Source: an optimization exercise on an open RTL-to-GDS flow (aim: small area). Production flows keep margins and buffers that such runs may drop.
Where RTL was checked, it was by simulation tests only, not by an equivalence proof against the original.
The series may have gaps, and a smaller design here may also do less where the tests do not look.
Only the layout flow was run in run 2; the RTL was not checked for function there.

==> flow/config.mk <==
export PLATFORM = sky130hd
export DESIGN_NAME = ball
export DESIGN_NICKNAME = ball
export VERILOG_FILES = /design/flow/design.v
export SDC_FILE = /design/flow/constraint.sdc
export NUM_CORES = 4
export LEC_CHECK = 0
export ABC_AREA = 1
export CAP_MARGIN = 20
export CORE_MARGIN = 2
export CORE_UTILIZATION = 40
export SLEW_MARGIN = 20
==> flow/constraint.sdc <==
create_clock -name core_clock -period 10.0 [get_ports {Clk}]
set_input_delay 2.0000 -clock core_clock [delete_from_list [all_inputs] [get_ports {Clk}]]
set_output_delay 2.0000 -clock core_clock [all_outputs]
set_load 0.01 [all_outputs]
==> flow/design.v <==
module ball ( input Clk, Reset, frame_clk,
              input [15:0] keycode,
              input [9:0] DrawX, DrawY,
              output logic [9:0] ballX, ballY,
              output left_out, attack_out );
  logic fcd;
  logic [9:0] X, Y;
  logic mr, ml, md, mu, left, attack;
  wire tick = frame_clk & ~fcd;
  wire hitV, hitH, dirX, dirY;
  ball_ov u_ov( .X(X), .Y(Y), .hitV(hitV), .hitH(hitH), .dirX(dirX), .dirY(dirY));
  wire [7:0] k = keycode[7:0];
  wire k_up = k == 8'h1A, k_rt = k == 8'h07, k_dn = k == 8'h16, k_lt = k == 8'h04, k_at = k == 8'h08;
  wire n_mr = hitV ? dirX : (~hitH & k_rt);
  wire n_ml = hitV ? ~dirX : (~hitH & k_lt);
  wire n_md = ~hitV & (hitH ? dirY : k_dn);
  wire n_mu = ~hitV & (hitH ? ~dirY : k_up);
  logic [9:0] xa, xz, ya, yz, tx, ty;
  always_comb begin
    xa[0] = 1'b1; xz[0] = 1'b1; ya[0] = 1'b1; yz[0] = 1'b1;
    for (int i = 1; i < 10; i++) begin
      xa[i] = xa[i-1] & X[i-1]; xz[i] = xz[i-1] & ~X[i-1];
      ya[i] = ya[i-1] & Y[i-1]; yz[i] = yz[i-1] & ~Y[i-1];
    end
    for (int i = 0; i < 10; i++) begin
      tx[i] = tick & ((mr & xa[i]) | (ml & xz[i]));
      ty[i] = tick & ((md & ya[i]) | (mu & yz[i]));
    end
  end
  always_ff @(posedge Clk) fcd <= frame_clk;
  always_ff @(posedge Clk) begin
    if (Reset) begin
      X <= 10'd320; Y <= 10'd240;
    end else begin
      X <= X ^ tx;
      Y <= Y ^ ty;
    end
  end
  always_ff @(posedge Clk) begin
    if (Reset) begin
      mr <= 0; ml <= 0; md <= 0; mu <= 0; left <= 0; attack <= 0;
    end else if (tick) begin
      mr <= n_mr; ml <= n_ml; md <= n_md; mu <= n_mu;
      left <= k_lt | (left & ~k_rt);
      attack <= k_at;
    end
  end
  assign ballX = X; assign ballY = Y;
  assign left_out = left; assign attack_out = attack;
endmodule
module ball_ov(input [9:0] X, input [9:0] Y, output hitV, output hitH, output dirX, output dirY);
  wire new_n25, new_n26, new_n27, new_n28, new_n29, new_n30, new_n31,
    new_n32, new_n33, new_n34, new_n35, new_n36, new_n37, new_n38, new_n39,
    new_n40, new_n41, new_n42, new_n43, new_n44, new_n45, new_n46, new_n47,
    new_n48, new_n49, new_n50, new_n51, new_n52, new_n53, new_n54, new_n55,
    new_n56, new_n57, new_n58, new_n59, new_n60, new_n61, new_n62, new_n63,
    new_n64, new_n65, new_n66, new_n67, new_n68, new_n69, new_n70, new_n71,
    new_n72, new_n73, new_n74, new_n75, new_n76, new_n77, new_n78, new_n79,
    new_n80, new_n81, new_n82, new_n83, new_n84, new_n85, new_n86, new_n87,
    new_n88, new_n89, new_n90, new_n91, new_n92, new_n93, new_n94, new_n95,
    new_n96, new_n97, new_n98, new_n99, new_n100, new_n101, new_n102,
    new_n103, new_n104, new_n105, new_n106, new_n107, new_n108, new_n109,
    new_n110, new_n111, new_n112, new_n113, new_n114, new_n115, new_n116,
    new_n117, new_n118, new_n119, new_n120, new_n121, new_n122, new_n123,
    new_n124, new_n125, new_n126, new_n127, new_n128, new_n129, new_n130,
    new_n131, new_n132, new_n133, new_n134, new_n135, new_n136, new_n137,
    new_n138, new_n139, new_n140, new_n141, new_n142, new_n143, new_n144,
    new_n145, new_n146, new_n147, new_n148, new_n149, new_n150, new_n151,
    new_n152, new_n153, new_n154, new_n155, new_n156, new_n157, new_n158,
    new_n159, new_n160, new_n161, new_n162, new_n163, new_n164, new_n165,
    new_n166, new_n167, new_n168, new_n169, new_n170, new_n171, new_n172,
    new_n173, new_n174, new_n175, new_n176, new_n177, new_n178, new_n179,
    new_n180, new_n181, new_n182, new_n183, new_n184, new_n185, new_n186,
    new_n187, new_n188, new_n189, new_n190, new_n191, new_n192, new_n193,
    new_n194, new_n195, new_n196, new_n197, new_n198, new_n199, new_n200,
    new_n201, new_n202, new_n203, new_n204, new_n205, new_n206, new_n207,
    new_n208, new_n209, new_n210, new_n211, new_n212, new_n213, new_n214,
    new_n215, new_n216, new_n217, new_n218, new_n219, new_n220, new_n221,
    new_n222, new_n223, new_n224, new_n225, new_n226, new_n227, new_n228,
    new_n229, new_n230, new_n231, new_n232, new_n233, new_n234, new_n235,
    new_n236, new_n237, new_n238, new_n239, new_n240, new_n241, new_n242,
    new_n243, new_n244, new_n245, new_n246, new_n247, new_n248, new_n249,
    new_n250, new_n251, new_n252, new_n253, new_n254, new_n255, new_n256,
    new_n257, new_n258, new_n259, new_n260, new_n261, new_n262, new_n263,
    new_n264, new_n265, new_n266, new_n267, new_n268, new_n269, new_n270,
    new_n271, new_n272, new_n273, new_n274, new_n275, new_n276, new_n277,
    new_n278, new_n279, new_n280, new_n281, new_n282, new_n283, new_n284,
    new_n285, new_n286, new_n287, new_n288, new_n289, new_n290, new_n291,
    new_n292, new_n293, new_n294, new_n295, new_n296, new_n297, new_n298,
    new_n299, new_n300, new_n301, new_n302, new_n303, new_n304, new_n305,
    new_n306, new_n307, new_n308, new_n309, new_n310, new_n311, new_n312,
    new_n313, new_n314, new_n315, new_n316, new_n317, new_n318, new_n319,
    new_n320, new_n321, new_n322, new_n323, new_n324, new_n325, new_n326,
    new_n327, new_n328, new_n329, new_n330, new_n331, new_n332, new_n333,
    new_n334, new_n335, new_n336, new_n337, new_n338, new_n339, new_n340,
    new_n341, new_n342, new_n343, new_n344, new_n345, new_n346, new_n347,
    new_n348, new_n349, new_n350, new_n351, new_n352, new_n353, new_n354,
    new_n355, new_n356, new_n357, new_n358, new_n359, new_n360, new_n361,
    new_n362, new_n363, new_n364, new_n365, new_n366, new_n367, new_n368,
    new_n369, new_n370, new_n371, new_n372, new_n373, new_n374, new_n375,
    new_n376, new_n377, new_n378, new_n379, new_n380, new_n381, new_n382,
    new_n383, new_n384, new_n385, new_n386, new_n387, new_n388, new_n389,
    new_n390, new_n391, new_n392, new_n393, new_n394, new_n395, new_n396,
    new_n397, new_n399, new_n400, new_n401, new_n402, new_n403, new_n404,
    new_n405, new_n406, new_n407, new_n408, new_n409, new_n410, new_n411,
    new_n412, new_n413, new_n414, new_n415, new_n416, new_n417, new_n418,
    new_n419, new_n420, new_n421, new_n422, new_n423, new_n424, new_n425,
    new_n426, new_n427, new_n428, new_n429, new_n430, new_n431, new_n432,
    new_n433, new_n434, new_n435, new_n436, new_n437, new_n438, new_n439,
    new_n440, new_n441, new_n442, new_n443, new_n444, new_n445, new_n446,
    new_n447, new_n448, new_n449, new_n450, new_n451, new_n452, new_n453,
    new_n454, new_n455, new_n456, new_n457, new_n458, new_n459, new_n460,
    new_n461, new_n462, new_n463, new_n464, new_n465, new_n466, new_n467,
    new_n468, new_n469, new_n470, new_n471, new_n472, new_n473, new_n474,
    new_n475, new_n476, new_n477, new_n478, new_n479, new_n480, new_n481,
    new_n482, new_n483, new_n484, new_n485, new_n486, new_n487, new_n488,
    new_n489, new_n490, new_n491, new_n492, new_n493, new_n494, new_n495,
    new_n496, new_n497, new_n498, new_n499, new_n500, new_n501, new_n502,
    new_n503, new_n504, new_n505, new_n506, new_n507, new_n508, new_n509,
    new_n510, new_n511, new_n512, new_n513, new_n514, new_n515, new_n516,
    new_n517, new_n518, new_n519, new_n521, new_n522, new_n523, new_n524,
    new_n525, new_n526, new_n527, new_n528, new_n529, new_n530, new_n531,
    new_n532, new_n533, new_n534, new_n535, new_n536, new_n537, new_n538,
    new_n539, new_n540, new_n541, new_n542, new_n543, new_n544, new_n545,
    new_n546, new_n547, new_n548, new_n549, new_n550, new_n551, new_n552,
    new_n553, new_n554, new_n555, new_n556, new_n557, new_n558, new_n559,
    new_n560, new_n561, new_n562, new_n563, new_n564, new_n565, new_n567,
    new_n568, new_n569, new_n570, new_n571, new_n572, new_n573;
  assign new_n25 = ~X[6] & ~X[7];
  assign new_n26 = ~X[9] & new_n25;
  assign new_n27 = ~Y[7] & Y[8];
  assign new_n28 = ~Y[9] & new_n27;
  assign new_n29 = ~Y[1] & ~Y[2];
  assign new_n30 = ~Y[4] & ~Y[5];
  assign new_n31 = Y[3] & new_n30;
  assign new_n32 = new_n29 & new_n31;
  assign new_n33 = ~Y[3] & ~Y[5];
  assign new_n34 = ~Y[4] & new_n33;
  assign new_n35 = Y[6] & ~new_n34;
  assign new_n36 = ~new_n32 & new_n35;
  assign new_n37 = Y[6] & ~new_n30;
  assign new_n38 = new_n29 & new_n33;
  assign new_n39 = ~Y[0] & new_n38;
  assign new_n40 = new_n37 & ~new_n39;
  assign new_n41 = new_n36 & ~new_n40;
  assign new_n42 = Y[2] & Y[3];
  assign new_n43 = Y[4] & Y[5];
  assign new_n44 = Y[8] & new_n43;
  assign new_n45 = Y[1] & Y[2];
  assign new_n46 = Y[0] & Y[2];
  assign new_n47 = ~new_n45 & ~new_n46;
  assign new_n48 = ~Y[3] & new_n47;
  assign new_n49 = new_n44 & ~new_n48;
  assign new_n50 = ~new_n42 & new_n49;
  assign new_n51 = ~new_n36 & new_n50;
  assign new_n52 = ~new_n41 & ~new_n51;
  assign new_n53 = new_n28 & ~new_n52;
  assign new_n54 = Y[6] & new_n28;
  assign new_n55 = ~Y[4] & Y[5];
  assign new_n56 = ~Y[3] & new_n55;
  assign new_n57 = ~new_n45 & new_n56;
  assign new_n58 = Y[3] & ~Y[5];
  assign new_n59 = Y[4] & new_n58;
  assign new_n60 = ~Y[0] & new_n29;
  assign new_n61 = new_n59 & ~new_n60;
  assign new_n62 = ~new_n57 & ~new_n61;
  assign new_n63 = new_n54 & ~new_n62;
  assign new_n64 = ~new_n53 & ~new_n63;
  assign new_n65 = new_n26 & ~new_n64;
  assign new_n66 = ~Y[2] & ~Y[3];
  assign new_n67 = new_n44 & ~new_n66;
  assign new_n68 = Y[6] & new_n67;
  assign new_n69 = new_n28 & ~new_n68;
  assign new_n70 = Y[1] & ~Y[2];
  assign new_n71 = Y[0] & new_n70;
  assign new_n72 = ~Y[2] & ~new_n71;
  assign new_n73 = ~Y[4] & ~new_n72;
  assign new_n74 = new_n58 & ~new_n73;
  assign new_n75 = new_n34 & ~new_n72;
  assign new_n76 = new_n43 & new_n48;
  assign new_n77 = Y[3] & ~new_n47;
  assign new_n78 = new_n55 & new_n77;
  assign new_n79 = ~new_n76 & ~new_n78;
  assign new_n80 = ~new_n75 & new_n79;
  assign new_n81 = ~new_n74 & new_n80;
  assign new_n82 = ~new_n30 & new_n81;
  assign new_n83 = Y[1] & new_n42;
  assign new_n84 = new_n55 & new_n83;
  assign new_n85 = ~new_n43 & ~new_n84;
  assign new_n86 = ~new_n66 & ~new_n84;
  assign new_n87 = ~new_n85 & ~new_n86;
  assign new_n88 = Y[0] & new_n45;
  assign new_n89 = ~new_n60 & ~new_n88;
  assign new_n90 = new_n59 & new_n89;
  assign new_n91 = ~new_n87 & ~new_n90;
  assign new_n92 = Y[2] & new_n34;
  assign new_n93 = ~new_n32 & ~new_n92;
  assign new_n94 = new_n91 & new_n93;
  assign new_n95 = ~Y[6] & ~Y[7];
  assign new_n96 = ~Y[3] & new_n95;
  assign new_n97 = new_n94 & new_n96;
  assign new_n98 = ~new_n82 & new_n97;
  assign new_n99 = new_n69 & ~new_n98;
  assign new_n100 = ~Y[8] & ~Y[9];
  assign new_n101 = Y[6] & Y[7];
  assign new_n102 = new_n43 & new_n101;
  assign new_n103 = new_n42 & new_n102;
  assign new_n104 = new_n100 & ~new_n103;
  assign new_n105 = ~Y[6] & ~new_n43;
  assign new_n106 = ~new_n78 & new_n105;
  assign new_n107 = ~Y[7] & new_n106;
  assign new_n108 = new_n104 & ~new_n107;
  assign new_n109 = ~X[8] & ~new_n108;
  assign new_n110 = ~new_n99 & new_n109;
  assign new_n111 = X[6] & X[7];
  assign new_n112 = Y[7] & new_n100;
  assign new_n113 = new_n31 & new_n60;
  assign new_n114 = Y[6] & ~new_n113;
  assign new_n115 = ~new_n75 & new_n114;
  assign new_n116 = new_n33 & ~new_n41;
  assign new_n117 = new_n115 & new_n116;
  assign new_n118 = ~Y[3] & ~new_n88;
  assign new_n119 = ~Y[6] & ~new_n118;
  assign new_n120 = Y[4] & ~new_n42;
  assign new_n121 = Y[5] & ~new_n120;
  assign new_n122 = new_n119 & new_n121;
  assign new_n123 = ~new_n87 & new_n122;
  assign new_n124 = ~new_n117 & ~new_n123;
  assign new_n125 = new_n112 & ~new_n124;
  assign new_n126 = ~Y[6] & new_n28;
  assign new_n127 = ~new_n81 & new_n126;
  assign new_n128 = X[8] & ~new_n127;
  assign new_n129 = ~new_n125 & new_n128;
  assign new_n130 = new_n111 & ~new_n129;
  assign new_n131 = ~new_n110 & new_n130;
  assign new_n132 = ~new_n65 & ~new_n131;
  assign new_n133 = X[0] & ~X[4];
  assign new_n134 = X[2] & X[3];
  assign new_n135 = ~X[1] & new_n134;
  assign new_n136 = new_n133 & new_n135;
  assign new_n137 = ~X[5] & new_n136;
  assign new_n138 = ~new_n132 & new_n137;
  assign new_n139 = X[4] & new_n125;
  assign new_n140 = Y[5] & Y[6];
  assign new_n141 = ~Y[7] & ~Y[8];
  assign new_n142 = ~new_n140 & new_n141;
  assign new_n143 = Y[4] & Y[6];
  assign new_n144 = new_n83 & new_n143;
  assign new_n145 = new_n142 & ~new_n144;
  assign new_n146 = new_n85 & new_n145;
  assign new_n147 = Y[4] & new_n77;
  assign new_n148 = Y[6] & ~new_n147;
  assign new_n149 = new_n146 & ~new_n148;
  assign new_n150 = ~X[4] & ~X[5];
  assign new_n151 = new_n104 & new_n150;
  assign new_n152 = ~new_n149 & new_n151;
  assign new_n153 = ~new_n139 & ~new_n152;
  assign new_n154 = ~X[6] & X[7];
  assign new_n155 = X[8] & new_n154;
  assign new_n156 = X[1] & new_n134;
  assign new_n157 = new_n155 & new_n156;
  assign new_n158 = ~new_n153 & new_n157;
  assign new_n159 = Y[3] & new_n73;
  assign new_n160 = new_n82 & new_n159;
  assign new_n161 = ~new_n67 & ~new_n145;
  assign new_n162 = ~new_n160 & ~new_n161;
  assign new_n163 = X[1] & X[2];
  assign new_n164 = ~X[3] & new_n150;
  assign new_n165 = ~X[6] & new_n164;
  assign new_n166 = new_n163 & new_n165;
  assign new_n167 = ~new_n100 & ~new_n126;
  assign new_n168 = X[9] & ~new_n167;
  assign new_n169 = new_n166 & new_n168;
  assign new_n170 = ~new_n162 & new_n169;
  assign new_n171 = X[1] & ~X[2];
  assign new_n172 = X[3] & new_n171;
  assign new_n173 = ~X[4] & ~new_n134;
  assign new_n174 = ~new_n172 & new_n173;
  assign new_n175 = X[5] & ~X[8];
  assign new_n176 = new_n154 & new_n175;
  assign new_n177 = ~new_n174 & new_n176;
  assign new_n178 = ~new_n173 & new_n176;
  assign new_n179 = ~new_n111 & ~new_n178;
  assign new_n180 = new_n177 & new_n179;
  assign new_n181 = new_n108 & new_n180;
  assign new_n182 = new_n54 & new_n87;
  assign new_n183 = X[3] & X[4];
  assign new_n184 = ~X[1] & ~X[2];
  assign new_n185 = new_n183 & new_n184;
  assign new_n186 = new_n176 & new_n185;
  assign new_n187 = new_n182 & new_n186;
  assign new_n188 = ~new_n181 & ~new_n187;
  assign new_n189 = ~new_n170 & new_n188;
  assign new_n190 = ~new_n158 & new_n189;
  assign new_n191 = ~X[0] & ~new_n190;
  assign new_n192 = new_n34 & new_n72;
  assign new_n193 = new_n180 & ~new_n192;
  assign new_n194 = ~Y[6] & ~new_n49;
  assign new_n195 = ~new_n193 & new_n194;
  assign new_n196 = ~X[5] & ~X[6];
  assign new_n197 = X[9] & new_n196;
  assign new_n198 = new_n185 & new_n197;
  assign new_n199 = ~new_n180 & ~new_n198;
  assign new_n200 = new_n69 & ~new_n199;
  assign new_n201 = ~new_n195 & new_n200;
  assign new_n202 = new_n155 & new_n166;
  assign new_n203 = new_n182 & new_n202;
  assign new_n204 = ~new_n201 & ~new_n203;
  assign new_n205 = X[0] & ~new_n204;
  assign new_n206 = new_n58 & new_n88;
  assign new_n207 = new_n47 & new_n56;
  assign new_n208 = ~new_n206 & ~new_n207;
  assign new_n209 = new_n54 & ~new_n208;
  assign new_n210 = ~new_n53 & ~new_n209;
  assign new_n211 = ~X[4] & ~new_n156;
  assign new_n212 = ~new_n136 & new_n211;
  assign new_n213 = new_n134 & new_n176;
  assign new_n214 = new_n212 & new_n213;
  assign new_n215 = ~new_n210 & new_n214;
  assign new_n216 = ~Y[6] & new_n91;
  assign new_n217 = X[4] & X[5];
  assign new_n218 = X[0] & new_n217;
  assign new_n219 = ~X[3] & new_n163;
  assign new_n220 = new_n218 & new_n219;
  assign new_n221 = ~X[8] & ~X[9];
  assign new_n222 = ~X[7] & new_n221;
  assign new_n223 = new_n220 & new_n222;
  assign new_n224 = ~X[0] & new_n150;
  assign new_n225 = ~X[8] & new_n111;
  assign new_n226 = new_n224 & new_n225;
  assign new_n227 = ~X[0] & ~X[3];
  assign new_n228 = ~X[1] & new_n227;
  assign new_n229 = new_n176 & new_n228;
  assign new_n230 = ~new_n226 & ~new_n229;
  assign new_n231 = ~new_n223 & new_n230;
  assign new_n232 = new_n112 & ~new_n115;
  assign new_n233 = ~new_n231 & new_n232;
  assign new_n234 = ~new_n216 & new_n233;
  assign new_n235 = new_n37 & ~new_n38;
  assign new_n236 = ~new_n70 & ~new_n235;
  assign new_n237 = new_n36 & new_n236;
  assign new_n238 = new_n43 & ~new_n77;
  assign new_n239 = new_n119 & new_n238;
  assign new_n240 = Y[8] & new_n140;
  assign new_n241 = new_n56 & new_n240;
  assign new_n242 = new_n89 & new_n241;
  assign new_n243 = ~new_n239 & ~new_n242;
  assign new_n244 = ~new_n237 & new_n243;
  assign new_n245 = X[8] & new_n25;
  assign new_n246 = new_n220 & new_n245;
  assign new_n247 = ~X[5] & new_n155;
  assign new_n248 = ~X[1] & ~X[3];
  assign new_n249 = ~X[2] & ~X[3];
  assign new_n250 = X[4] & ~new_n249;
  assign new_n251 = new_n248 & new_n250;
  assign new_n252 = new_n247 & new_n251;
  assign new_n253 = ~Y[3] & new_n71;
  assign new_n254 = ~X[0] & ~new_n253;
  assign new_n255 = new_n252 & new_n254;
  assign new_n256 = ~new_n246 & ~new_n255;
  assign new_n257 = new_n28 & ~new_n256;
  assign new_n258 = ~new_n244 & new_n257;
  assign new_n259 = ~new_n104 & new_n226;
  assign new_n260 = ~new_n40 & new_n141;
  assign new_n261 = Y[8] & ~new_n30;
  assign new_n262 = new_n25 & new_n133;
  assign new_n263 = new_n221 & new_n262;
  assign new_n264 = ~new_n261 & new_n263;
  assign new_n265 = ~new_n260 & new_n264;
  assign new_n266 = ~new_n259 & ~new_n265;
  assign new_n267 = X[3] & new_n184;
  assign new_n268 = ~new_n167 & new_n267;
  assign new_n269 = ~new_n266 & new_n268;
  assign new_n270 = ~new_n258 & ~new_n269;
  assign new_n271 = ~new_n234 & new_n270;
  assign new_n272 = ~new_n215 & new_n271;
  assign new_n273 = ~new_n205 & new_n272;
  assign new_n274 = X[5] & new_n183;
  assign new_n275 = ~X[6] & ~new_n274;
  assign new_n276 = ~X[7] & X[8];
  assign new_n277 = ~new_n275 & new_n276;
  assign new_n278 = ~X[3] & new_n171;
  assign new_n279 = new_n217 & new_n278;
  assign new_n280 = new_n277 & new_n279;
  assign new_n281 = ~new_n252 & ~new_n280;
  assign new_n282 = ~Y[4] & new_n66;
  assign new_n283 = new_n140 & ~new_n282;
  assign new_n284 = X[0] & ~new_n283;
  assign new_n285 = ~new_n281 & new_n284;
  assign new_n286 = new_n47 & new_n92;
  assign new_n287 = new_n43 & ~new_n72;
  assign new_n288 = ~new_n286 & ~new_n287;
  assign new_n289 = Y[6] & ~new_n288;
  assign new_n290 = ~X[5] & new_n211;
  assign new_n291 = X[8] & ~new_n290;
  assign new_n292 = new_n111 & new_n291;
  assign new_n293 = new_n220 & new_n292;
  assign new_n294 = ~new_n289 & new_n293;
  assign new_n295 = ~new_n285 & ~new_n294;
  assign new_n296 = new_n99 & ~new_n295;
  assign new_n297 = new_n26 & new_n150;
  assign new_n298 = new_n156 & new_n297;
  assign new_n299 = X[0] & new_n298;
  assign new_n300 = new_n155 & new_n274;
  assign new_n301 = ~new_n218 & ~new_n300;
  assign new_n302 = ~X[3] & new_n245;
  assign new_n303 = new_n218 & ~new_n302;
  assign new_n304 = new_n171 & ~new_n303;
  assign new_n305 = ~new_n301 & new_n304;
  assign new_n306 = ~new_n299 & ~new_n305;
  assign new_n307 = new_n127 & ~new_n306;
  assign new_n308 = X[4] & ~X[9];
  assign new_n309 = ~Y[6] & new_n308;
  assign new_n310 = new_n227 & new_n309;
  assign new_n311 = ~X[7] & ~X[8];
  assign new_n312 = new_n171 & new_n311;
  assign new_n313 = ~Y[0] & ~new_n43;
  assign new_n314 = new_n112 & ~new_n313;
  assign new_n315 = new_n312 & new_n314;
  assign new_n316 = new_n310 & new_n315;
  assign new_n317 = new_n87 & new_n316;
  assign new_n318 = new_n136 & new_n155;
  assign new_n319 = new_n104 & new_n318;
  assign new_n320 = ~new_n146 & new_n319;
  assign new_n321 = ~new_n317 & ~new_n320;
  assign new_n322 = X[5] & ~new_n321;
  assign new_n323 = ~Y[4] & ~Y[8];
  assign new_n324 = new_n95 & new_n323;
  assign new_n325 = ~new_n159 & new_n324;
  assign new_n326 = ~Y[5] & ~Y[8];
  assign new_n327 = new_n95 & new_n326;
  assign new_n328 = ~X[0] & X[9];
  assign new_n329 = ~X[6] & new_n328;
  assign new_n330 = new_n173 & new_n329;
  assign new_n331 = ~new_n327 & new_n330;
  assign new_n332 = ~new_n49 & new_n331;
  assign new_n333 = X[5] & ~new_n174;
  assign new_n334 = ~new_n167 & new_n333;
  assign new_n335 = new_n332 & new_n334;
  assign new_n336 = ~new_n325 & new_n335;
  assign new_n337 = ~new_n322 & ~new_n336;
  assign new_n338 = ~new_n307 & new_n337;
  assign new_n339 = new_n165 & new_n328;
  assign new_n340 = X[1] & new_n218;
  assign new_n341 = new_n217 & ~new_n249;
  assign new_n342 = ~new_n340 & ~new_n341;
  assign new_n343 = X[6] & ~new_n342;
  assign new_n344 = new_n222 & ~new_n343;
  assign new_n345 = X[0] & new_n274;
  assign new_n346 = new_n344 & new_n345;
  assign new_n347 = ~new_n339 & ~new_n346;
  assign new_n348 = ~X[1] & X[2];
  assign new_n349 = new_n54 & new_n348;
  assign new_n350 = ~new_n94 & new_n349;
  assign new_n351 = ~new_n347 & new_n350;
  assign new_n352 = Y[8] & new_n101;
  assign new_n353 = ~new_n192 & new_n352;
  assign new_n354 = ~new_n147 & new_n327;
  assign new_n355 = ~Y[9] & ~new_n354;
  assign new_n356 = ~new_n353 & new_n355;
  assign new_n357 = ~X[0] & ~new_n356;
  assign new_n358 = X[6] & X[9];
  assign new_n359 = new_n217 & new_n358;
  assign new_n360 = ~new_n357 & new_n359;
  assign new_n361 = ~new_n351 & ~new_n360;
  assign new_n362 = new_n338 & new_n361;
  assign new_n363 = ~new_n296 & new_n362;
  assign new_n364 = X[0] & ~new_n356;
  assign new_n365 = new_n297 & ~new_n364;
  assign new_n366 = ~Y[4] & Y[6];
  assign new_n367 = Y[4] & Y[7];
  assign new_n368 = ~new_n366 & ~new_n367;
  assign new_n369 = new_n38 & new_n368;
  assign new_n370 = new_n112 & ~new_n369;
  assign new_n371 = ~new_n36 & new_n370;
  assign new_n372 = ~Y[9] & new_n141;
  assign new_n373 = new_n235 & new_n372;
  assign new_n374 = ~new_n371 & ~new_n373;
  assign new_n375 = X[6] & ~X[7];
  assign new_n376 = new_n274 & new_n375;
  assign new_n377 = new_n163 & new_n376;
  assign new_n378 = ~X[0] & new_n377;
  assign new_n379 = X[0] & X[4];
  assign new_n380 = new_n154 & new_n379;
  assign new_n381 = new_n172 & new_n380;
  assign new_n382 = ~new_n378 & ~new_n381;
  assign new_n383 = ~new_n374 & ~new_n382;
  assign new_n384 = ~new_n365 & ~new_n383;
  assign new_n385 = ~X[8] & ~new_n384;
  assign new_n386 = ~new_n82 & new_n126;
  assign new_n387 = ~Y[9] & new_n260;
  assign new_n388 = ~new_n106 & new_n387;
  assign new_n389 = ~new_n370 & ~new_n388;
  assign new_n390 = ~new_n386 & new_n389;
  assign new_n391 = new_n172 & new_n224;
  assign new_n392 = new_n222 & new_n391;
  assign new_n393 = ~new_n390 & new_n392;
  assign new_n394 = ~new_n385 & ~new_n393;
  assign new_n395 = new_n363 & new_n394;
  assign new_n396 = new_n273 & new_n395;
  assign new_n397 = ~new_n191 & new_n396;
  assign hitV = new_n138 | ~new_n397;
  assign new_n399 = Y[8] & ~new_n72;
  assign new_n400 = new_n98 & new_n399;
  assign new_n401 = ~new_n221 & ~new_n297;
  assign new_n402 = ~X[8] & new_n179;
  assign new_n403 = ~new_n401 & ~new_n402;
  assign new_n404 = new_n44 & new_n96;
  assign new_n405 = ~new_n154 & new_n404;
  assign new_n406 = Y[0] & new_n241;
  assign new_n407 = ~new_n405 & ~new_n406;
  assign new_n408 = ~Y[1] & Y[2];
  assign new_n409 = ~new_n298 & new_n408;
  assign new_n410 = ~new_n407 & new_n409;
  assign new_n411 = new_n403 & new_n410;
  assign new_n412 = ~new_n400 & ~new_n411;
  assign new_n413 = new_n25 & ~new_n333;
  assign new_n414 = ~X[8] & new_n413;
  assign new_n415 = X[9] & ~new_n414;
  assign new_n416 = ~X[9] & ~new_n292;
  assign new_n417 = ~new_n415 & ~new_n416;
  assign new_n418 = ~X[5] & new_n174;
  assign new_n419 = X[6] & ~new_n418;
  assign new_n420 = new_n222 & ~new_n419;
  assign new_n421 = ~new_n184 & new_n300;
  assign new_n422 = new_n25 & ~new_n341;
  assign new_n423 = X[8] & ~X[9];
  assign new_n424 = ~new_n111 & new_n423;
  assign new_n425 = ~new_n422 & new_n424;
  assign new_n426 = ~new_n421 & new_n425;
  assign new_n427 = ~new_n420 & ~new_n426;
  assign new_n428 = ~new_n403 & new_n427;
  assign new_n429 = ~new_n417 & new_n428;
  assign new_n430 = ~new_n412 & ~new_n429;
  assign new_n431 = new_n163 & new_n274;
  assign new_n432 = X[7] & new_n423;
  assign new_n433 = X[5] & new_n432;
  assign new_n434 = ~new_n431 & new_n433;
  assign new_n435 = ~new_n417 & ~new_n434;
  assign new_n436 = ~Y[6] & ~Y[8];
  assign new_n437 = Y[7] & new_n436;
  assign new_n438 = new_n56 & new_n437;
  assign new_n439 = Y[4] & new_n33;
  assign new_n440 = new_n101 & new_n439;
  assign new_n441 = ~new_n438 & ~new_n440;
  assign new_n442 = new_n88 & ~new_n441;
  assign new_n443 = ~new_n435 & new_n442;
  assign new_n444 = new_n174 & new_n196;
  assign new_n445 = ~X[7] & new_n423;
  assign new_n446 = ~new_n444 & new_n445;
  assign new_n447 = ~new_n420 & ~new_n446;
  assign new_n448 = new_n70 & new_n438;
  assign new_n449 = new_n408 & new_n440;
  assign new_n450 = ~new_n448 & ~new_n449;
  assign new_n451 = X[5] & X[6];
  assign new_n452 = ~new_n212 & new_n451;
  assign new_n453 = ~new_n450 & ~new_n452;
  assign new_n454 = ~new_n447 & new_n453;
  assign new_n455 = ~Y[2] & new_n436;
  assign new_n456 = new_n59 & new_n455;
  assign new_n457 = Y[1] & new_n456;
  assign new_n458 = ~new_n413 & new_n457;
  assign new_n459 = new_n344 & new_n458;
  assign new_n460 = ~new_n454 & ~new_n459;
  assign new_n461 = ~Y[0] & ~new_n460;
  assign new_n462 = ~new_n443 & ~new_n461;
  assign new_n463 = ~X[6] & ~new_n431;
  assign new_n464 = new_n222 & ~new_n463;
  assign new_n465 = ~new_n165 & new_n432;
  assign new_n466 = new_n197 & new_n311;
  assign new_n467 = new_n183 & ~new_n184;
  assign new_n468 = new_n466 & ~new_n467;
  assign new_n469 = ~new_n465 & ~new_n468;
  assign new_n470 = ~new_n464 & new_n469;
  assign new_n471 = new_n154 & new_n221;
  assign new_n472 = ~new_n274 & new_n471;
  assign new_n473 = new_n470 & ~new_n472;
  assign new_n474 = Y[4] & ~new_n473;
  assign new_n475 = new_n341 & new_n375;
  assign new_n476 = ~X[5] & X[7];
  assign new_n477 = ~X[6] & new_n476;
  assign new_n478 = ~new_n475 & ~new_n477;
  assign new_n479 = ~X[6] & ~new_n248;
  assign new_n480 = new_n250 & new_n479;
  assign new_n481 = ~Y[4] & new_n423;
  assign new_n482 = ~new_n480 & new_n481;
  assign new_n483 = ~new_n478 & new_n482;
  assign new_n484 = ~new_n474 & ~new_n483;
  assign new_n485 = new_n240 & new_n253;
  assign new_n486 = ~new_n484 & new_n485;
  assign new_n487 = ~new_n111 & new_n221;
  assign new_n488 = ~new_n177 & new_n487;
  assign new_n489 = new_n324 & ~new_n488;
  assign new_n490 = new_n142 & new_n143;
  assign new_n491 = ~new_n222 & new_n490;
  assign new_n492 = ~new_n489 & ~new_n491;
  assign new_n493 = new_n42 & ~new_n492;
  assign new_n494 = ~new_n154 & ~new_n376;
  assign new_n495 = ~X[4] & new_n249;
  assign new_n496 = X[5] & new_n495;
  assign new_n497 = new_n221 & ~new_n496;
  assign new_n498 = ~new_n494 & new_n497;
  assign new_n499 = new_n456 & new_n498;
  assign new_n500 = ~new_n493 & ~new_n499;
  assign new_n501 = Y[0] & ~Y[1];
  assign new_n502 = ~new_n415 & new_n501;
  assign new_n503 = ~new_n500 & new_n502;
  assign new_n504 = ~new_n486 & ~new_n503;
  assign new_n505 = new_n462 & new_n504;
  assign new_n506 = X[5] & ~new_n211;
  assign new_n507 = new_n154 & ~new_n506;
  assign new_n508 = new_n291 & new_n507;
  assign new_n509 = new_n225 & new_n290;
  assign new_n510 = ~new_n177 & ~new_n509;
  assign new_n511 = ~new_n508 & new_n510;
  assign new_n512 = Y[3] & new_n71;
  assign new_n513 = new_n102 & new_n512;
  assign new_n514 = ~new_n511 & new_n513;
  assign new_n515 = Y[4] & ~new_n46;
  assign new_n516 = ~new_n72 & new_n515;
  assign new_n517 = ~new_n46 & ~new_n323;
  assign new_n518 = ~Y[5] & ~new_n517;
  assign new_n519 = ~new_n140 & ~new_n518;
  assign dirY = new_n516 | ~new_n519;
  assign new_n521 = new_n289 & ~dirY;
  assign new_n522 = ~new_n154 & new_n470;
  assign new_n523 = new_n521 & ~new_n522;
  assign new_n524 = new_n247 & ~new_n250;
  assign new_n525 = ~new_n277 & ~new_n524;
  assign new_n526 = new_n45 & new_n242;
  assign new_n527 = ~X[7] & new_n88;
  assign new_n528 = new_n404 & new_n527;
  assign new_n529 = ~new_n526 & ~new_n528;
  assign new_n530 = ~new_n525 & ~new_n529;
  assign new_n531 = ~new_n523 & ~new_n530;
  assign new_n532 = ~new_n514 & new_n531;
  assign new_n533 = ~X[9] & ~new_n532;
  assign new_n534 = Y[0] & ~Y[8];
  assign new_n535 = new_n487 & new_n534;
  assign new_n536 = new_n369 & new_n535;
  assign new_n537 = new_n31 & new_n95;
  assign new_n538 = new_n88 & new_n537;
  assign new_n539 = new_n420 & new_n538;
  assign new_n540 = ~new_n536 & ~new_n539;
  assign new_n541 = ~new_n413 & ~new_n540;
  assign new_n542 = new_n466 & new_n495;
  assign new_n543 = new_n521 & new_n542;
  assign new_n544 = ~new_n344 & ~new_n498;
  assign new_n545 = X[4] & new_n134;
  assign new_n546 = new_n476 & ~new_n545;
  assign new_n547 = Y[0] & ~new_n546;
  assign new_n548 = ~new_n377 & new_n547;
  assign new_n549 = new_n32 & new_n101;
  assign new_n550 = ~new_n548 & new_n549;
  assign new_n551 = ~new_n544 & new_n550;
  assign new_n552 = X[9] & new_n253;
  assign new_n553 = ~new_n163 & new_n164;
  assign new_n554 = new_n404 & ~new_n553;
  assign new_n555 = new_n552 & new_n554;
  assign new_n556 = new_n414 & new_n555;
  assign new_n557 = new_n47 & new_n327;
  assign new_n558 = ~new_n72 & new_n352;
  assign new_n559 = ~new_n557 & ~new_n558;
  assign new_n560 = ~new_n556 & new_n559;
  assign new_n561 = ~new_n551 & new_n560;
  assign new_n562 = ~new_n543 & new_n561;
  assign new_n563 = ~new_n541 & new_n562;
  assign new_n564 = ~new_n533 & new_n563;
  assign new_n565 = new_n505 & new_n564;
  assign hitH = new_n430 | ~new_n565;
  assign new_n567 = X[8] & new_n476;
  assign new_n568 = X[3] & ~new_n175;
  assign new_n569 = ~new_n567 & new_n568;
  assign new_n570 = ~X[2] & X[7];
  assign new_n571 = ~new_n196 & ~new_n570;
  assign new_n572 = ~X[1] & ~new_n571;
  assign new_n573 = ~new_n312 & ~new_n572;
  assign dirX = new_n569 | ~new_n573;
endmodule
==> flow/run.sh <==
#!/bin/bash
# synth_recipe.tcl (not shown) runs the flow's synth.tcl, then flattens the netlist and writes it again
# the make line also repeats each setting of config.mk as NAME=value (left out here)
make -C /OpenROAD-flow-scripts/flow DESIGN_CONFIG=/design/flow/config.mk WORK_HOME=/design/flow/orfs CLKGATE_MAP_FILE= SYNTH_SCRIPT=/design/flow/synth_recipe.tcl finish
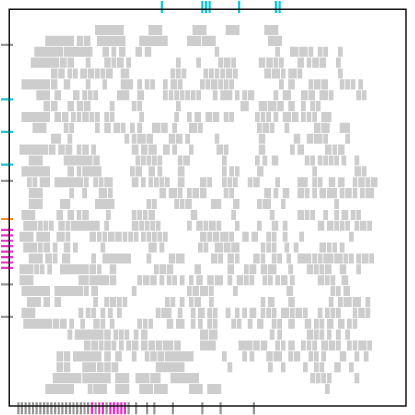
(run_1/io_placement.png)
(4 px per um) Pins as bars across the die edge, other pins in grey.
magenta -> keycode  # pins 16, direction input, edge 8 west, 8 south
cyan -> ballX  # pins 10, direction output, edge 7 north, 3 west
orange -> left_out  # pins 1, direction output, edge west
all pins by edge = 38 south, 16 west, 7 north
# port buffers: 32
die height: 98.8 um

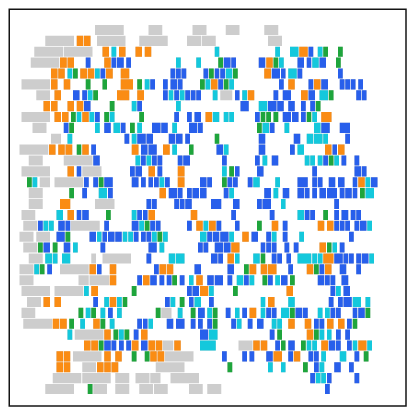
(run_1/logic_types.png)
(4 px per um)
cyan -> nor cells  # cells 145, most used nor2_1, where all over the die
blue -> nand cells  # cells 316, most used nand2_1
orange -> aoi and oai cells  # cells 119, most used a21oi_1, where all over the die
green -> inv cells  # cells 81, most used inv_1, where all over the die

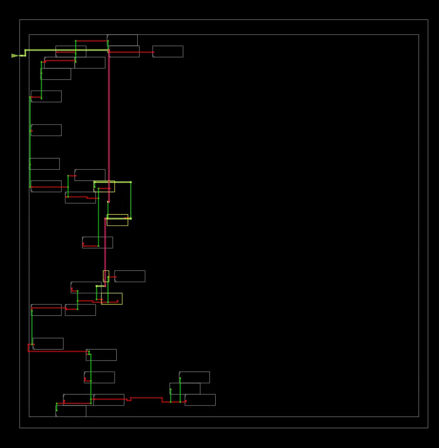
(run_1/clocks.png)
clock buf count: 4
clock sink count: 27
Clock Skew: 0.00574 ns
latest clock arrival within the worst-skew pair: 0.27 ns

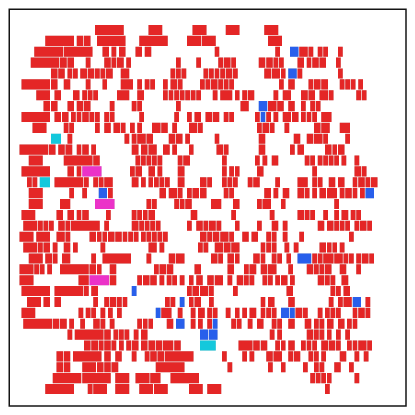
(run_1/sizes.png)
(4 px per um)
red -> _0 and _1 cells  # cells 708, share 97%
magenta -> _6 and larger  # cells 3, share 0.41%
blue -> _2 cells  # cells 17, share 2.3%
cyan -> _3 and _4 cells  # cells 3, share 0.41%
Final Cell Area: 3990 sq um
Final WS setup: 6.05 ns
Non-clk bufs: 34
Area Growth Syn to Fin: 10.8%

==> results.cfg, run 1 <==
[hold_path]
hold_depth = 2
hold_class = reg2reg

[cells_and_area]
layout_common_cells = nand2_1, nor2_1, nand3_1
final_util_pct = 45.7
seqCellArea_sq_um = 541
nets = 771
layout_commonest_cell = nand2_1
multi_input_area_share_pct = 65.9
top_regs = X (10), Y (10)
clk_share_pct = 1.13
multi_input_gates = 585
buf_share_pct = 8.41
diodes = 0
seq_cells = 27
layout-drive-gt1-share_pct = 3.15

[route]
post_drt_wl_per_cell_um = 18.5
met3_length_mm = 1.69
ant_nets = 0
drt-total-wl_mm = 15.5

[logic_synthesis]
synth-simple-area-share_pct = 54.7
syn_inst = 719
synthTopCellsByCount = nand2_1, nor2_1, nand3_1
ys_ff_latch = 27
synth_edf_count = 0
yosysTopAreaCell = nand2_1
synthAdderAreaFrac_pct = 0
synthArstFlopShare_pct = 0
synthMuxAreaShare_pct = 0
yosys_most_used_dff = dfxtp_1
yosys-top-cells-area = nand2_1, dfxtp_1, nor2_1, nand3_1, a21oi_1
synth_cell_type_count = 32
yosys.area.top_type_share_pct = 21.9

[timing]
period_needed_ns = 3.95
fin_tns_setup_ns = 0
finalCritPeriodShare_pct = 39.5

[setup_path]
cp-startpoint = Y[4]$_SDFF_PP1_
path_depth = 1
crit_slowest_cell = dfxtp_1
start_kind = flip-flop
cpPeakStageDelay_ns = 0.98
r2r_end = mr$_SDFFE_PP0P_
cp_cell_sequence = clkdlybuf4s50_1
endpoint = ballY[4]

[die]
dieArea_sq_um = 9770
num_io_pins = 61
rows = 34

[global_routing]
met3_usage_pct = 5.25
grt_max_degree = 25
grt_pass1_vias = 4653
grt_pass1_wl_mm = 24.3
met2_usage_pct = 46.6
grt_util_all_layers_pct = 31.3

[run]
max-cap-violations = 0

[clock_network]
clockBufferDepth = 2
cts_root_buffer = clkbuf_8
cts.clk_slew.worst_paths_ns = 0.09

[outcome]
status = finished clean

[placement]
dp_slack_ns = 6.14
dp.cells = 835
## Run 2: files that changed since run 1, shown whole
==> flow/design.v <==
module  ball ( input         Clk,                 
                             Reset,               
                             frame_clk,           
					input [15:0]  keycode,
               input [9:0]   DrawX, DrawY,        
					output logic [9:0]ballX, ballY,
					output left_out, attack_out
              );
    parameter [9:0] Ball_X_Center=320;   
    parameter [9:0] Ball_Y_Center=240;   
    parameter [9:0] Ball_X_Min=0;        
    parameter [9:0] Ball_X_Max=639;      
    parameter [9:0] Ball_Y_Min=0;        
    parameter [9:0] Ball_Y_Max=479;      
    parameter [9:0] Ball_X_Step=1;       
    parameter [9:0] Ball_Y_Step=1;       
    parameter [9:0] Ball_X_Size=15;         
	 parameter [9:0] Ball_Y_Size=28;
    logic [9:0] Ball_X_Pos, Ball_X_Motion, Ball_Y_Pos, Ball_Y_Motion;
    logic [9:0] Ball_X_Pos_in, Ball_X_Motion_in, Ball_Y_Pos_in, Ball_Y_Motion_in;
	 logic left, left_in, attack, attack_in;
    int Size_X, Size_Y;
    assign Size_X = Ball_X_Size;
	 assign Size_Y = Ball_Y_Size;
	 assign ballX = Ball_X_Pos;
	 assign ballY = Ball_Y_Pos;
	 assign left_out = left;
	 assign attack_out = attack;
    logic frame_clk_delayed;
    logic frame_clk_rising_edge;
    always_ff @ (posedge Clk) begin
        frame_clk_delayed <= frame_clk;
    end
    assign frame_clk_rising_edge = (frame_clk == 1'b1) && (frame_clk_delayed == 1'b0);
    always_ff @ (posedge Clk)
    begin
        if (Reset)
        begin
            Ball_X_Pos <= Ball_X_Center;
            Ball_Y_Pos <= Ball_Y_Center;
            Ball_X_Motion <= 10'd0;
            Ball_Y_Motion <= 10'd0;
            left <= 1'b0;
            attack <= 1'b0;
        end
        else if (frame_clk_rising_edge)         
        begin
            Ball_X_Pos <= Ball_X_Pos_in;
            Ball_Y_Pos <= Ball_Y_Pos_in;
            Ball_X_Motion <= Ball_X_Motion_in;
            Ball_Y_Motion <= Ball_Y_Motion_in;
				left <= left_in;
				attack <= attack_in;
        end
    end
    always_comb
    begin
        Ball_X_Motion_in = 10'd0;
        Ball_Y_Motion_in = 10'd0;
		  left_in = left;
		  attack_in = 10'd0;
		 unique case(keycode[7:0])
				8'h1A:  
					begin
						Ball_X_Motion_in=0;
						Ball_Y_Motion_in=(~(Ball_Y_Step)+1'b1);
					end
				8'h07:  
					begin
						Ball_Y_Motion_in=0;
						Ball_X_Motion_in=Ball_X_Step;
						left_in = 0;
					end
				8'h16:  
					begin
						Ball_X_Motion_in=0;
						Ball_Y_Motion_in=Ball_Y_Step;
					end
				8'h04:  
					begin
						Ball_X_Motion_in=(~(Ball_X_Step)+1'b1);
						Ball_Y_Motion_in=0;
						left_in = 1;
					end
				8'h08:  
					begin
						Ball_X_Motion_in = 0;
						Ball_Y_Motion_in = 0;
						attack_in = 1;
					end
				default: ;
			endcase
        if( Ball_Y_Pos + Ball_Y_Size >= Ball_Y_Max )   
				begin
				Ball_X_Motion_in = 0;
            Ball_Y_Motion_in = (~(Ball_Y_Step) + 1'b1);   
				end
        else if ( Ball_Y_Pos <= Ball_Y_Min + Ball_Y_Size )   
				begin
				Ball_X_Motion_in = 0;
            Ball_Y_Motion_in = Ball_Y_Step;
				end
		  else if (Ball_X_Pos+Ball_X_Size>=Ball_X_Max)
				begin
				Ball_X_Motion_in = (~(Ball_X_Step) + 1'b1);
				Ball_Y_Motion_in = 0;
				end
			else if (Ball_X_Pos <= Ball_X_Min + Ball_X_Size )
				begin
				Ball_X_Motion_in = Ball_X_Step;
				Ball_Y_Motion_in = 0;
				end
	    else if(Ball_X_Pos+14 == 184 && ((Ball_Y_Pos-21<=230 && Ball_Y_Pos-21>=66) || (Ball_Y_Pos+21<=230 && Ball_Y_Pos+21>=66)
			|| (Ball_Y_Pos<=230 && Ball_Y_Pos>=66)))
				begin
				Ball_X_Motion_in = (~(Ball_X_Step) + 1'b1);
				Ball_Y_Motion_in = 0;
				end
	    else if(Ball_X_Pos-14 == 191 && ((Ball_Y_Pos-21<=230 && Ball_Y_Pos-21>=66) || (Ball_Y_Pos+21<=230 && Ball_Y_Pos+21>=66)
			|| (Ball_Y_Pos<=230 && Ball_Y_Pos>=66)))
				begin
				Ball_X_Motion_in = Ball_X_Step;
				Ball_Y_Motion_in = 0;
				end
	    else if (Ball_Y_Pos-21 == 230 && Ball_X_Pos-14<=191 && Ball_X_Pos+14>=184)
				begin
				Ball_X_Motion_in =0;
				Ball_Y_Motion_in =Ball_Y_Step;
				end
	    else if(Ball_Y_Pos+21 ==66 && Ball_X_Pos-14<=191 && Ball_X_Pos+14>=184)
				begin
				Ball_X_Motion_in = 0;
				Ball_Y_Motion_in = (~(Ball_Y_Step) + 1'b1);
				end
	    else if(Ball_X_Pos+14 == 184 && ((Ball_Y_Pos-21<=72 && Ball_Y_Pos-21>=66) || (Ball_Y_Pos+21<=72 && Ball_Y_Pos+21>=66)
			|| (Ball_Y_Pos<=72 && Ball_Y_Pos>=66)))
				begin
				Ball_X_Motion_in = (~(Ball_X_Step) + 1'b1);
				Ball_Y_Motion_in = 0;
				end
	    else if(Ball_X_Pos-14 == 540 && ((Ball_Y_Pos-21<=72 && Ball_Y_Pos-21>=66) || (Ball_Y_Pos+21<=72 && Ball_Y_Pos+21>=66)
			|| (Ball_Y_Pos<=72 && Ball_Y_Pos>=66)))
				begin
				Ball_X_Motion_in = Ball_X_Step;
				Ball_Y_Motion_in = 0;
				end
	    else if (Ball_Y_Pos-21 == 72 && Ball_X_Pos-14<=540 && Ball_X_Pos+14>=184)
				begin
				Ball_X_Motion_in =0;
				Ball_Y_Motion_in =Ball_Y_Step;
				end
	    else if(Ball_Y_Pos+21 ==66 && Ball_X_Pos-14<=540 && Ball_X_Pos+14>=184)
				begin
				Ball_X_Motion_in = 0;
				Ball_Y_Motion_in = (~(Ball_Y_Step) + 1'b1);
				end
	    else if(Ball_X_Pos+14 == 412 && ((Ball_Y_Pos-21<=230 && Ball_Y_Pos-21>=66) || (Ball_Y_Pos+21<=230 && Ball_Y_Pos+21>=66)
			|| (Ball_Y_Pos<=230 && Ball_Y_Pos>=66)))
				begin
				Ball_X_Motion_in = (~(Ball_X_Step) + 1'b1);
				Ball_Y_Motion_in = 0;
				end
	    else if(Ball_X_Pos-14 == 415 && ((Ball_Y_Pos-21<=230 && Ball_Y_Pos-21>=66) || (Ball_Y_Pos+21<=230 && Ball_Y_Pos+21>=66)
			|| (Ball_Y_Pos<=230 && Ball_Y_Pos>=66)))
				begin
				Ball_X_Motion_in = Ball_X_Step;
				Ball_Y_Motion_in = 0;
				end
	    else if (Ball_Y_Pos-21 == 230 && Ball_X_Pos-14<=415 && Ball_X_Pos+14>=412)
				begin
				Ball_X_Motion_in =0;
				Ball_Y_Motion_in =Ball_Y_Step;
				end
	    else if(Ball_Y_Pos+21 ==66 && Ball_X_Pos-14<=415 && Ball_X_Pos+14>=412)
				begin
				Ball_X_Motion_in = 0;
				Ball_Y_Motion_in = (~(Ball_Y_Step) + 1'b1);
				end
	    else if(Ball_X_Pos+14 == 532 && ((Ball_Y_Pos-21<=286 && Ball_Y_Pos-21>=64) || (Ball_Y_Pos+21<=286 && Ball_Y_Pos+21>=64)
			|| (Ball_Y_Pos<=286 && Ball_Y_Pos>=66)))
				begin
				Ball_X_Motion_in = (~(Ball_X_Step) + 1'b1);
				Ball_Y_Motion_in = 0;
				end
	    else if(Ball_X_Pos-14 == 540 && ((Ball_Y_Pos-21<=286 && Ball_Y_Pos-21>=64) || (Ball_Y_Pos+21<=286 && Ball_Y_Pos+21>=64)
			|| (Ball_Y_Pos<=286 && Ball_Y_Pos>=66)))
				begin
				Ball_X_Motion_in = Ball_X_Step;
				Ball_Y_Motion_in = 0;
				end
	    else if (Ball_Y_Pos-21 == 286 && Ball_X_Pos-14<=540 && Ball_X_Pos+14>=532)
				begin
				Ball_X_Motion_in =0;
				Ball_Y_Motion_in =Ball_Y_Step;
				end
	    else if(Ball_Y_Pos+21 ==66 && Ball_X_Pos-14<=540 && Ball_X_Pos+14>=532)
				begin
				Ball_X_Motion_in = 0;
				Ball_Y_Motion_in = (~(Ball_Y_Step) + 1'b1);
				end
        else if(Ball_X_Pos+14 == 55 && ((Ball_Y_Pos-21<=108 && Ball_Y_Pos-21>=102) || (Ball_Y_Pos+21<=108 && Ball_Y_Pos+21>=102)
  			|| (Ball_Y_Pos<=108 && Ball_Y_Pos>=102)))
  				begin
  				Ball_X_Motion_in = (~(Ball_X_Step) + 1'b1);
  				Ball_Y_Motion_in = 0;
  				end
  	    else if(Ball_X_Pos-14 == 186 && ((Ball_Y_Pos-21<=250 && Ball_Y_Pos-21>=66) || (Ball_Y_Pos+21<=108 && Ball_Y_Pos+21>=102)
  			|| (Ball_Y_Pos<=108 && Ball_Y_Pos>=102)))
  				begin
  				Ball_X_Motion_in = Ball_X_Step;
  				Ball_Y_Motion_in = 0;
  				end
  	    else if (Ball_Y_Pos-21 == 108 && Ball_X_Pos-14<=186 && Ball_X_Pos+14>=55)
  				begin
  				Ball_X_Motion_in =0;
  				Ball_Y_Motion_in =Ball_Y_Step;
  				end
  	    else if(Ball_Y_Pos+21 ==102 && Ball_X_Pos-14<=186 && Ball_X_Pos+14>=55)
  				begin
  				Ball_X_Motion_in = 0;
  				Ball_Y_Motion_in = (~(Ball_Y_Step) + 1'b1);
  				end
          else if(Ball_X_Pos+14 == 55 && ((Ball_Y_Pos-21<=250 && Ball_Y_Pos-21>=102) || (Ball_Y_Pos+21<=250 && Ball_Y_Pos+21>=102)
    			|| (Ball_Y_Pos<=250 && Ball_Y_Pos>=102)))
    				begin
    				Ball_X_Motion_in = (~(Ball_X_Step) + 1'b1);
    				Ball_Y_Motion_in = 0;
    				end
    	    else if(Ball_X_Pos-14 == 60 && ((Ball_Y_Pos-21<=250 && Ball_Y_Pos-21>=102) || (Ball_Y_Pos+21<=250 && Ball_Y_Pos+21>=66)
    			|| (Ball_Y_Pos<=250 && Ball_Y_Pos>=66)))
    				begin
    				Ball_X_Motion_in = Ball_X_Step;
    				Ball_Y_Motion_in = 0;
    				end
    	    else if (Ball_Y_Pos-21 == 250 && Ball_X_Pos-14<=60 && Ball_X_Pos+14>=55)
    				begin
    				Ball_X_Motion_in =0;
    				Ball_Y_Motion_in =Ball_Y_Step;
    				end
    	    else if(Ball_Y_Pos+21 ==102 && Ball_X_Pos-14<=60 && Ball_X_Pos+14>=55)
    				begin
    				Ball_X_Motion_in = 0;
    				Ball_Y_Motion_in = (~(Ball_Y_Step) + 1'b1);
    				end
            else if(Ball_X_Pos+14 == 55 && ((Ball_Y_Pos-21<=175 && Ball_Y_Pos-21>=179) || (Ball_Y_Pos+21<=175 && Ball_Y_Pos+21>=175)
      			|| (Ball_Y_Pos<=179 && Ball_Y_Pos>=175)))
      				begin
      				Ball_X_Motion_in = (~(Ball_X_Step) + 1'b1);
      				Ball_Y_Motion_in = 0;
      				end
      	    else if(Ball_X_Pos-14 == 100 && ((Ball_Y_Pos-21<=175 && Ball_Y_Pos-21>=179) || (Ball_Y_Pos+21<=175 && Ball_Y_Pos+21>=179)
      			|| (Ball_Y_Pos<=179 && Ball_Y_Pos>=175)))
      				begin
      				Ball_X_Motion_in = Ball_X_Step;
      				Ball_Y_Motion_in = 0;
      				end
      	    else if (Ball_Y_Pos-21 == 179 && Ball_X_Pos-14<=100 && Ball_X_Pos+14>=55)
      				begin
      				Ball_X_Motion_in =0;
      				Ball_Y_Motion_in =Ball_Y_Step;
      				end
      	    else if(Ball_Y_Pos+21 ==175 && Ball_X_Pos-14<=100 && Ball_X_Pos+14>=55)
      				begin
      				Ball_X_Motion_in = 0;
      				Ball_Y_Motion_in = (~(Ball_Y_Step) + 1'b1);
      				end
              else if(Ball_X_Pos+14 == 140 && ((Ball_Y_Pos-21<=180 && Ball_Y_Pos-21>=102) || (Ball_Y_Pos+21<=180 && Ball_Y_Pos+21>=102)
              || (Ball_Y_Pos<=180 && Ball_Y_Pos>=102)))
                begin
                Ball_X_Motion_in = (~(Ball_X_Step) + 1'b1);
                Ball_Y_Motion_in = 0;
                end
              else if(Ball_X_Pos-14 == 141 && ((Ball_Y_Pos-21<=180 && Ball_Y_Pos-21>=102) || (Ball_Y_Pos+21<=180 && Ball_Y_Pos+21>=102)
              || (Ball_Y_Pos<=180 && Ball_Y_Pos>=102)))
                begin
                Ball_X_Motion_in = Ball_X_Step;
                Ball_Y_Motion_in = 0;
                end
              else if (Ball_Y_Pos-21 == 180 && Ball_X_Pos-14<=141 && Ball_X_Pos+14>=140)
                begin
                Ball_X_Motion_in =0;
                Ball_Y_Motion_in =Ball_Y_Step;
                end
              else if(Ball_Y_Pos+21 ==102 && Ball_X_Pos-14<=141 && Ball_X_Pos+14>=140)
                begin
                Ball_X_Motion_in = 0;
                Ball_Y_Motion_in = (~(Ball_Y_Step) + 1'b1);
                end
                else if(Ball_X_Pos+14 == 133 && ((Ball_Y_Pos-21<=179 && Ball_Y_Pos-21>=174) || (Ball_Y_Pos+21<=179 && Ball_Y_Pos+21>=174)
          			|| (Ball_Y_Pos<=179 && Ball_Y_Pos>=174)))
          				begin
          				Ball_X_Motion_in = (~(Ball_X_Step) + 1'b1);
          				Ball_Y_Motion_in = 0;
          				end
          	    else if(Ball_X_Pos-14 == 146 && ((Ball_Y_Pos-21<=179 && Ball_Y_Pos-21>=174) || (Ball_Y_Pos+21<=179 && Ball_Y_Pos+21>=174)
          			|| (Ball_Y_Pos<=179 && Ball_Y_Pos>=174)))
          				begin
          				Ball_X_Motion_in = Ball_X_Step;
          				Ball_Y_Motion_in = 0;
          				end
          	    else if (Ball_Y_Pos-21 == 179 && Ball_X_Pos-14<=146 && Ball_X_Pos+14>=133)
          				begin
          				Ball_X_Motion_in =0;
          				Ball_Y_Motion_in =Ball_Y_Step;
          				end
          	    else if(Ball_Y_Pos+21 ==174 && Ball_X_Pos-14<=146 && Ball_X_Pos+14>=133)
          				begin
          				Ball_X_Motion_in = 0;
          				Ball_Y_Motion_in = (~(Ball_Y_Step) + 1'b1);
          				end
                  else if(Ball_X_Pos+14 == 178 && ((Ball_Y_Pos-21<=179 && Ball_Y_Pos-21>=174) || (Ball_Y_Pos+21<=179 && Ball_Y_Pos+21>=174)
            			|| (Ball_Y_Pos<=179 && Ball_Y_Pos>=174)))
            				begin
            				Ball_X_Motion_in = (~(Ball_X_Step) + 1'b1);
            				Ball_Y_Motion_in = 0;
            				end
            	    else if(Ball_X_Pos-14 == 192 && ((Ball_Y_Pos-21<=179 && Ball_Y_Pos-21>=174) || (Ball_Y_Pos+21<=179 && Ball_Y_Pos+21>=174)
            			|| (Ball_Y_Pos<=179 && Ball_Y_Pos>=174)))
            				begin
            				Ball_X_Motion_in = Ball_X_Step;
            				Ball_Y_Motion_in = 0;
            				end
            	    else if (Ball_Y_Pos-21 == 179 && Ball_X_Pos-14<=192 && Ball_X_Pos+14>=178)
            				begin
            				Ball_X_Motion_in =0;
            				Ball_Y_Motion_in =Ball_Y_Step;
            				end
            	    else if(Ball_Y_Pos+21 ==174 && Ball_X_Pos-14<=192 && Ball_X_Pos+14>=178)
            				begin
            				Ball_X_Motion_in = 0;
            				Ball_Y_Motion_in = (~(Ball_Y_Step) + 1'b1);
            				end
                    else if(Ball_X_Pos+14 == 414 && ((Ball_Y_Pos-21<=194 && Ball_Y_Pos-21>=188) || (Ball_Y_Pos+21<=194 && Ball_Y_Pos+21>=188)
              			|| (Ball_Y_Pos<=194 && Ball_Y_Pos>=188)))
              				begin
              				Ball_X_Motion_in = (~(Ball_X_Step) + 1'b1);
              				Ball_Y_Motion_in = 0;
              				end
              	    else if(Ball_X_Pos-14 == 432 && ((Ball_Y_Pos-21<=194 && Ball_Y_Pos-21>=188) || (Ball_Y_Pos+21<=194 && Ball_Y_Pos+21>=188)
              			|| (Ball_Y_Pos<=194 && Ball_Y_Pos>=188)))
              				begin
              				Ball_X_Motion_in = Ball_X_Step;
              				Ball_Y_Motion_in = 0;
              				end
              	    else if (Ball_Y_Pos-21 == 194 && Ball_X_Pos-14<=432 && Ball_X_Pos+14>=414)
              				begin
              				Ball_X_Motion_in =0;
              				Ball_Y_Motion_in =Ball_Y_Step;
              				end
              	    else if(Ball_Y_Pos+21 ==188 && Ball_X_Pos-14<=432 && Ball_X_Pos+14>=414)
              				begin
              				Ball_X_Motion_in = 0;
              				Ball_Y_Motion_in = (~(Ball_Y_Step) + 1'b1);
              				end
                      else if(Ball_X_Pos+14 == 475 && ((Ball_Y_Pos-21<=194 && Ball_Y_Pos-21>=188) || (Ball_Y_Pos+21<=194 && Ball_Y_Pos+21>=188)
                      || (Ball_Y_Pos<=194 && Ball_Y_Pos>=188)))
                        begin
                        Ball_X_Motion_in = (~(Ball_X_Step) + 1'b1);
                        Ball_Y_Motion_in = 0;
                        end
                      else if(Ball_X_Pos-14 == 540 && ((Ball_Y_Pos-21<=194 && Ball_Y_Pos-21>=188) || (Ball_Y_Pos+21<=194 && Ball_Y_Pos+21>=188)
                      || (Ball_Y_Pos<=194 && Ball_Y_Pos>=188)))
                        begin
                        Ball_X_Motion_in = Ball_X_Step;
                        Ball_Y_Motion_in = 0;
                        end
                      else if (Ball_Y_Pos-21 == 194 && Ball_X_Pos-14<=540 && Ball_X_Pos+14>=475)
                        begin
                        Ball_X_Motion_in =0;
                        Ball_Y_Motion_in =Ball_Y_Step;
                        end
                      else if(Ball_Y_Pos+21 ==188 && Ball_X_Pos-14<=540 && Ball_X_Pos+14>=475)
                        begin
                        Ball_X_Motion_in = 0;
                        Ball_Y_Motion_in = (~(Ball_Y_Step) + 1'b1);
                        end
                        else if(Ball_X_Pos+14 == 475 && ((Ball_Y_Pos-21<=287 && Ball_Y_Pos-21>=280) || (Ball_Y_Pos+21<=287 && Ball_Y_Pos+21>=280)
                        || (Ball_Y_Pos<=287 && Ball_Y_Pos>=280)))
                          begin
                          Ball_X_Motion_in = (~(Ball_X_Step) + 1'b1);
                          Ball_Y_Motion_in = 0;
                          end
                        else if(Ball_X_Pos-14 == 540 && ((Ball_Y_Pos-21<=287 && Ball_Y_Pos-21>=280) || (Ball_Y_Pos+21<=287 && Ball_Y_Pos+21>=280)
                        || (Ball_Y_Pos<=287 && Ball_Y_Pos>=280)))
                          begin
                          Ball_X_Motion_in = Ball_X_Step;
                          Ball_Y_Motion_in = 0;
                          end
                        else if (Ball_Y_Pos-21 == 287 && Ball_X_Pos-14<=540 && Ball_X_Pos+14>=475)
                          begin
                          Ball_X_Motion_in =0;
                          Ball_Y_Motion_in =Ball_Y_Step;
                          end
                        else if(Ball_Y_Pos+21 ==280 && Ball_X_Pos-14<=540 && Ball_X_Pos+14>=475)
                          begin
                          Ball_X_Motion_in = 0;
                          Ball_Y_Motion_in = (~(Ball_Y_Step) + 1'b1);
                          end
                          else if(Ball_X_Pos+14 == 321 && ((Ball_Y_Pos-21<=287 && Ball_Y_Pos-21>=280) || (Ball_Y_Pos+21<=287 && Ball_Y_Pos+21>=280)
                          || (Ball_Y_Pos<=287 && Ball_Y_Pos>=280)))
                            begin
                            Ball_X_Motion_in = (~(Ball_X_Step) + 1'b1);
                            Ball_Y_Motion_in = 0;
                            end
                          else if(Ball_X_Pos-14 == 428 && ((Ball_Y_Pos-21<=287 && Ball_Y_Pos-21>=280) || (Ball_Y_Pos+21<=287 && Ball_Y_Pos+21>=280)
                          || (Ball_Y_Pos<=287 && Ball_Y_Pos>=280)))
                            begin
                            Ball_X_Motion_in = Ball_X_Step;
                            Ball_Y_Motion_in = 0;
                            end
                          else if (Ball_Y_Pos-21 == 287 && Ball_X_Pos-14<=428 && Ball_X_Pos+14>=321)
                            begin
                            Ball_X_Motion_in =0;
                            Ball_Y_Motion_in =Ball_Y_Step;
                            end
                          else if(Ball_Y_Pos+21 ==280 && Ball_X_Pos-14<=428 && Ball_X_Pos+14>=321)
                            begin
                            Ball_X_Motion_in = 0;
                            Ball_Y_Motion_in = (~(Ball_Y_Step) + 1'b1);
                            end
                            else if(Ball_X_Pos+14 == 185 && ((Ball_Y_Pos-21<=287 && Ball_Y_Pos-21>=280) || (Ball_Y_Pos+21<=287 && Ball_Y_Pos+21>=280)
                            || (Ball_Y_Pos<=287 && Ball_Y_Pos>=280)))
                              begin
                              Ball_X_Motion_in = (~(Ball_X_Step) + 1'b1);
                              Ball_Y_Motion_in = 0;
                              end
                            else if(Ball_X_Pos-14 == 257 && ((Ball_Y_Pos-21<=287 && Ball_Y_Pos-21>=280) || (Ball_Y_Pos+21<=287 && Ball_Y_Pos+21>=280)
                            || (Ball_Y_Pos<=287 && Ball_Y_Pos>=280)))
                              begin
                              Ball_X_Motion_in = Ball_X_Step;
                              Ball_Y_Motion_in = 0;
                              end
                            else if (Ball_Y_Pos-21 == 287 && Ball_X_Pos-14<=257 && Ball_X_Pos+14>=185)
                              begin
                              Ball_X_Motion_in =0;
                              Ball_Y_Motion_in =Ball_Y_Step;
                              end
                            else if(Ball_Y_Pos+21 ==280 && Ball_X_Pos-14<=257 && Ball_X_Pos+14>=185)
                              begin
                              Ball_X_Motion_in = 0;
                              Ball_Y_Motion_in = (~(Ball_Y_Step) + 1'b1);
                              end
                              else if(Ball_X_Pos+14 == 10 && ((Ball_Y_Pos-21<=287 && Ball_Y_Pos-21>=280) || (Ball_Y_Pos+21<=287 && Ball_Y_Pos+21>=280)
                              || (Ball_Y_Pos<=287 && Ball_Y_Pos>=280)))
                                begin
                                Ball_X_Motion_in = (~(Ball_X_Step) + 1'b1);
                                Ball_Y_Motion_in = 0;
                                end
                              else if(Ball_X_Pos-14 == 60 && ((Ball_Y_Pos-21<=287 && Ball_Y_Pos-21>=280) || (Ball_Y_Pos+21<=287 && Ball_Y_Pos+21>=280)
                              || (Ball_Y_Pos<=287 && Ball_Y_Pos>=280)))
                                begin
                                Ball_X_Motion_in = Ball_X_Step;
                                Ball_Y_Motion_in = 0;
                                end
                              else if (Ball_Y_Pos-21 == 287 && Ball_X_Pos-14<=60 && Ball_X_Pos+14>=10)
                                begin
                                Ball_X_Motion_in =0;
                                Ball_Y_Motion_in =Ball_Y_Step;
                                end
                              else if(Ball_Y_Pos+21 ==280 && Ball_X_Pos-14<=60 && Ball_X_Pos+14>=10)
                                begin
                                Ball_X_Motion_in = 0;
                                Ball_Y_Motion_in = (~(Ball_Y_Step) + 1'b1);
                                end
                                else if(Ball_X_Pos+14 == 15 && ((Ball_Y_Pos-21<=191 && Ball_Y_Pos-21>=183) || (Ball_Y_Pos+21<=191 && Ball_Y_Pos+21>=183)
                                || (Ball_Y_Pos<=191 && Ball_Y_Pos>=183)))
                                  begin
                                  Ball_X_Motion_in = (~(Ball_X_Step) + 1'b1);
                                  Ball_Y_Motion_in = 0;
                                  end
                                else if(Ball_X_Pos-14 == 60 && ((Ball_Y_Pos-21<=191 && Ball_Y_Pos-21>=280) || (Ball_Y_Pos+21<=191 && Ball_Y_Pos+21>=280)
                                || (Ball_Y_Pos<=191 && Ball_Y_Pos>=183)))
                                  begin
                                  Ball_X_Motion_in = Ball_X_Step;
                                  Ball_Y_Motion_in = 0;
                                  end
                                else if (Ball_Y_Pos-21 == 191 && Ball_X_Pos-14<=60 && Ball_X_Pos+14>=15)
                                  begin
                                  Ball_X_Motion_in =0;
                                  Ball_Y_Motion_in =Ball_Y_Step;
                                  end
                                else if(Ball_Y_Pos+21 ==183 && Ball_X_Pos-14<=60 && Ball_X_Pos+14>=15)
                                  begin
                                  Ball_X_Motion_in = 0;
                                  Ball_Y_Motion_in = (~(Ball_Y_Step) + 1'b1);
                                  end
                                else if(Ball_X_Pos+14 == 185 && ((Ball_Y_Pos-21<=350 && Ball_Y_Pos-21>=280) || (Ball_Y_Pos+21<=350 && Ball_Y_Pos+21>=280)
                                || (Ball_Y_Pos<=350 && Ball_Y_Pos>=280)))
                                begin
                                Ball_X_Motion_in = (~(Ball_X_Step) + 1'b1);
                                Ball_Y_Motion_in = 0;
                                end
                                else if(Ball_X_Pos-14 == 191 && ((Ball_Y_Pos-21<=350 && Ball_Y_Pos-21>=280) || (Ball_Y_Pos+21<=350 && Ball_Y_Pos+21>=280)
                                || (Ball_Y_Pos<=350 && Ball_Y_Pos>=280)))
                                begin
                                Ball_X_Motion_in = Ball_X_Step;
                                Ball_Y_Motion_in = 0;
                                end
                                else if (Ball_Y_Pos-21 == 191 && Ball_X_Pos-14<=350 && Ball_X_Pos+14>=280)
                                begin
                                Ball_X_Motion_in =0;
                                Ball_Y_Motion_in =Ball_Y_Step;
                                end
                                else if(Ball_Y_Pos+21 ==183 && Ball_X_Pos-14<=350 && Ball_X_Pos+14>=280)
                                begin
                                Ball_X_Motion_in = 0;
                                Ball_Y_Motion_in = (~(Ball_Y_Step) + 1'b1);
                                end
else if(Ball_X_Pos+14 == 75 && ((Ball_Y_Pos-21<=350 && Ball_Y_Pos-21>=345) || (Ball_Y_Pos+21<=350 && Ball_Y_Pos+21>=345)
|| (Ball_Y_Pos<=350 && Ball_Y_Pos>=345)))
begin
Ball_X_Motion_in = (~(Ball_X_Step) + 1'b1);
Ball_Y_Motion_in = 0;
end
else if(Ball_X_Pos-14 == 170 && ((Ball_Y_Pos-21<=350 && Ball_Y_Pos-21>=345) || (Ball_Y_Pos+21<=350 && Ball_Y_Pos+21>=345)
|| (Ball_Y_Pos<=350 && Ball_Y_Pos>=345)))
begin
Ball_X_Motion_in = Ball_X_Step;
Ball_Y_Motion_in = 0;
end
else if (Ball_Y_Pos-21 == 350 && Ball_X_Pos-14<=170 && Ball_X_Pos+14>=75)
begin
Ball_X_Motion_in =0;
Ball_Y_Motion_in =Ball_Y_Step;
end
else if(Ball_Y_Pos+21 ==345 && Ball_X_Pos-14<=170 && Ball_X_Pos+14>=75)
begin
Ball_X_Motion_in = 0;
Ball_Y_Motion_in = (~(Ball_Y_Step) + 1'b1);
end
else if(Ball_X_Pos+14 == 185 && ((Ball_Y_Pos-21<=336 && Ball_Y_Pos-21>=329) || (Ball_Y_Pos+21<=336 && Ball_Y_Pos+21>=329)
|| (Ball_Y_Pos<=336 && Ball_Y_Pos>=329)))
begin
Ball_X_Motion_in = (~(Ball_X_Step) + 1'b1);
Ball_Y_Motion_in = 0;
end
else if(Ball_X_Pos-14 == 255 && ((Ball_Y_Pos-21<=336 && Ball_Y_Pos-21>=329) || (Ball_Y_Pos+21<=336 && Ball_Y_Pos+21>=329)
|| (Ball_Y_Pos<=350 && Ball_Y_Pos>=345)))
begin
Ball_X_Motion_in = Ball_X_Step;
Ball_Y_Motion_in = 0;
end
else if (Ball_Y_Pos-21 == 336 && Ball_X_Pos-14<=255 && Ball_X_Pos+14>=185)
begin
Ball_X_Motion_in =0;
Ball_Y_Motion_in =Ball_Y_Step;
end
else if(Ball_Y_Pos+21 ==329 && Ball_X_Pos-14<=255 && Ball_X_Pos+14>=185)
begin
Ball_X_Motion_in = 0;
Ball_Y_Motion_in = (~(Ball_Y_Step) + 1'b1);
end
else if(Ball_X_Pos+14 == 385 && ((Ball_Y_Pos-21<=334 && Ball_Y_Pos-21>=280) || (Ball_Y_Pos+21<=334 && Ball_Y_Pos+21>=280)
|| (Ball_Y_Pos<=350 && Ball_Y_Pos>=345)))
begin
Ball_X_Motion_in = (~(Ball_X_Step) + 1'b1);
Ball_Y_Motion_in = 0;
end
else if(Ball_X_Pos-14 == 391 && ((Ball_Y_Pos-21<=334 && Ball_Y_Pos-21>=280) || (Ball_Y_Pos+21<=334 && Ball_Y_Pos+21>=280)
|| (Ball_Y_Pos<=334 && Ball_Y_Pos>=280)))
begin
Ball_X_Motion_in = Ball_X_Step;
Ball_Y_Motion_in = 0;
end
else if (Ball_Y_Pos-21 == 334 && Ball_X_Pos-14<=391 && Ball_X_Pos+14>=385)
begin
Ball_X_Motion_in =0;
Ball_Y_Motion_in =Ball_Y_Step;
end
else if(Ball_Y_Pos+21 ==280 && Ball_X_Pos-14<=391 && Ball_X_Pos+14>=385)
begin
Ball_X_Motion_in = 0;
Ball_Y_Motion_in = (~(Ball_Y_Step) + 1'b1);
end
else if(Ball_X_Pos+14 == 405 && ((Ball_Y_Pos-21<=350 && Ball_Y_Pos-21>=345) || (Ball_Y_Pos+21<=350 && Ball_Y_Pos+21>=345)
|| (Ball_Y_Pos<=350 && Ball_Y_Pos>=345)))
begin
Ball_X_Motion_in = (~(Ball_X_Step) + 1'b1);
Ball_Y_Motion_in = 0;
end
else if(Ball_X_Pos-14 == 502 && ((Ball_Y_Pos-21<=350 && Ball_Y_Pos-21>=345) || (Ball_Y_Pos+21<=350 && Ball_Y_Pos+21>=345)
|| (Ball_Y_Pos<=350 && Ball_Y_Pos>=345)))
begin
Ball_X_Motion_in = Ball_X_Step;
Ball_Y_Motion_in = 0;
end
else if (Ball_Y_Pos-21 == 350 && Ball_X_Pos-14<=502 && Ball_X_Pos+14>=405)
begin
Ball_X_Motion_in =0;
Ball_Y_Motion_in =Ball_Y_Step;
end
else if(Ball_Y_Pos+21 ==345 && Ball_X_Pos-14<=502 && Ball_X_Pos+14>=405)
begin
Ball_X_Motion_in = 0;
Ball_Y_Motion_in = (~(Ball_Y_Step) + 1'b1);
end
else if(Ball_X_Pos+14 == 325 && ((Ball_Y_Pos-21<=337 && Ball_Y_Pos-21>=332) || (Ball_Y_Pos+21<=337 && Ball_Y_Pos+21>=332)
|| (Ball_Y_Pos<=337 && Ball_Y_Pos>=332)))
begin
Ball_X_Motion_in = (~(Ball_X_Step) + 1'b1);
Ball_Y_Motion_in = 0;
end
else if(Ball_X_Pos-14 == 390 && ((Ball_Y_Pos-21<=337 && Ball_Y_Pos-21>=332) || (Ball_Y_Pos+21<=337 && Ball_Y_Pos+21>=332)
|| (Ball_Y_Pos<=337 && Ball_Y_Pos>=332)))
begin
Ball_X_Motion_in = Ball_X_Step;
Ball_Y_Motion_in = 0;
end
else if (Ball_Y_Pos-21 == 337 && Ball_X_Pos-14<=390 && Ball_X_Pos+14>=325)
begin
Ball_X_Motion_in =0;
Ball_Y_Motion_in =Ball_Y_Step;
end
else if(Ball_Y_Pos+21 ==332 && Ball_X_Pos-14<=390 && Ball_X_Pos+14>=325)
begin
Ball_X_Motion_in = 0;
Ball_Y_Motion_in = (~(Ball_Y_Step) + 1'b1);
end
else if(Ball_X_Pos+14 == 517 && ((Ball_Y_Pos-21<=350 && Ball_Y_Pos-21>=280) || (Ball_Y_Pos+21<=350 && Ball_Y_Pos+21>=280)
|| (Ball_Y_Pos<=350 && Ball_Y_Pos>=280)))
begin
Ball_X_Motion_in = (~(Ball_X_Step) + 1'b1);
Ball_Y_Motion_in = 0;
end
else if(Ball_X_Pos-14 == 523 && ((Ball_Y_Pos-21<=350 && Ball_Y_Pos-21>=280) || (Ball_Y_Pos+21<=191 && Ball_Y_Pos+21>=280)
|| (Ball_Y_Pos<=350 && Ball_Y_Pos>=280)))
begin
Ball_X_Motion_in = Ball_X_Step;
Ball_Y_Motion_in = 0;
end
else if (Ball_Y_Pos-21 == 350 && Ball_X_Pos-14<=523 && Ball_X_Pos+14>=517)
begin
Ball_X_Motion_in =0;
Ball_Y_Motion_in =Ball_Y_Step;
end
else if(Ball_Y_Pos+21 ==280 && Ball_X_Pos-14<=523 && Ball_X_Pos+14>=517)
begin
Ball_X_Motion_in = 0;
Ball_Y_Motion_in = (~(Ball_Y_Step) + 1'b1);
end
else if(Ball_X_Pos+14 == 186 && ((Ball_Y_Pos-21<=336 && Ball_Y_Pos-21>=330) || (Ball_Y_Pos+21<=336 && Ball_Y_Pos+21>=330)
|| (Ball_Y_Pos<=336 && Ball_Y_Pos>=330)))
begin
Ball_X_Motion_in = (~(Ball_X_Step) + 1'b1);
Ball_Y_Motion_in = 0;
end
else if(Ball_X_Pos-14 == 255 && ((Ball_Y_Pos-21<=336 && Ball_Y_Pos-21>=330) || (Ball_Y_Pos+21<=336 && Ball_Y_Pos+21>=330)
|| (Ball_Y_Pos<=336 && Ball_Y_Pos>=330)))
begin
Ball_X_Motion_in = Ball_X_Step;
Ball_Y_Motion_in = 0;
end
else if (Ball_Y_Pos-21 == 336 && Ball_X_Pos-14<=255 && Ball_X_Pos+14>=186)
begin
Ball_X_Motion_in =0;
Ball_Y_Motion_in =Ball_Y_Step;
end
else if(Ball_Y_Pos+21 ==330 && Ball_X_Pos-14<=255 && Ball_X_Pos+14>=186)
begin
Ball_X_Motion_in = 0;
Ball_Y_Motion_in = (~(Ball_Y_Step) + 1'b1);
end
        Ball_X_Pos_in = Ball_X_Pos + Ball_X_Motion;
        Ball_Y_Pos_in = Ball_Y_Pos + Ball_Y_Motion;
    end
endmodule
==> flow/config.mk <==
export PLATFORM = sky130hd
export DESIGN_NAME = ball
export DESIGN_NICKNAME = ball
export VERILOG_FILES = /design/flow/design.v
export SDC_FILE = /design/flow/constraint.sdc
export NUM_CORES = 4
export LEC_CHECK = 0
export CAP_MARGIN = 20
export CORE_MARGIN = 2
export CORE_UTILIZATION = 40
export SLEW_MARGIN = 20
==> run 2 against run 1 <==
Critical endpoint is now Ball_X_Motion[0]$_SDFFE_PP0P_. Critical path depth increased by 13. Clock skew fell by 0.0029 ns. Design area rose to 2.6 times the previous value. First-iteration DRC count grew to 3.4 times the previous value. Highest routed layer unchanged.
==> results.cfg, run 2 <==
[clock_network]
cts.clk_slew.worst_paths_ns = 0.07
cts_sinks = 27
cts_root_buffer = clkbuf_16
clk-insertion-delay-late_ns = 0.26

[hold_path]
hold_class = reg2reg
hold_depth = 2

[die]
num_io_pins = 61
die_h_um = 160
dieArea_sq_um = 25600

[setup_path]
r2r_end = Ball_X_Motion[0]$_SDFFE_PP0P_
cp-startpoint = Ball_Y_Pos[0]$_SDFFE_PP0P_
endpoint = Ball_X_Motion[0]$_SDFFE_PP0P_
crit_slowest_cell = nor3_1
path_depth = 14
cpPeakStageDelay_ns = 0.80
start_kind = flip-flop
cp_cell_sequence = buf_4 > inv_1 > ha_1 > and3b_1 > nor2_1 > o2111ai_1 > nor3_1 > o2111ai_1 > o311ai_2 > a22oi_1 > o2111a_1 > a211oi_1 > o21ai_0 > a31oi_1

[cells_and_area]
syn_to_final_growth_pct = 5.69
layout-drive-gt1-share_pct = 6.57
seqCellArea_sq_um = 547
largestClassByArea = multi-input combinational cells
layout_common_cells = nand2_1, a21oi_1, nor2_1
final_util_pct = 42.7
multi_input_area_share_pct = 83.1
n_all_buffers = 62
nets = 1534
stdcell_area_sq_um = 10300
diodes = 1
top_regs = Ball_X_Pos (10), Ball_Y_Pos (10)
clk_share_pct = 0.765

[logic_synthesis]
synth_cell_type_count = 102
yosys_most_used_dff = dfxtp_1
synthArstFlopShare_pct = 0
synth-simple-area-share_pct = 36.1
yosys.area.top_type_share_pct = 6.78
yosys-top-cells-area = a21oi_1, dfxtp_1, nand2_1, nor2_1, ha_1
synth_edf_count = 0
syn_inst = 1504
yosysTopAreaCell = a21oi_1

[global_routing]
grt_pass1_wl_mm = 73.9
grt_pass1_vias = 11900
met2_usage_pct = 53.3
grt_util_all_layers_pct = 36.7
met3_usage_pct = 9.77
grt_max_degree = 63

[placement]
dp.cells = 1781
dp_slack_ns = 4.39
placement.io_buffers = 32

[timing]
fin_tns_setup_ns = 0
finalCritPeriodShare_pct = 59.6
finClkSkew_ns = 0.00279

[route]
post_drt_wl_per_cell_um = 27.5
met3_length_mm = 6.86
drt-total-wl_mm = 49.1

[outcome]
status = finished clean

[run]
max-cap-violations = 0
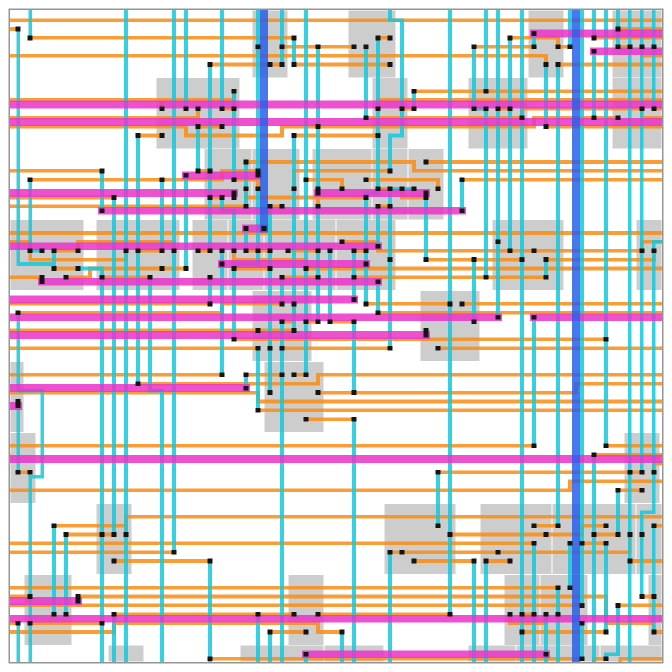
(run_2/detail.png)
Region (68, 100) to (93, 125) um. Cells in grey, sequential cells in the stronger grey; small squares are vias.
cyan -> metal 2
orange -> metal 1
magenta -> metal 3
blue -> metal 4
cells with their middle in the window = 32
sequential cells in the window = 0
most frequent = nand2_1 (7), nor2_1 (4), a21oi_1 (3)

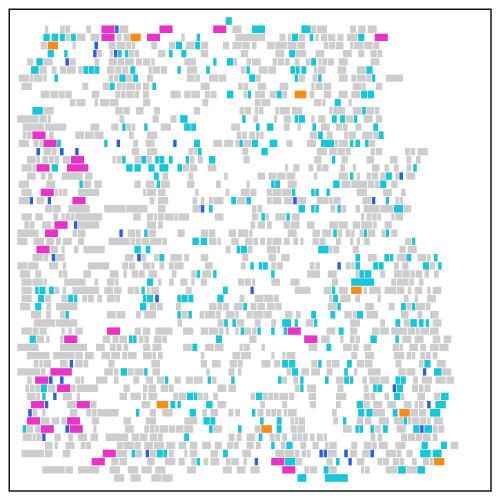
(run_2/logic_types.png)
(3 px per um)
orange -> mux cells  # cells 8, most used mux2i_1, where all over the die
cyan -> nor cells  # cells 283, most used nor2_1, where all over the die
blue -> inv cells  # cells 42, most used inv_1, where all over the die
magenta -> fa/ha/maj cells  # cells 33, most used ha_1

==> run 3: too many edits to list; what changed since run 2 <==
flow/design.v: 666 -> 836 lines; modules unchanged: 0
  ball: edited, 666 -> 23 lines
  ball_next: new, 813 lines
==> module ball as of run 3 <==
module ball ( input Clk, Reset, frame_clk,
              input [15:0] keycode,
              input [9:0] DrawX, DrawY,
              output logic [9:0] ballX, ballY,
              output left_out, attack_out );
  logic fcd;
  logic [9:0] X, Y;
  logic mr, ml, md, mu, left, attack;
  wire [9:0] Xn, Yn;
  wire mrn, mln, mdn, mun, leftn, attackn;
  ball_next u_next(.X(X), .Y(Y), .mr(mr), .ml(ml), .md(md), .mu(mu), .left(left), .attack(attack),
                   .fcd(fcd), .frame_clk(frame_clk), .Reset(Reset), .k(keycode[7:0]),
                   .Xn(Xn), .Yn(Yn), .mrn(mrn), .mln(mln), .mdn(mdn), .mun(mun),
                   .leftn(leftn), .attackn(attackn));
  always_ff @(posedge Clk) begin
    fcd <= frame_clk;
    X <= Xn; Y <= Yn;
    mr <= mrn; ml <= mln; md <= mdn; mu <= mun;
    left <= leftn; attack <= attackn;
  end
  assign ballX = X; assign ballY = Y;
  assign left_out = left; assign attack_out = attack;
endmodule
==> flow/flow/run.sh (new file) <==
#!/bin/bash
# Own layout flow: the standard flow (standard.sh) with two changes:
#  - synthesis: the standard flow's synthesis script unchanged, except that ABC's cell mapping uses
#    flow/area.abc (area-oriented mapping) instead of ORFS's abc_area.script;
#  - placement: the port buffers are the smallest buffer cell (buf_1).
# Registers, their names and cells are the standard synthesis's.
set -euo pipefail
here=$(pwd)
{ head -n 1 synth_recipe.tcl; cat flow/abc_override.tcl; tail -n +2 synth_recipe.tcl; } > my_synth.tcl
sed "s#SYNTH_SCRIPT=[^ ]*synth_recipe.tcl#SYNTH_SCRIPT=$here/my_synth.tcl#" standard.sh > my_standard.sh
grep -q "SYNTH_SCRIPT=$here/my_synth.tcl" my_standard.sh
export MY_ABC_SCRIPT=$here/flow/area.abc
export BUFFER_PORTS_ARGS="-buffer_cell sky130_fd_sc_hd__buf_1"
bash my_standard.sh > flow.log 2>&1
==> flow/flow/abc_override.tcl (new file) <==
# ABC runs with the script named by MY_ABC_SCRIPT in place of the one synth.tcl passes.
proc abc {args} {
  set i [lsearch -exact $args -script]
  if { $i >= 0 } { lset args [expr {$i + 1}] $::env(MY_ABC_SCRIPT) }
  puts "abc (own flow script): $args"
  yosys abc {*}$args
}
==> flow/flow/area.abc (new file) <==
strash
dch -f
amap
topo
==> flow/standard.sh (new file) <==
#!/bin/bash
# synth_recipe.tcl (not shown) runs the flow's synth.tcl, then flattens the netlist and writes it again
# the make line also repeats each setting of config.mk as NAME=value (left out here)
make -C /OpenROAD-flow-scripts/flow DESIGN_CONFIG=/design/flow/config.mk WORK_HOME=/design/flow/orfs CLKGATE_MAP_FILE= SYNTH_SCRIPT=/design/flow/synth_recipe.tcl "${@:-finish}"
--- a/flow/config.mk
+++ b/flow/config.mk
@@ -6,4 +6,5 @@
 export NUM_CORES = 4
 export LEC_CHECK = 0
+export ABC_AREA = 1
 export CAP_MARGIN = 20
 export CORE_MARGIN = 2
removed: flow/run.sh
==> run 3 against run 2 <==
Setup slack better by 1.3 ns. Sequential cell count did not move. Global-route usage down 5.2 points. Clock-buffer cell count decreased by 1. Non-clock buffer count down 29. Critical path type unchanged. Critical endpoint is now mu$_DFF_P_. Largest cell class unchanged. Highest routed layer unchanged.
==> results.cfg, run 3 <==
[route]
ant_nets = 0
route.detailed.drc = 0
drt-total-wl_mm = 13.2
post_drt_wl_per_cell_um = 21.6
met3_length_mm = 1.45

[cells_and_area]
seq_cells = 27
multi_input_gates = 383
nets = 563
clk_share_pct = 1.43
seqCellArea_sq_um = 541
layout-drive-gt1-share_pct = 0.977
stdcell_area_sq_um = 3250
largestClassByArea = multi-input combinational cells
syn_to_final_growth_pct = 10.2
nClkBuffers = 3
top_regs = X (10), Y (10)
final_util_pct = 45.3
diodes = 1
buf_share_pct = 3.93
layout_commonest_cell = nor2_1
layout_common_cells = nor2_1, clkinv_1, nand2_1

[logic_synthesis]
yosys_most_used_dff = dfxtp_1
yosysTopAreaCell = dfxtp_1
synth_top_family_by_area = compound AO/OA/AOI/OAI gates
synth-simple-area-share_pct = 33.8
synth_cell_type_count = 46
yosys-top-cells-area = dfxtp_1, nor2_1, clkinv_1, nand2_1, o21ai_0
ys_seq_area_share_pct = 18.3
synth_edf_count = 0
synthArstFlopShare_pct = 0
synthTopCellsByCount = nor2_1, clkinv_1, nand2_1
ys_ff_latch = 27
synthMuxAreaShare_pct = 0
synthAdderAreaFrac_pct = 4.67
yosys.area.top_type_share_pct = 18.3
syn_inst = 475

[global_routing]
met2_usage_pct = 49.2
grt_max_degree = 20
grt_util_all_layers_pct = 31.4
grt_pass1_wl_mm = 20.3
met3_usage_pct = 4.95
grt_pass1_vias = 3706

[clock_network]
cts_root_buffer = clkbuf_8
clk-insertion-delay-late_ns = 0.29
clockBufferDepth = 2
cts_max_level = 1
cts.clk_slew.worst_paths_ns = 0.12
cts_sinks = 27
post_cts_buffers = 0
cts_inserted_buffers = 3

[timing]
fin_tns_setup_ns = 0
finalCritPeriodShare_pct = 46.5
period_needed_ns = 4.65
finClkSkew_ns = 0.00488

[hold_path]
hold_depth = 2
hold_class = reg2reg

[placement]
dp_slack_ns = 5.45
dp.cells = 607
placement.io_buffers = 32

[die]
rows = 31
num_io_pins = 61
die_h_um = 89.8
dieArea_sq_um = 8070

[setup_path]
cp_cell_sequence = clkinv_1 > nor2_1 > o21ai_0 > nand2_1 > a21oi_1 > clkinv_1 > nor2_1 > nor3_1 > o21ai_0 > a21oi_1 > o21ai_0 > o41a_1 > nor3_1 > nor3_1 > o21ai_0 > nor3b_1 > nor2_1 > o22ai_1
endpoint = mu$_DFF_P_
cpPeakStageDelay_ns = 0.67
cp.required_ns = 10.22
cp-startpoint = X[2]$_DFF_P_
path_depth = 18
r2r_end = mu$_DFF_P_
crit_slowest_cell = o21ai_0
start_kind = flip-flop

[outcome]
status = finished clean

[run]
max-cap-violations = 0
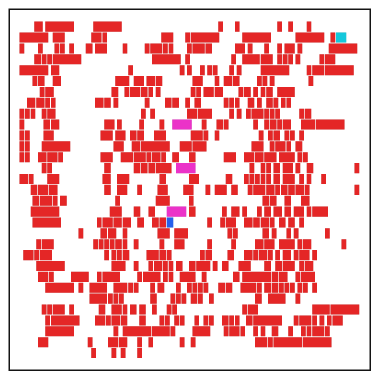
(run_3/sizes.png)
(4 px per um)
red -> _0 and _1 cells  # cells 507, share 99%
blue -> _2 cells  # cells 1, share 0.20%
magenta -> _6 and larger  # cells 3, share 0.59%
cyan -> _3 and _4 cells  # cells 1, share 0.20%
Non-clk bufs: 33
Final WS setup: 5.35 ns

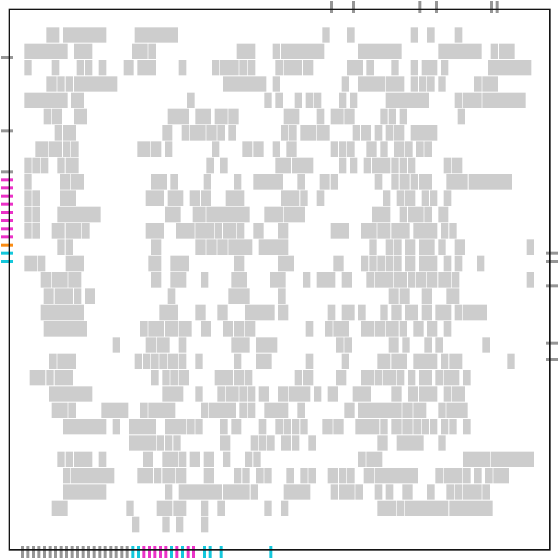
(run_3/io_placement.png)
(6 px per um) Pins as bars across the die edge, other pins in grey.
orange -> left_out  # pins 1, direction output, edge west
cyan -> ballX  # pins 10, direction output, edge 8 south, 2 west
magenta -> keycode  # pins 16, direction input, edge 8 west, 8 south
all pins by edge = 36 south, 14 west, 6 north, 5 east

==> run 4: too many edits to list; what changed since run 3 <==
flow/design.v: 836 -> 825 lines; modules unchanged: 0
  ball: edited, 23 -> 23 lines
  ball_next: edited, 813 -> 802 lines
==> module ball as of run 4 <==
module ball ( input Clk, Reset, frame_clk,
              input [15:0] keycode,
              input [9:0] DrawX, DrawY,
              output logic [9:0] ballX, ballY,
              output left_out, attack_out );
  logic fcd;
  logic [9:0] X, Y;
  logic mv, ax, ng, left, attack;
  wire [9:0] Xn, Yn;
  wire mvn, axn, ngn, leftn, attackn;
  ball_next u_next(.X(X), .Y(Y), .mv(mv), .ax(ax), .ng(ng), .left(left), .attack(attack),
                   .fcd(fcd), .frame_clk(frame_clk), .Reset(Reset), .k(keycode[7:0]),
                   .Xn(Xn), .Yn(Yn), .mvn(mvn), .axn(axn), .ngn(ngn),
                   .leftn(leftn), .attackn(attackn));
  always_ff @(posedge Clk) begin
    fcd <= frame_clk;
    X <= Xn; Y <= Yn;
    mv <= mvn; ax <= axn; ng <= ngn;
    left <= leftn; attack <= attackn;
  end
  assign ballX = X; assign ballY = Y;
  assign left_out = left; assign attack_out = attack;
endmodule
==> run 4 against run 3 <==
Sequential share of layout area fell by 0.53 points. Clock skew fell by 0.0031 ns. First-iteration DRC count fell by 22%. Highest routed layer unchanged. Fmax fell by 5.7%. Hold slack improved by 0.029 ns. Synthesized cell count rose by 1.3%. Routed wire length fell by 3.3%. Still clean on timing, DRC and antenna. Register-to-register slack got worse by 0.28 ns. Critical path depth fell by 1. Non-clock buffer count fell by 1.
==> results.cfg, run 4 <==
[logic_synthesis]
synth_top_family_by_area = compound AO/OA/AOI/OAI gates
synthArstFlopShare_pct = 0
synthTopCellsByCount = nor2_1, clkinv_1, nand2_1, nor3_1, a21oi_1
yosysTopAreaCell = dfxtp_1
synth_edf_count = 0
synth_cell_type_count = 40
syn_nets = 531
syn_inst = 481
synth-simple-area-share_pct = 34.1
ys_ff_latch = 26
synthMuxAreaShare_pct = 0
synthAdderAreaFrac_pct = 4.72
yosys-top-cells-area = dfxtp_1, nor2_1, clkinv_1, nor3_1, a21oi_1
yosys.area.top_type_share_pct = 17.9
yosys_most_used_dff = dfxtp_1

[setup_path]
r2r_end = ng$_DFF_P_
cpPeakStageDelay_ns = 0.65
cp_cell_sequence = clkinv_1 > nor2_1 > clkinv_1 > nand2_1 > o21ai_0 > a21oi_1 > nor4_1 > o21a_1 > or4_1 > nor3_1 > clkinv_1 > nor2_1 > nor3_1 > o31ai_1 > clkinv_1 > a2111o_1 > a31oi_1
crit_slowest_cell = dfxtp_1
endpoint = ng$_DFF_P_
start_kind = flip-flop
cp.required_ns = 10.20
cp-startpoint = X[4]$_DFF_P_

[route]
met3_length_mm = 1.16
drt-total-wl_mm = 12.8
route.detailed.drc = 0
ant_nets = 0

[placement]
dp_slack_ns = 5.31
dp.cells = 612
placement.io_buffers = 32

[cells_and_area]
top_regs = X (10), Y (10)
multi_input_gates = 387
nets = 568
final_util_pct = 45.3
layout_common_cells = nor2_1, clkinv_1, nor3_1, nand2_1, buf_1
largestClassByArea = multi-input combinational cells
syn_to_final_growth_pct = 10.8
diodes = 0
seq_cells = 26
nClkBuffers = 3
layout_commonest_cell = nor2_1
layout-drive-gt1-share_pct = 0.774
n_all_buffers = 32
buf_share_pct = 3.72
multi_input_area_share_pct = 66.2
seqCellArea_sq_um = 520
clk_share_pct = 2.21

[timing]
worst_slack_ns = 5.07
finalCritPeriodShare_pct = 49.3
fin_tns_setup_ns = 0
finClkSkew_ns = 0.00175

[clock_network]
cts_max_level = 1
post_cts_buffers = 0
clockBufferDepth = 2
cts_root_buffer = clkbuf_8
cts_inserted_buffers = 3

[die]
dieArea_sq_um = 7990
rows = 31

[global_routing]
met3_usage_pct = 2.40
grt_pass1_vias = 3580
met2_usage_pct = 48.8

[run]
max-cap-violations = 0

[outcome]
status = finished clean

[hold_path]
hold_depth = 2
hold_class = reg2reg
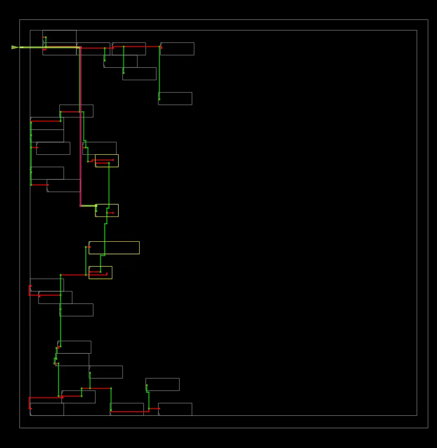
(run_4/clocks.png)
clock sink count: 26

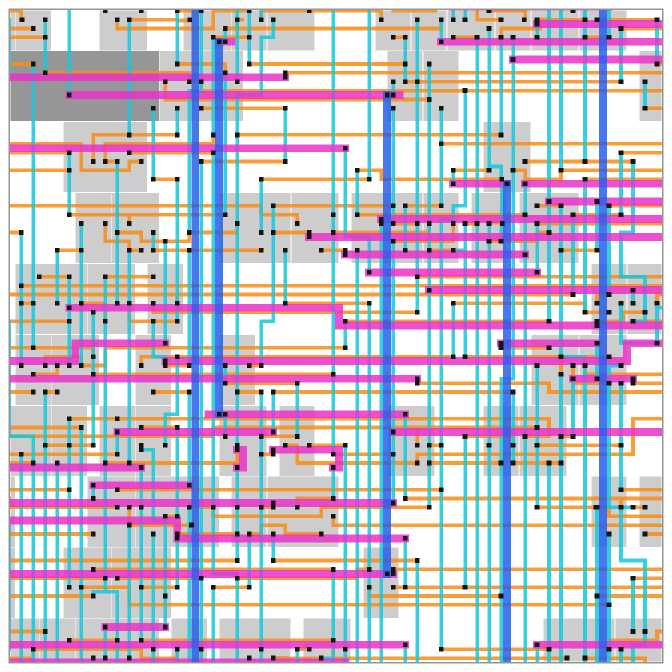
(run_4/detail.png)
Region (32, 50) to (57, 75) um. Cells in grey, sequential cells in the stronger grey; small squares are vias.
blue -> metal 4
magenta -> metal 3
orange -> metal 1
cyan -> metal 2
most frequent = nor2_1 (16), nand2_1 (9), nor3_1 (7)
sequential cells in the window = 1
netlist names of flops here include = X (1)
cells with their middle in the window = 64

static timing again, ports no longer ideal:
In the flow no input, the clock included, has a driving cell. The finished layouts below were timed again as built, in two steps.
Step 1, drivers: a clkbuf_16 drives Clk and a buf_2 each remaining input, both assumed.
Step 2 moves the port delays by t, midway between the first and last clock arrival at a register: inputs arrive t later, outputs are due t later. That takes back most of the time a late clock gives input paths.
a / b / c = ideal / step 1 / step 2; a / b = the first two.
| run | t, ns | setup slack, ns | worst hold slack (ns) | worst register clock-pin slew, ns | pins driven straight from the clock port |
|---|---|---|---|---|---|
| run 1 | 0.299 | 6.050 / 6.021 / 6.127 | 0.475 / 0.475 / 0.475 | 0.09 / 0.09 | 1 |
| run 2 | 0.295 | 4.041 / 4.041 / 4.041 | 0.470 / 0.470 / 0.470 | 0.07 / 0.07 | 1 |
| run 3 | 0.321 | 5.349 / 5.349 / 5.349 | 0.485 / 0.485 / 0.485 | 0.12 / 0.12 | 1 |
| run 4 | 0.291 | 5.068 / 5.068 / 5.068 | 0.515 / 0.515 / 0.515 | 0.09 / 0.09 | 1 |
After both steps setup and hold are still met in every run listed.
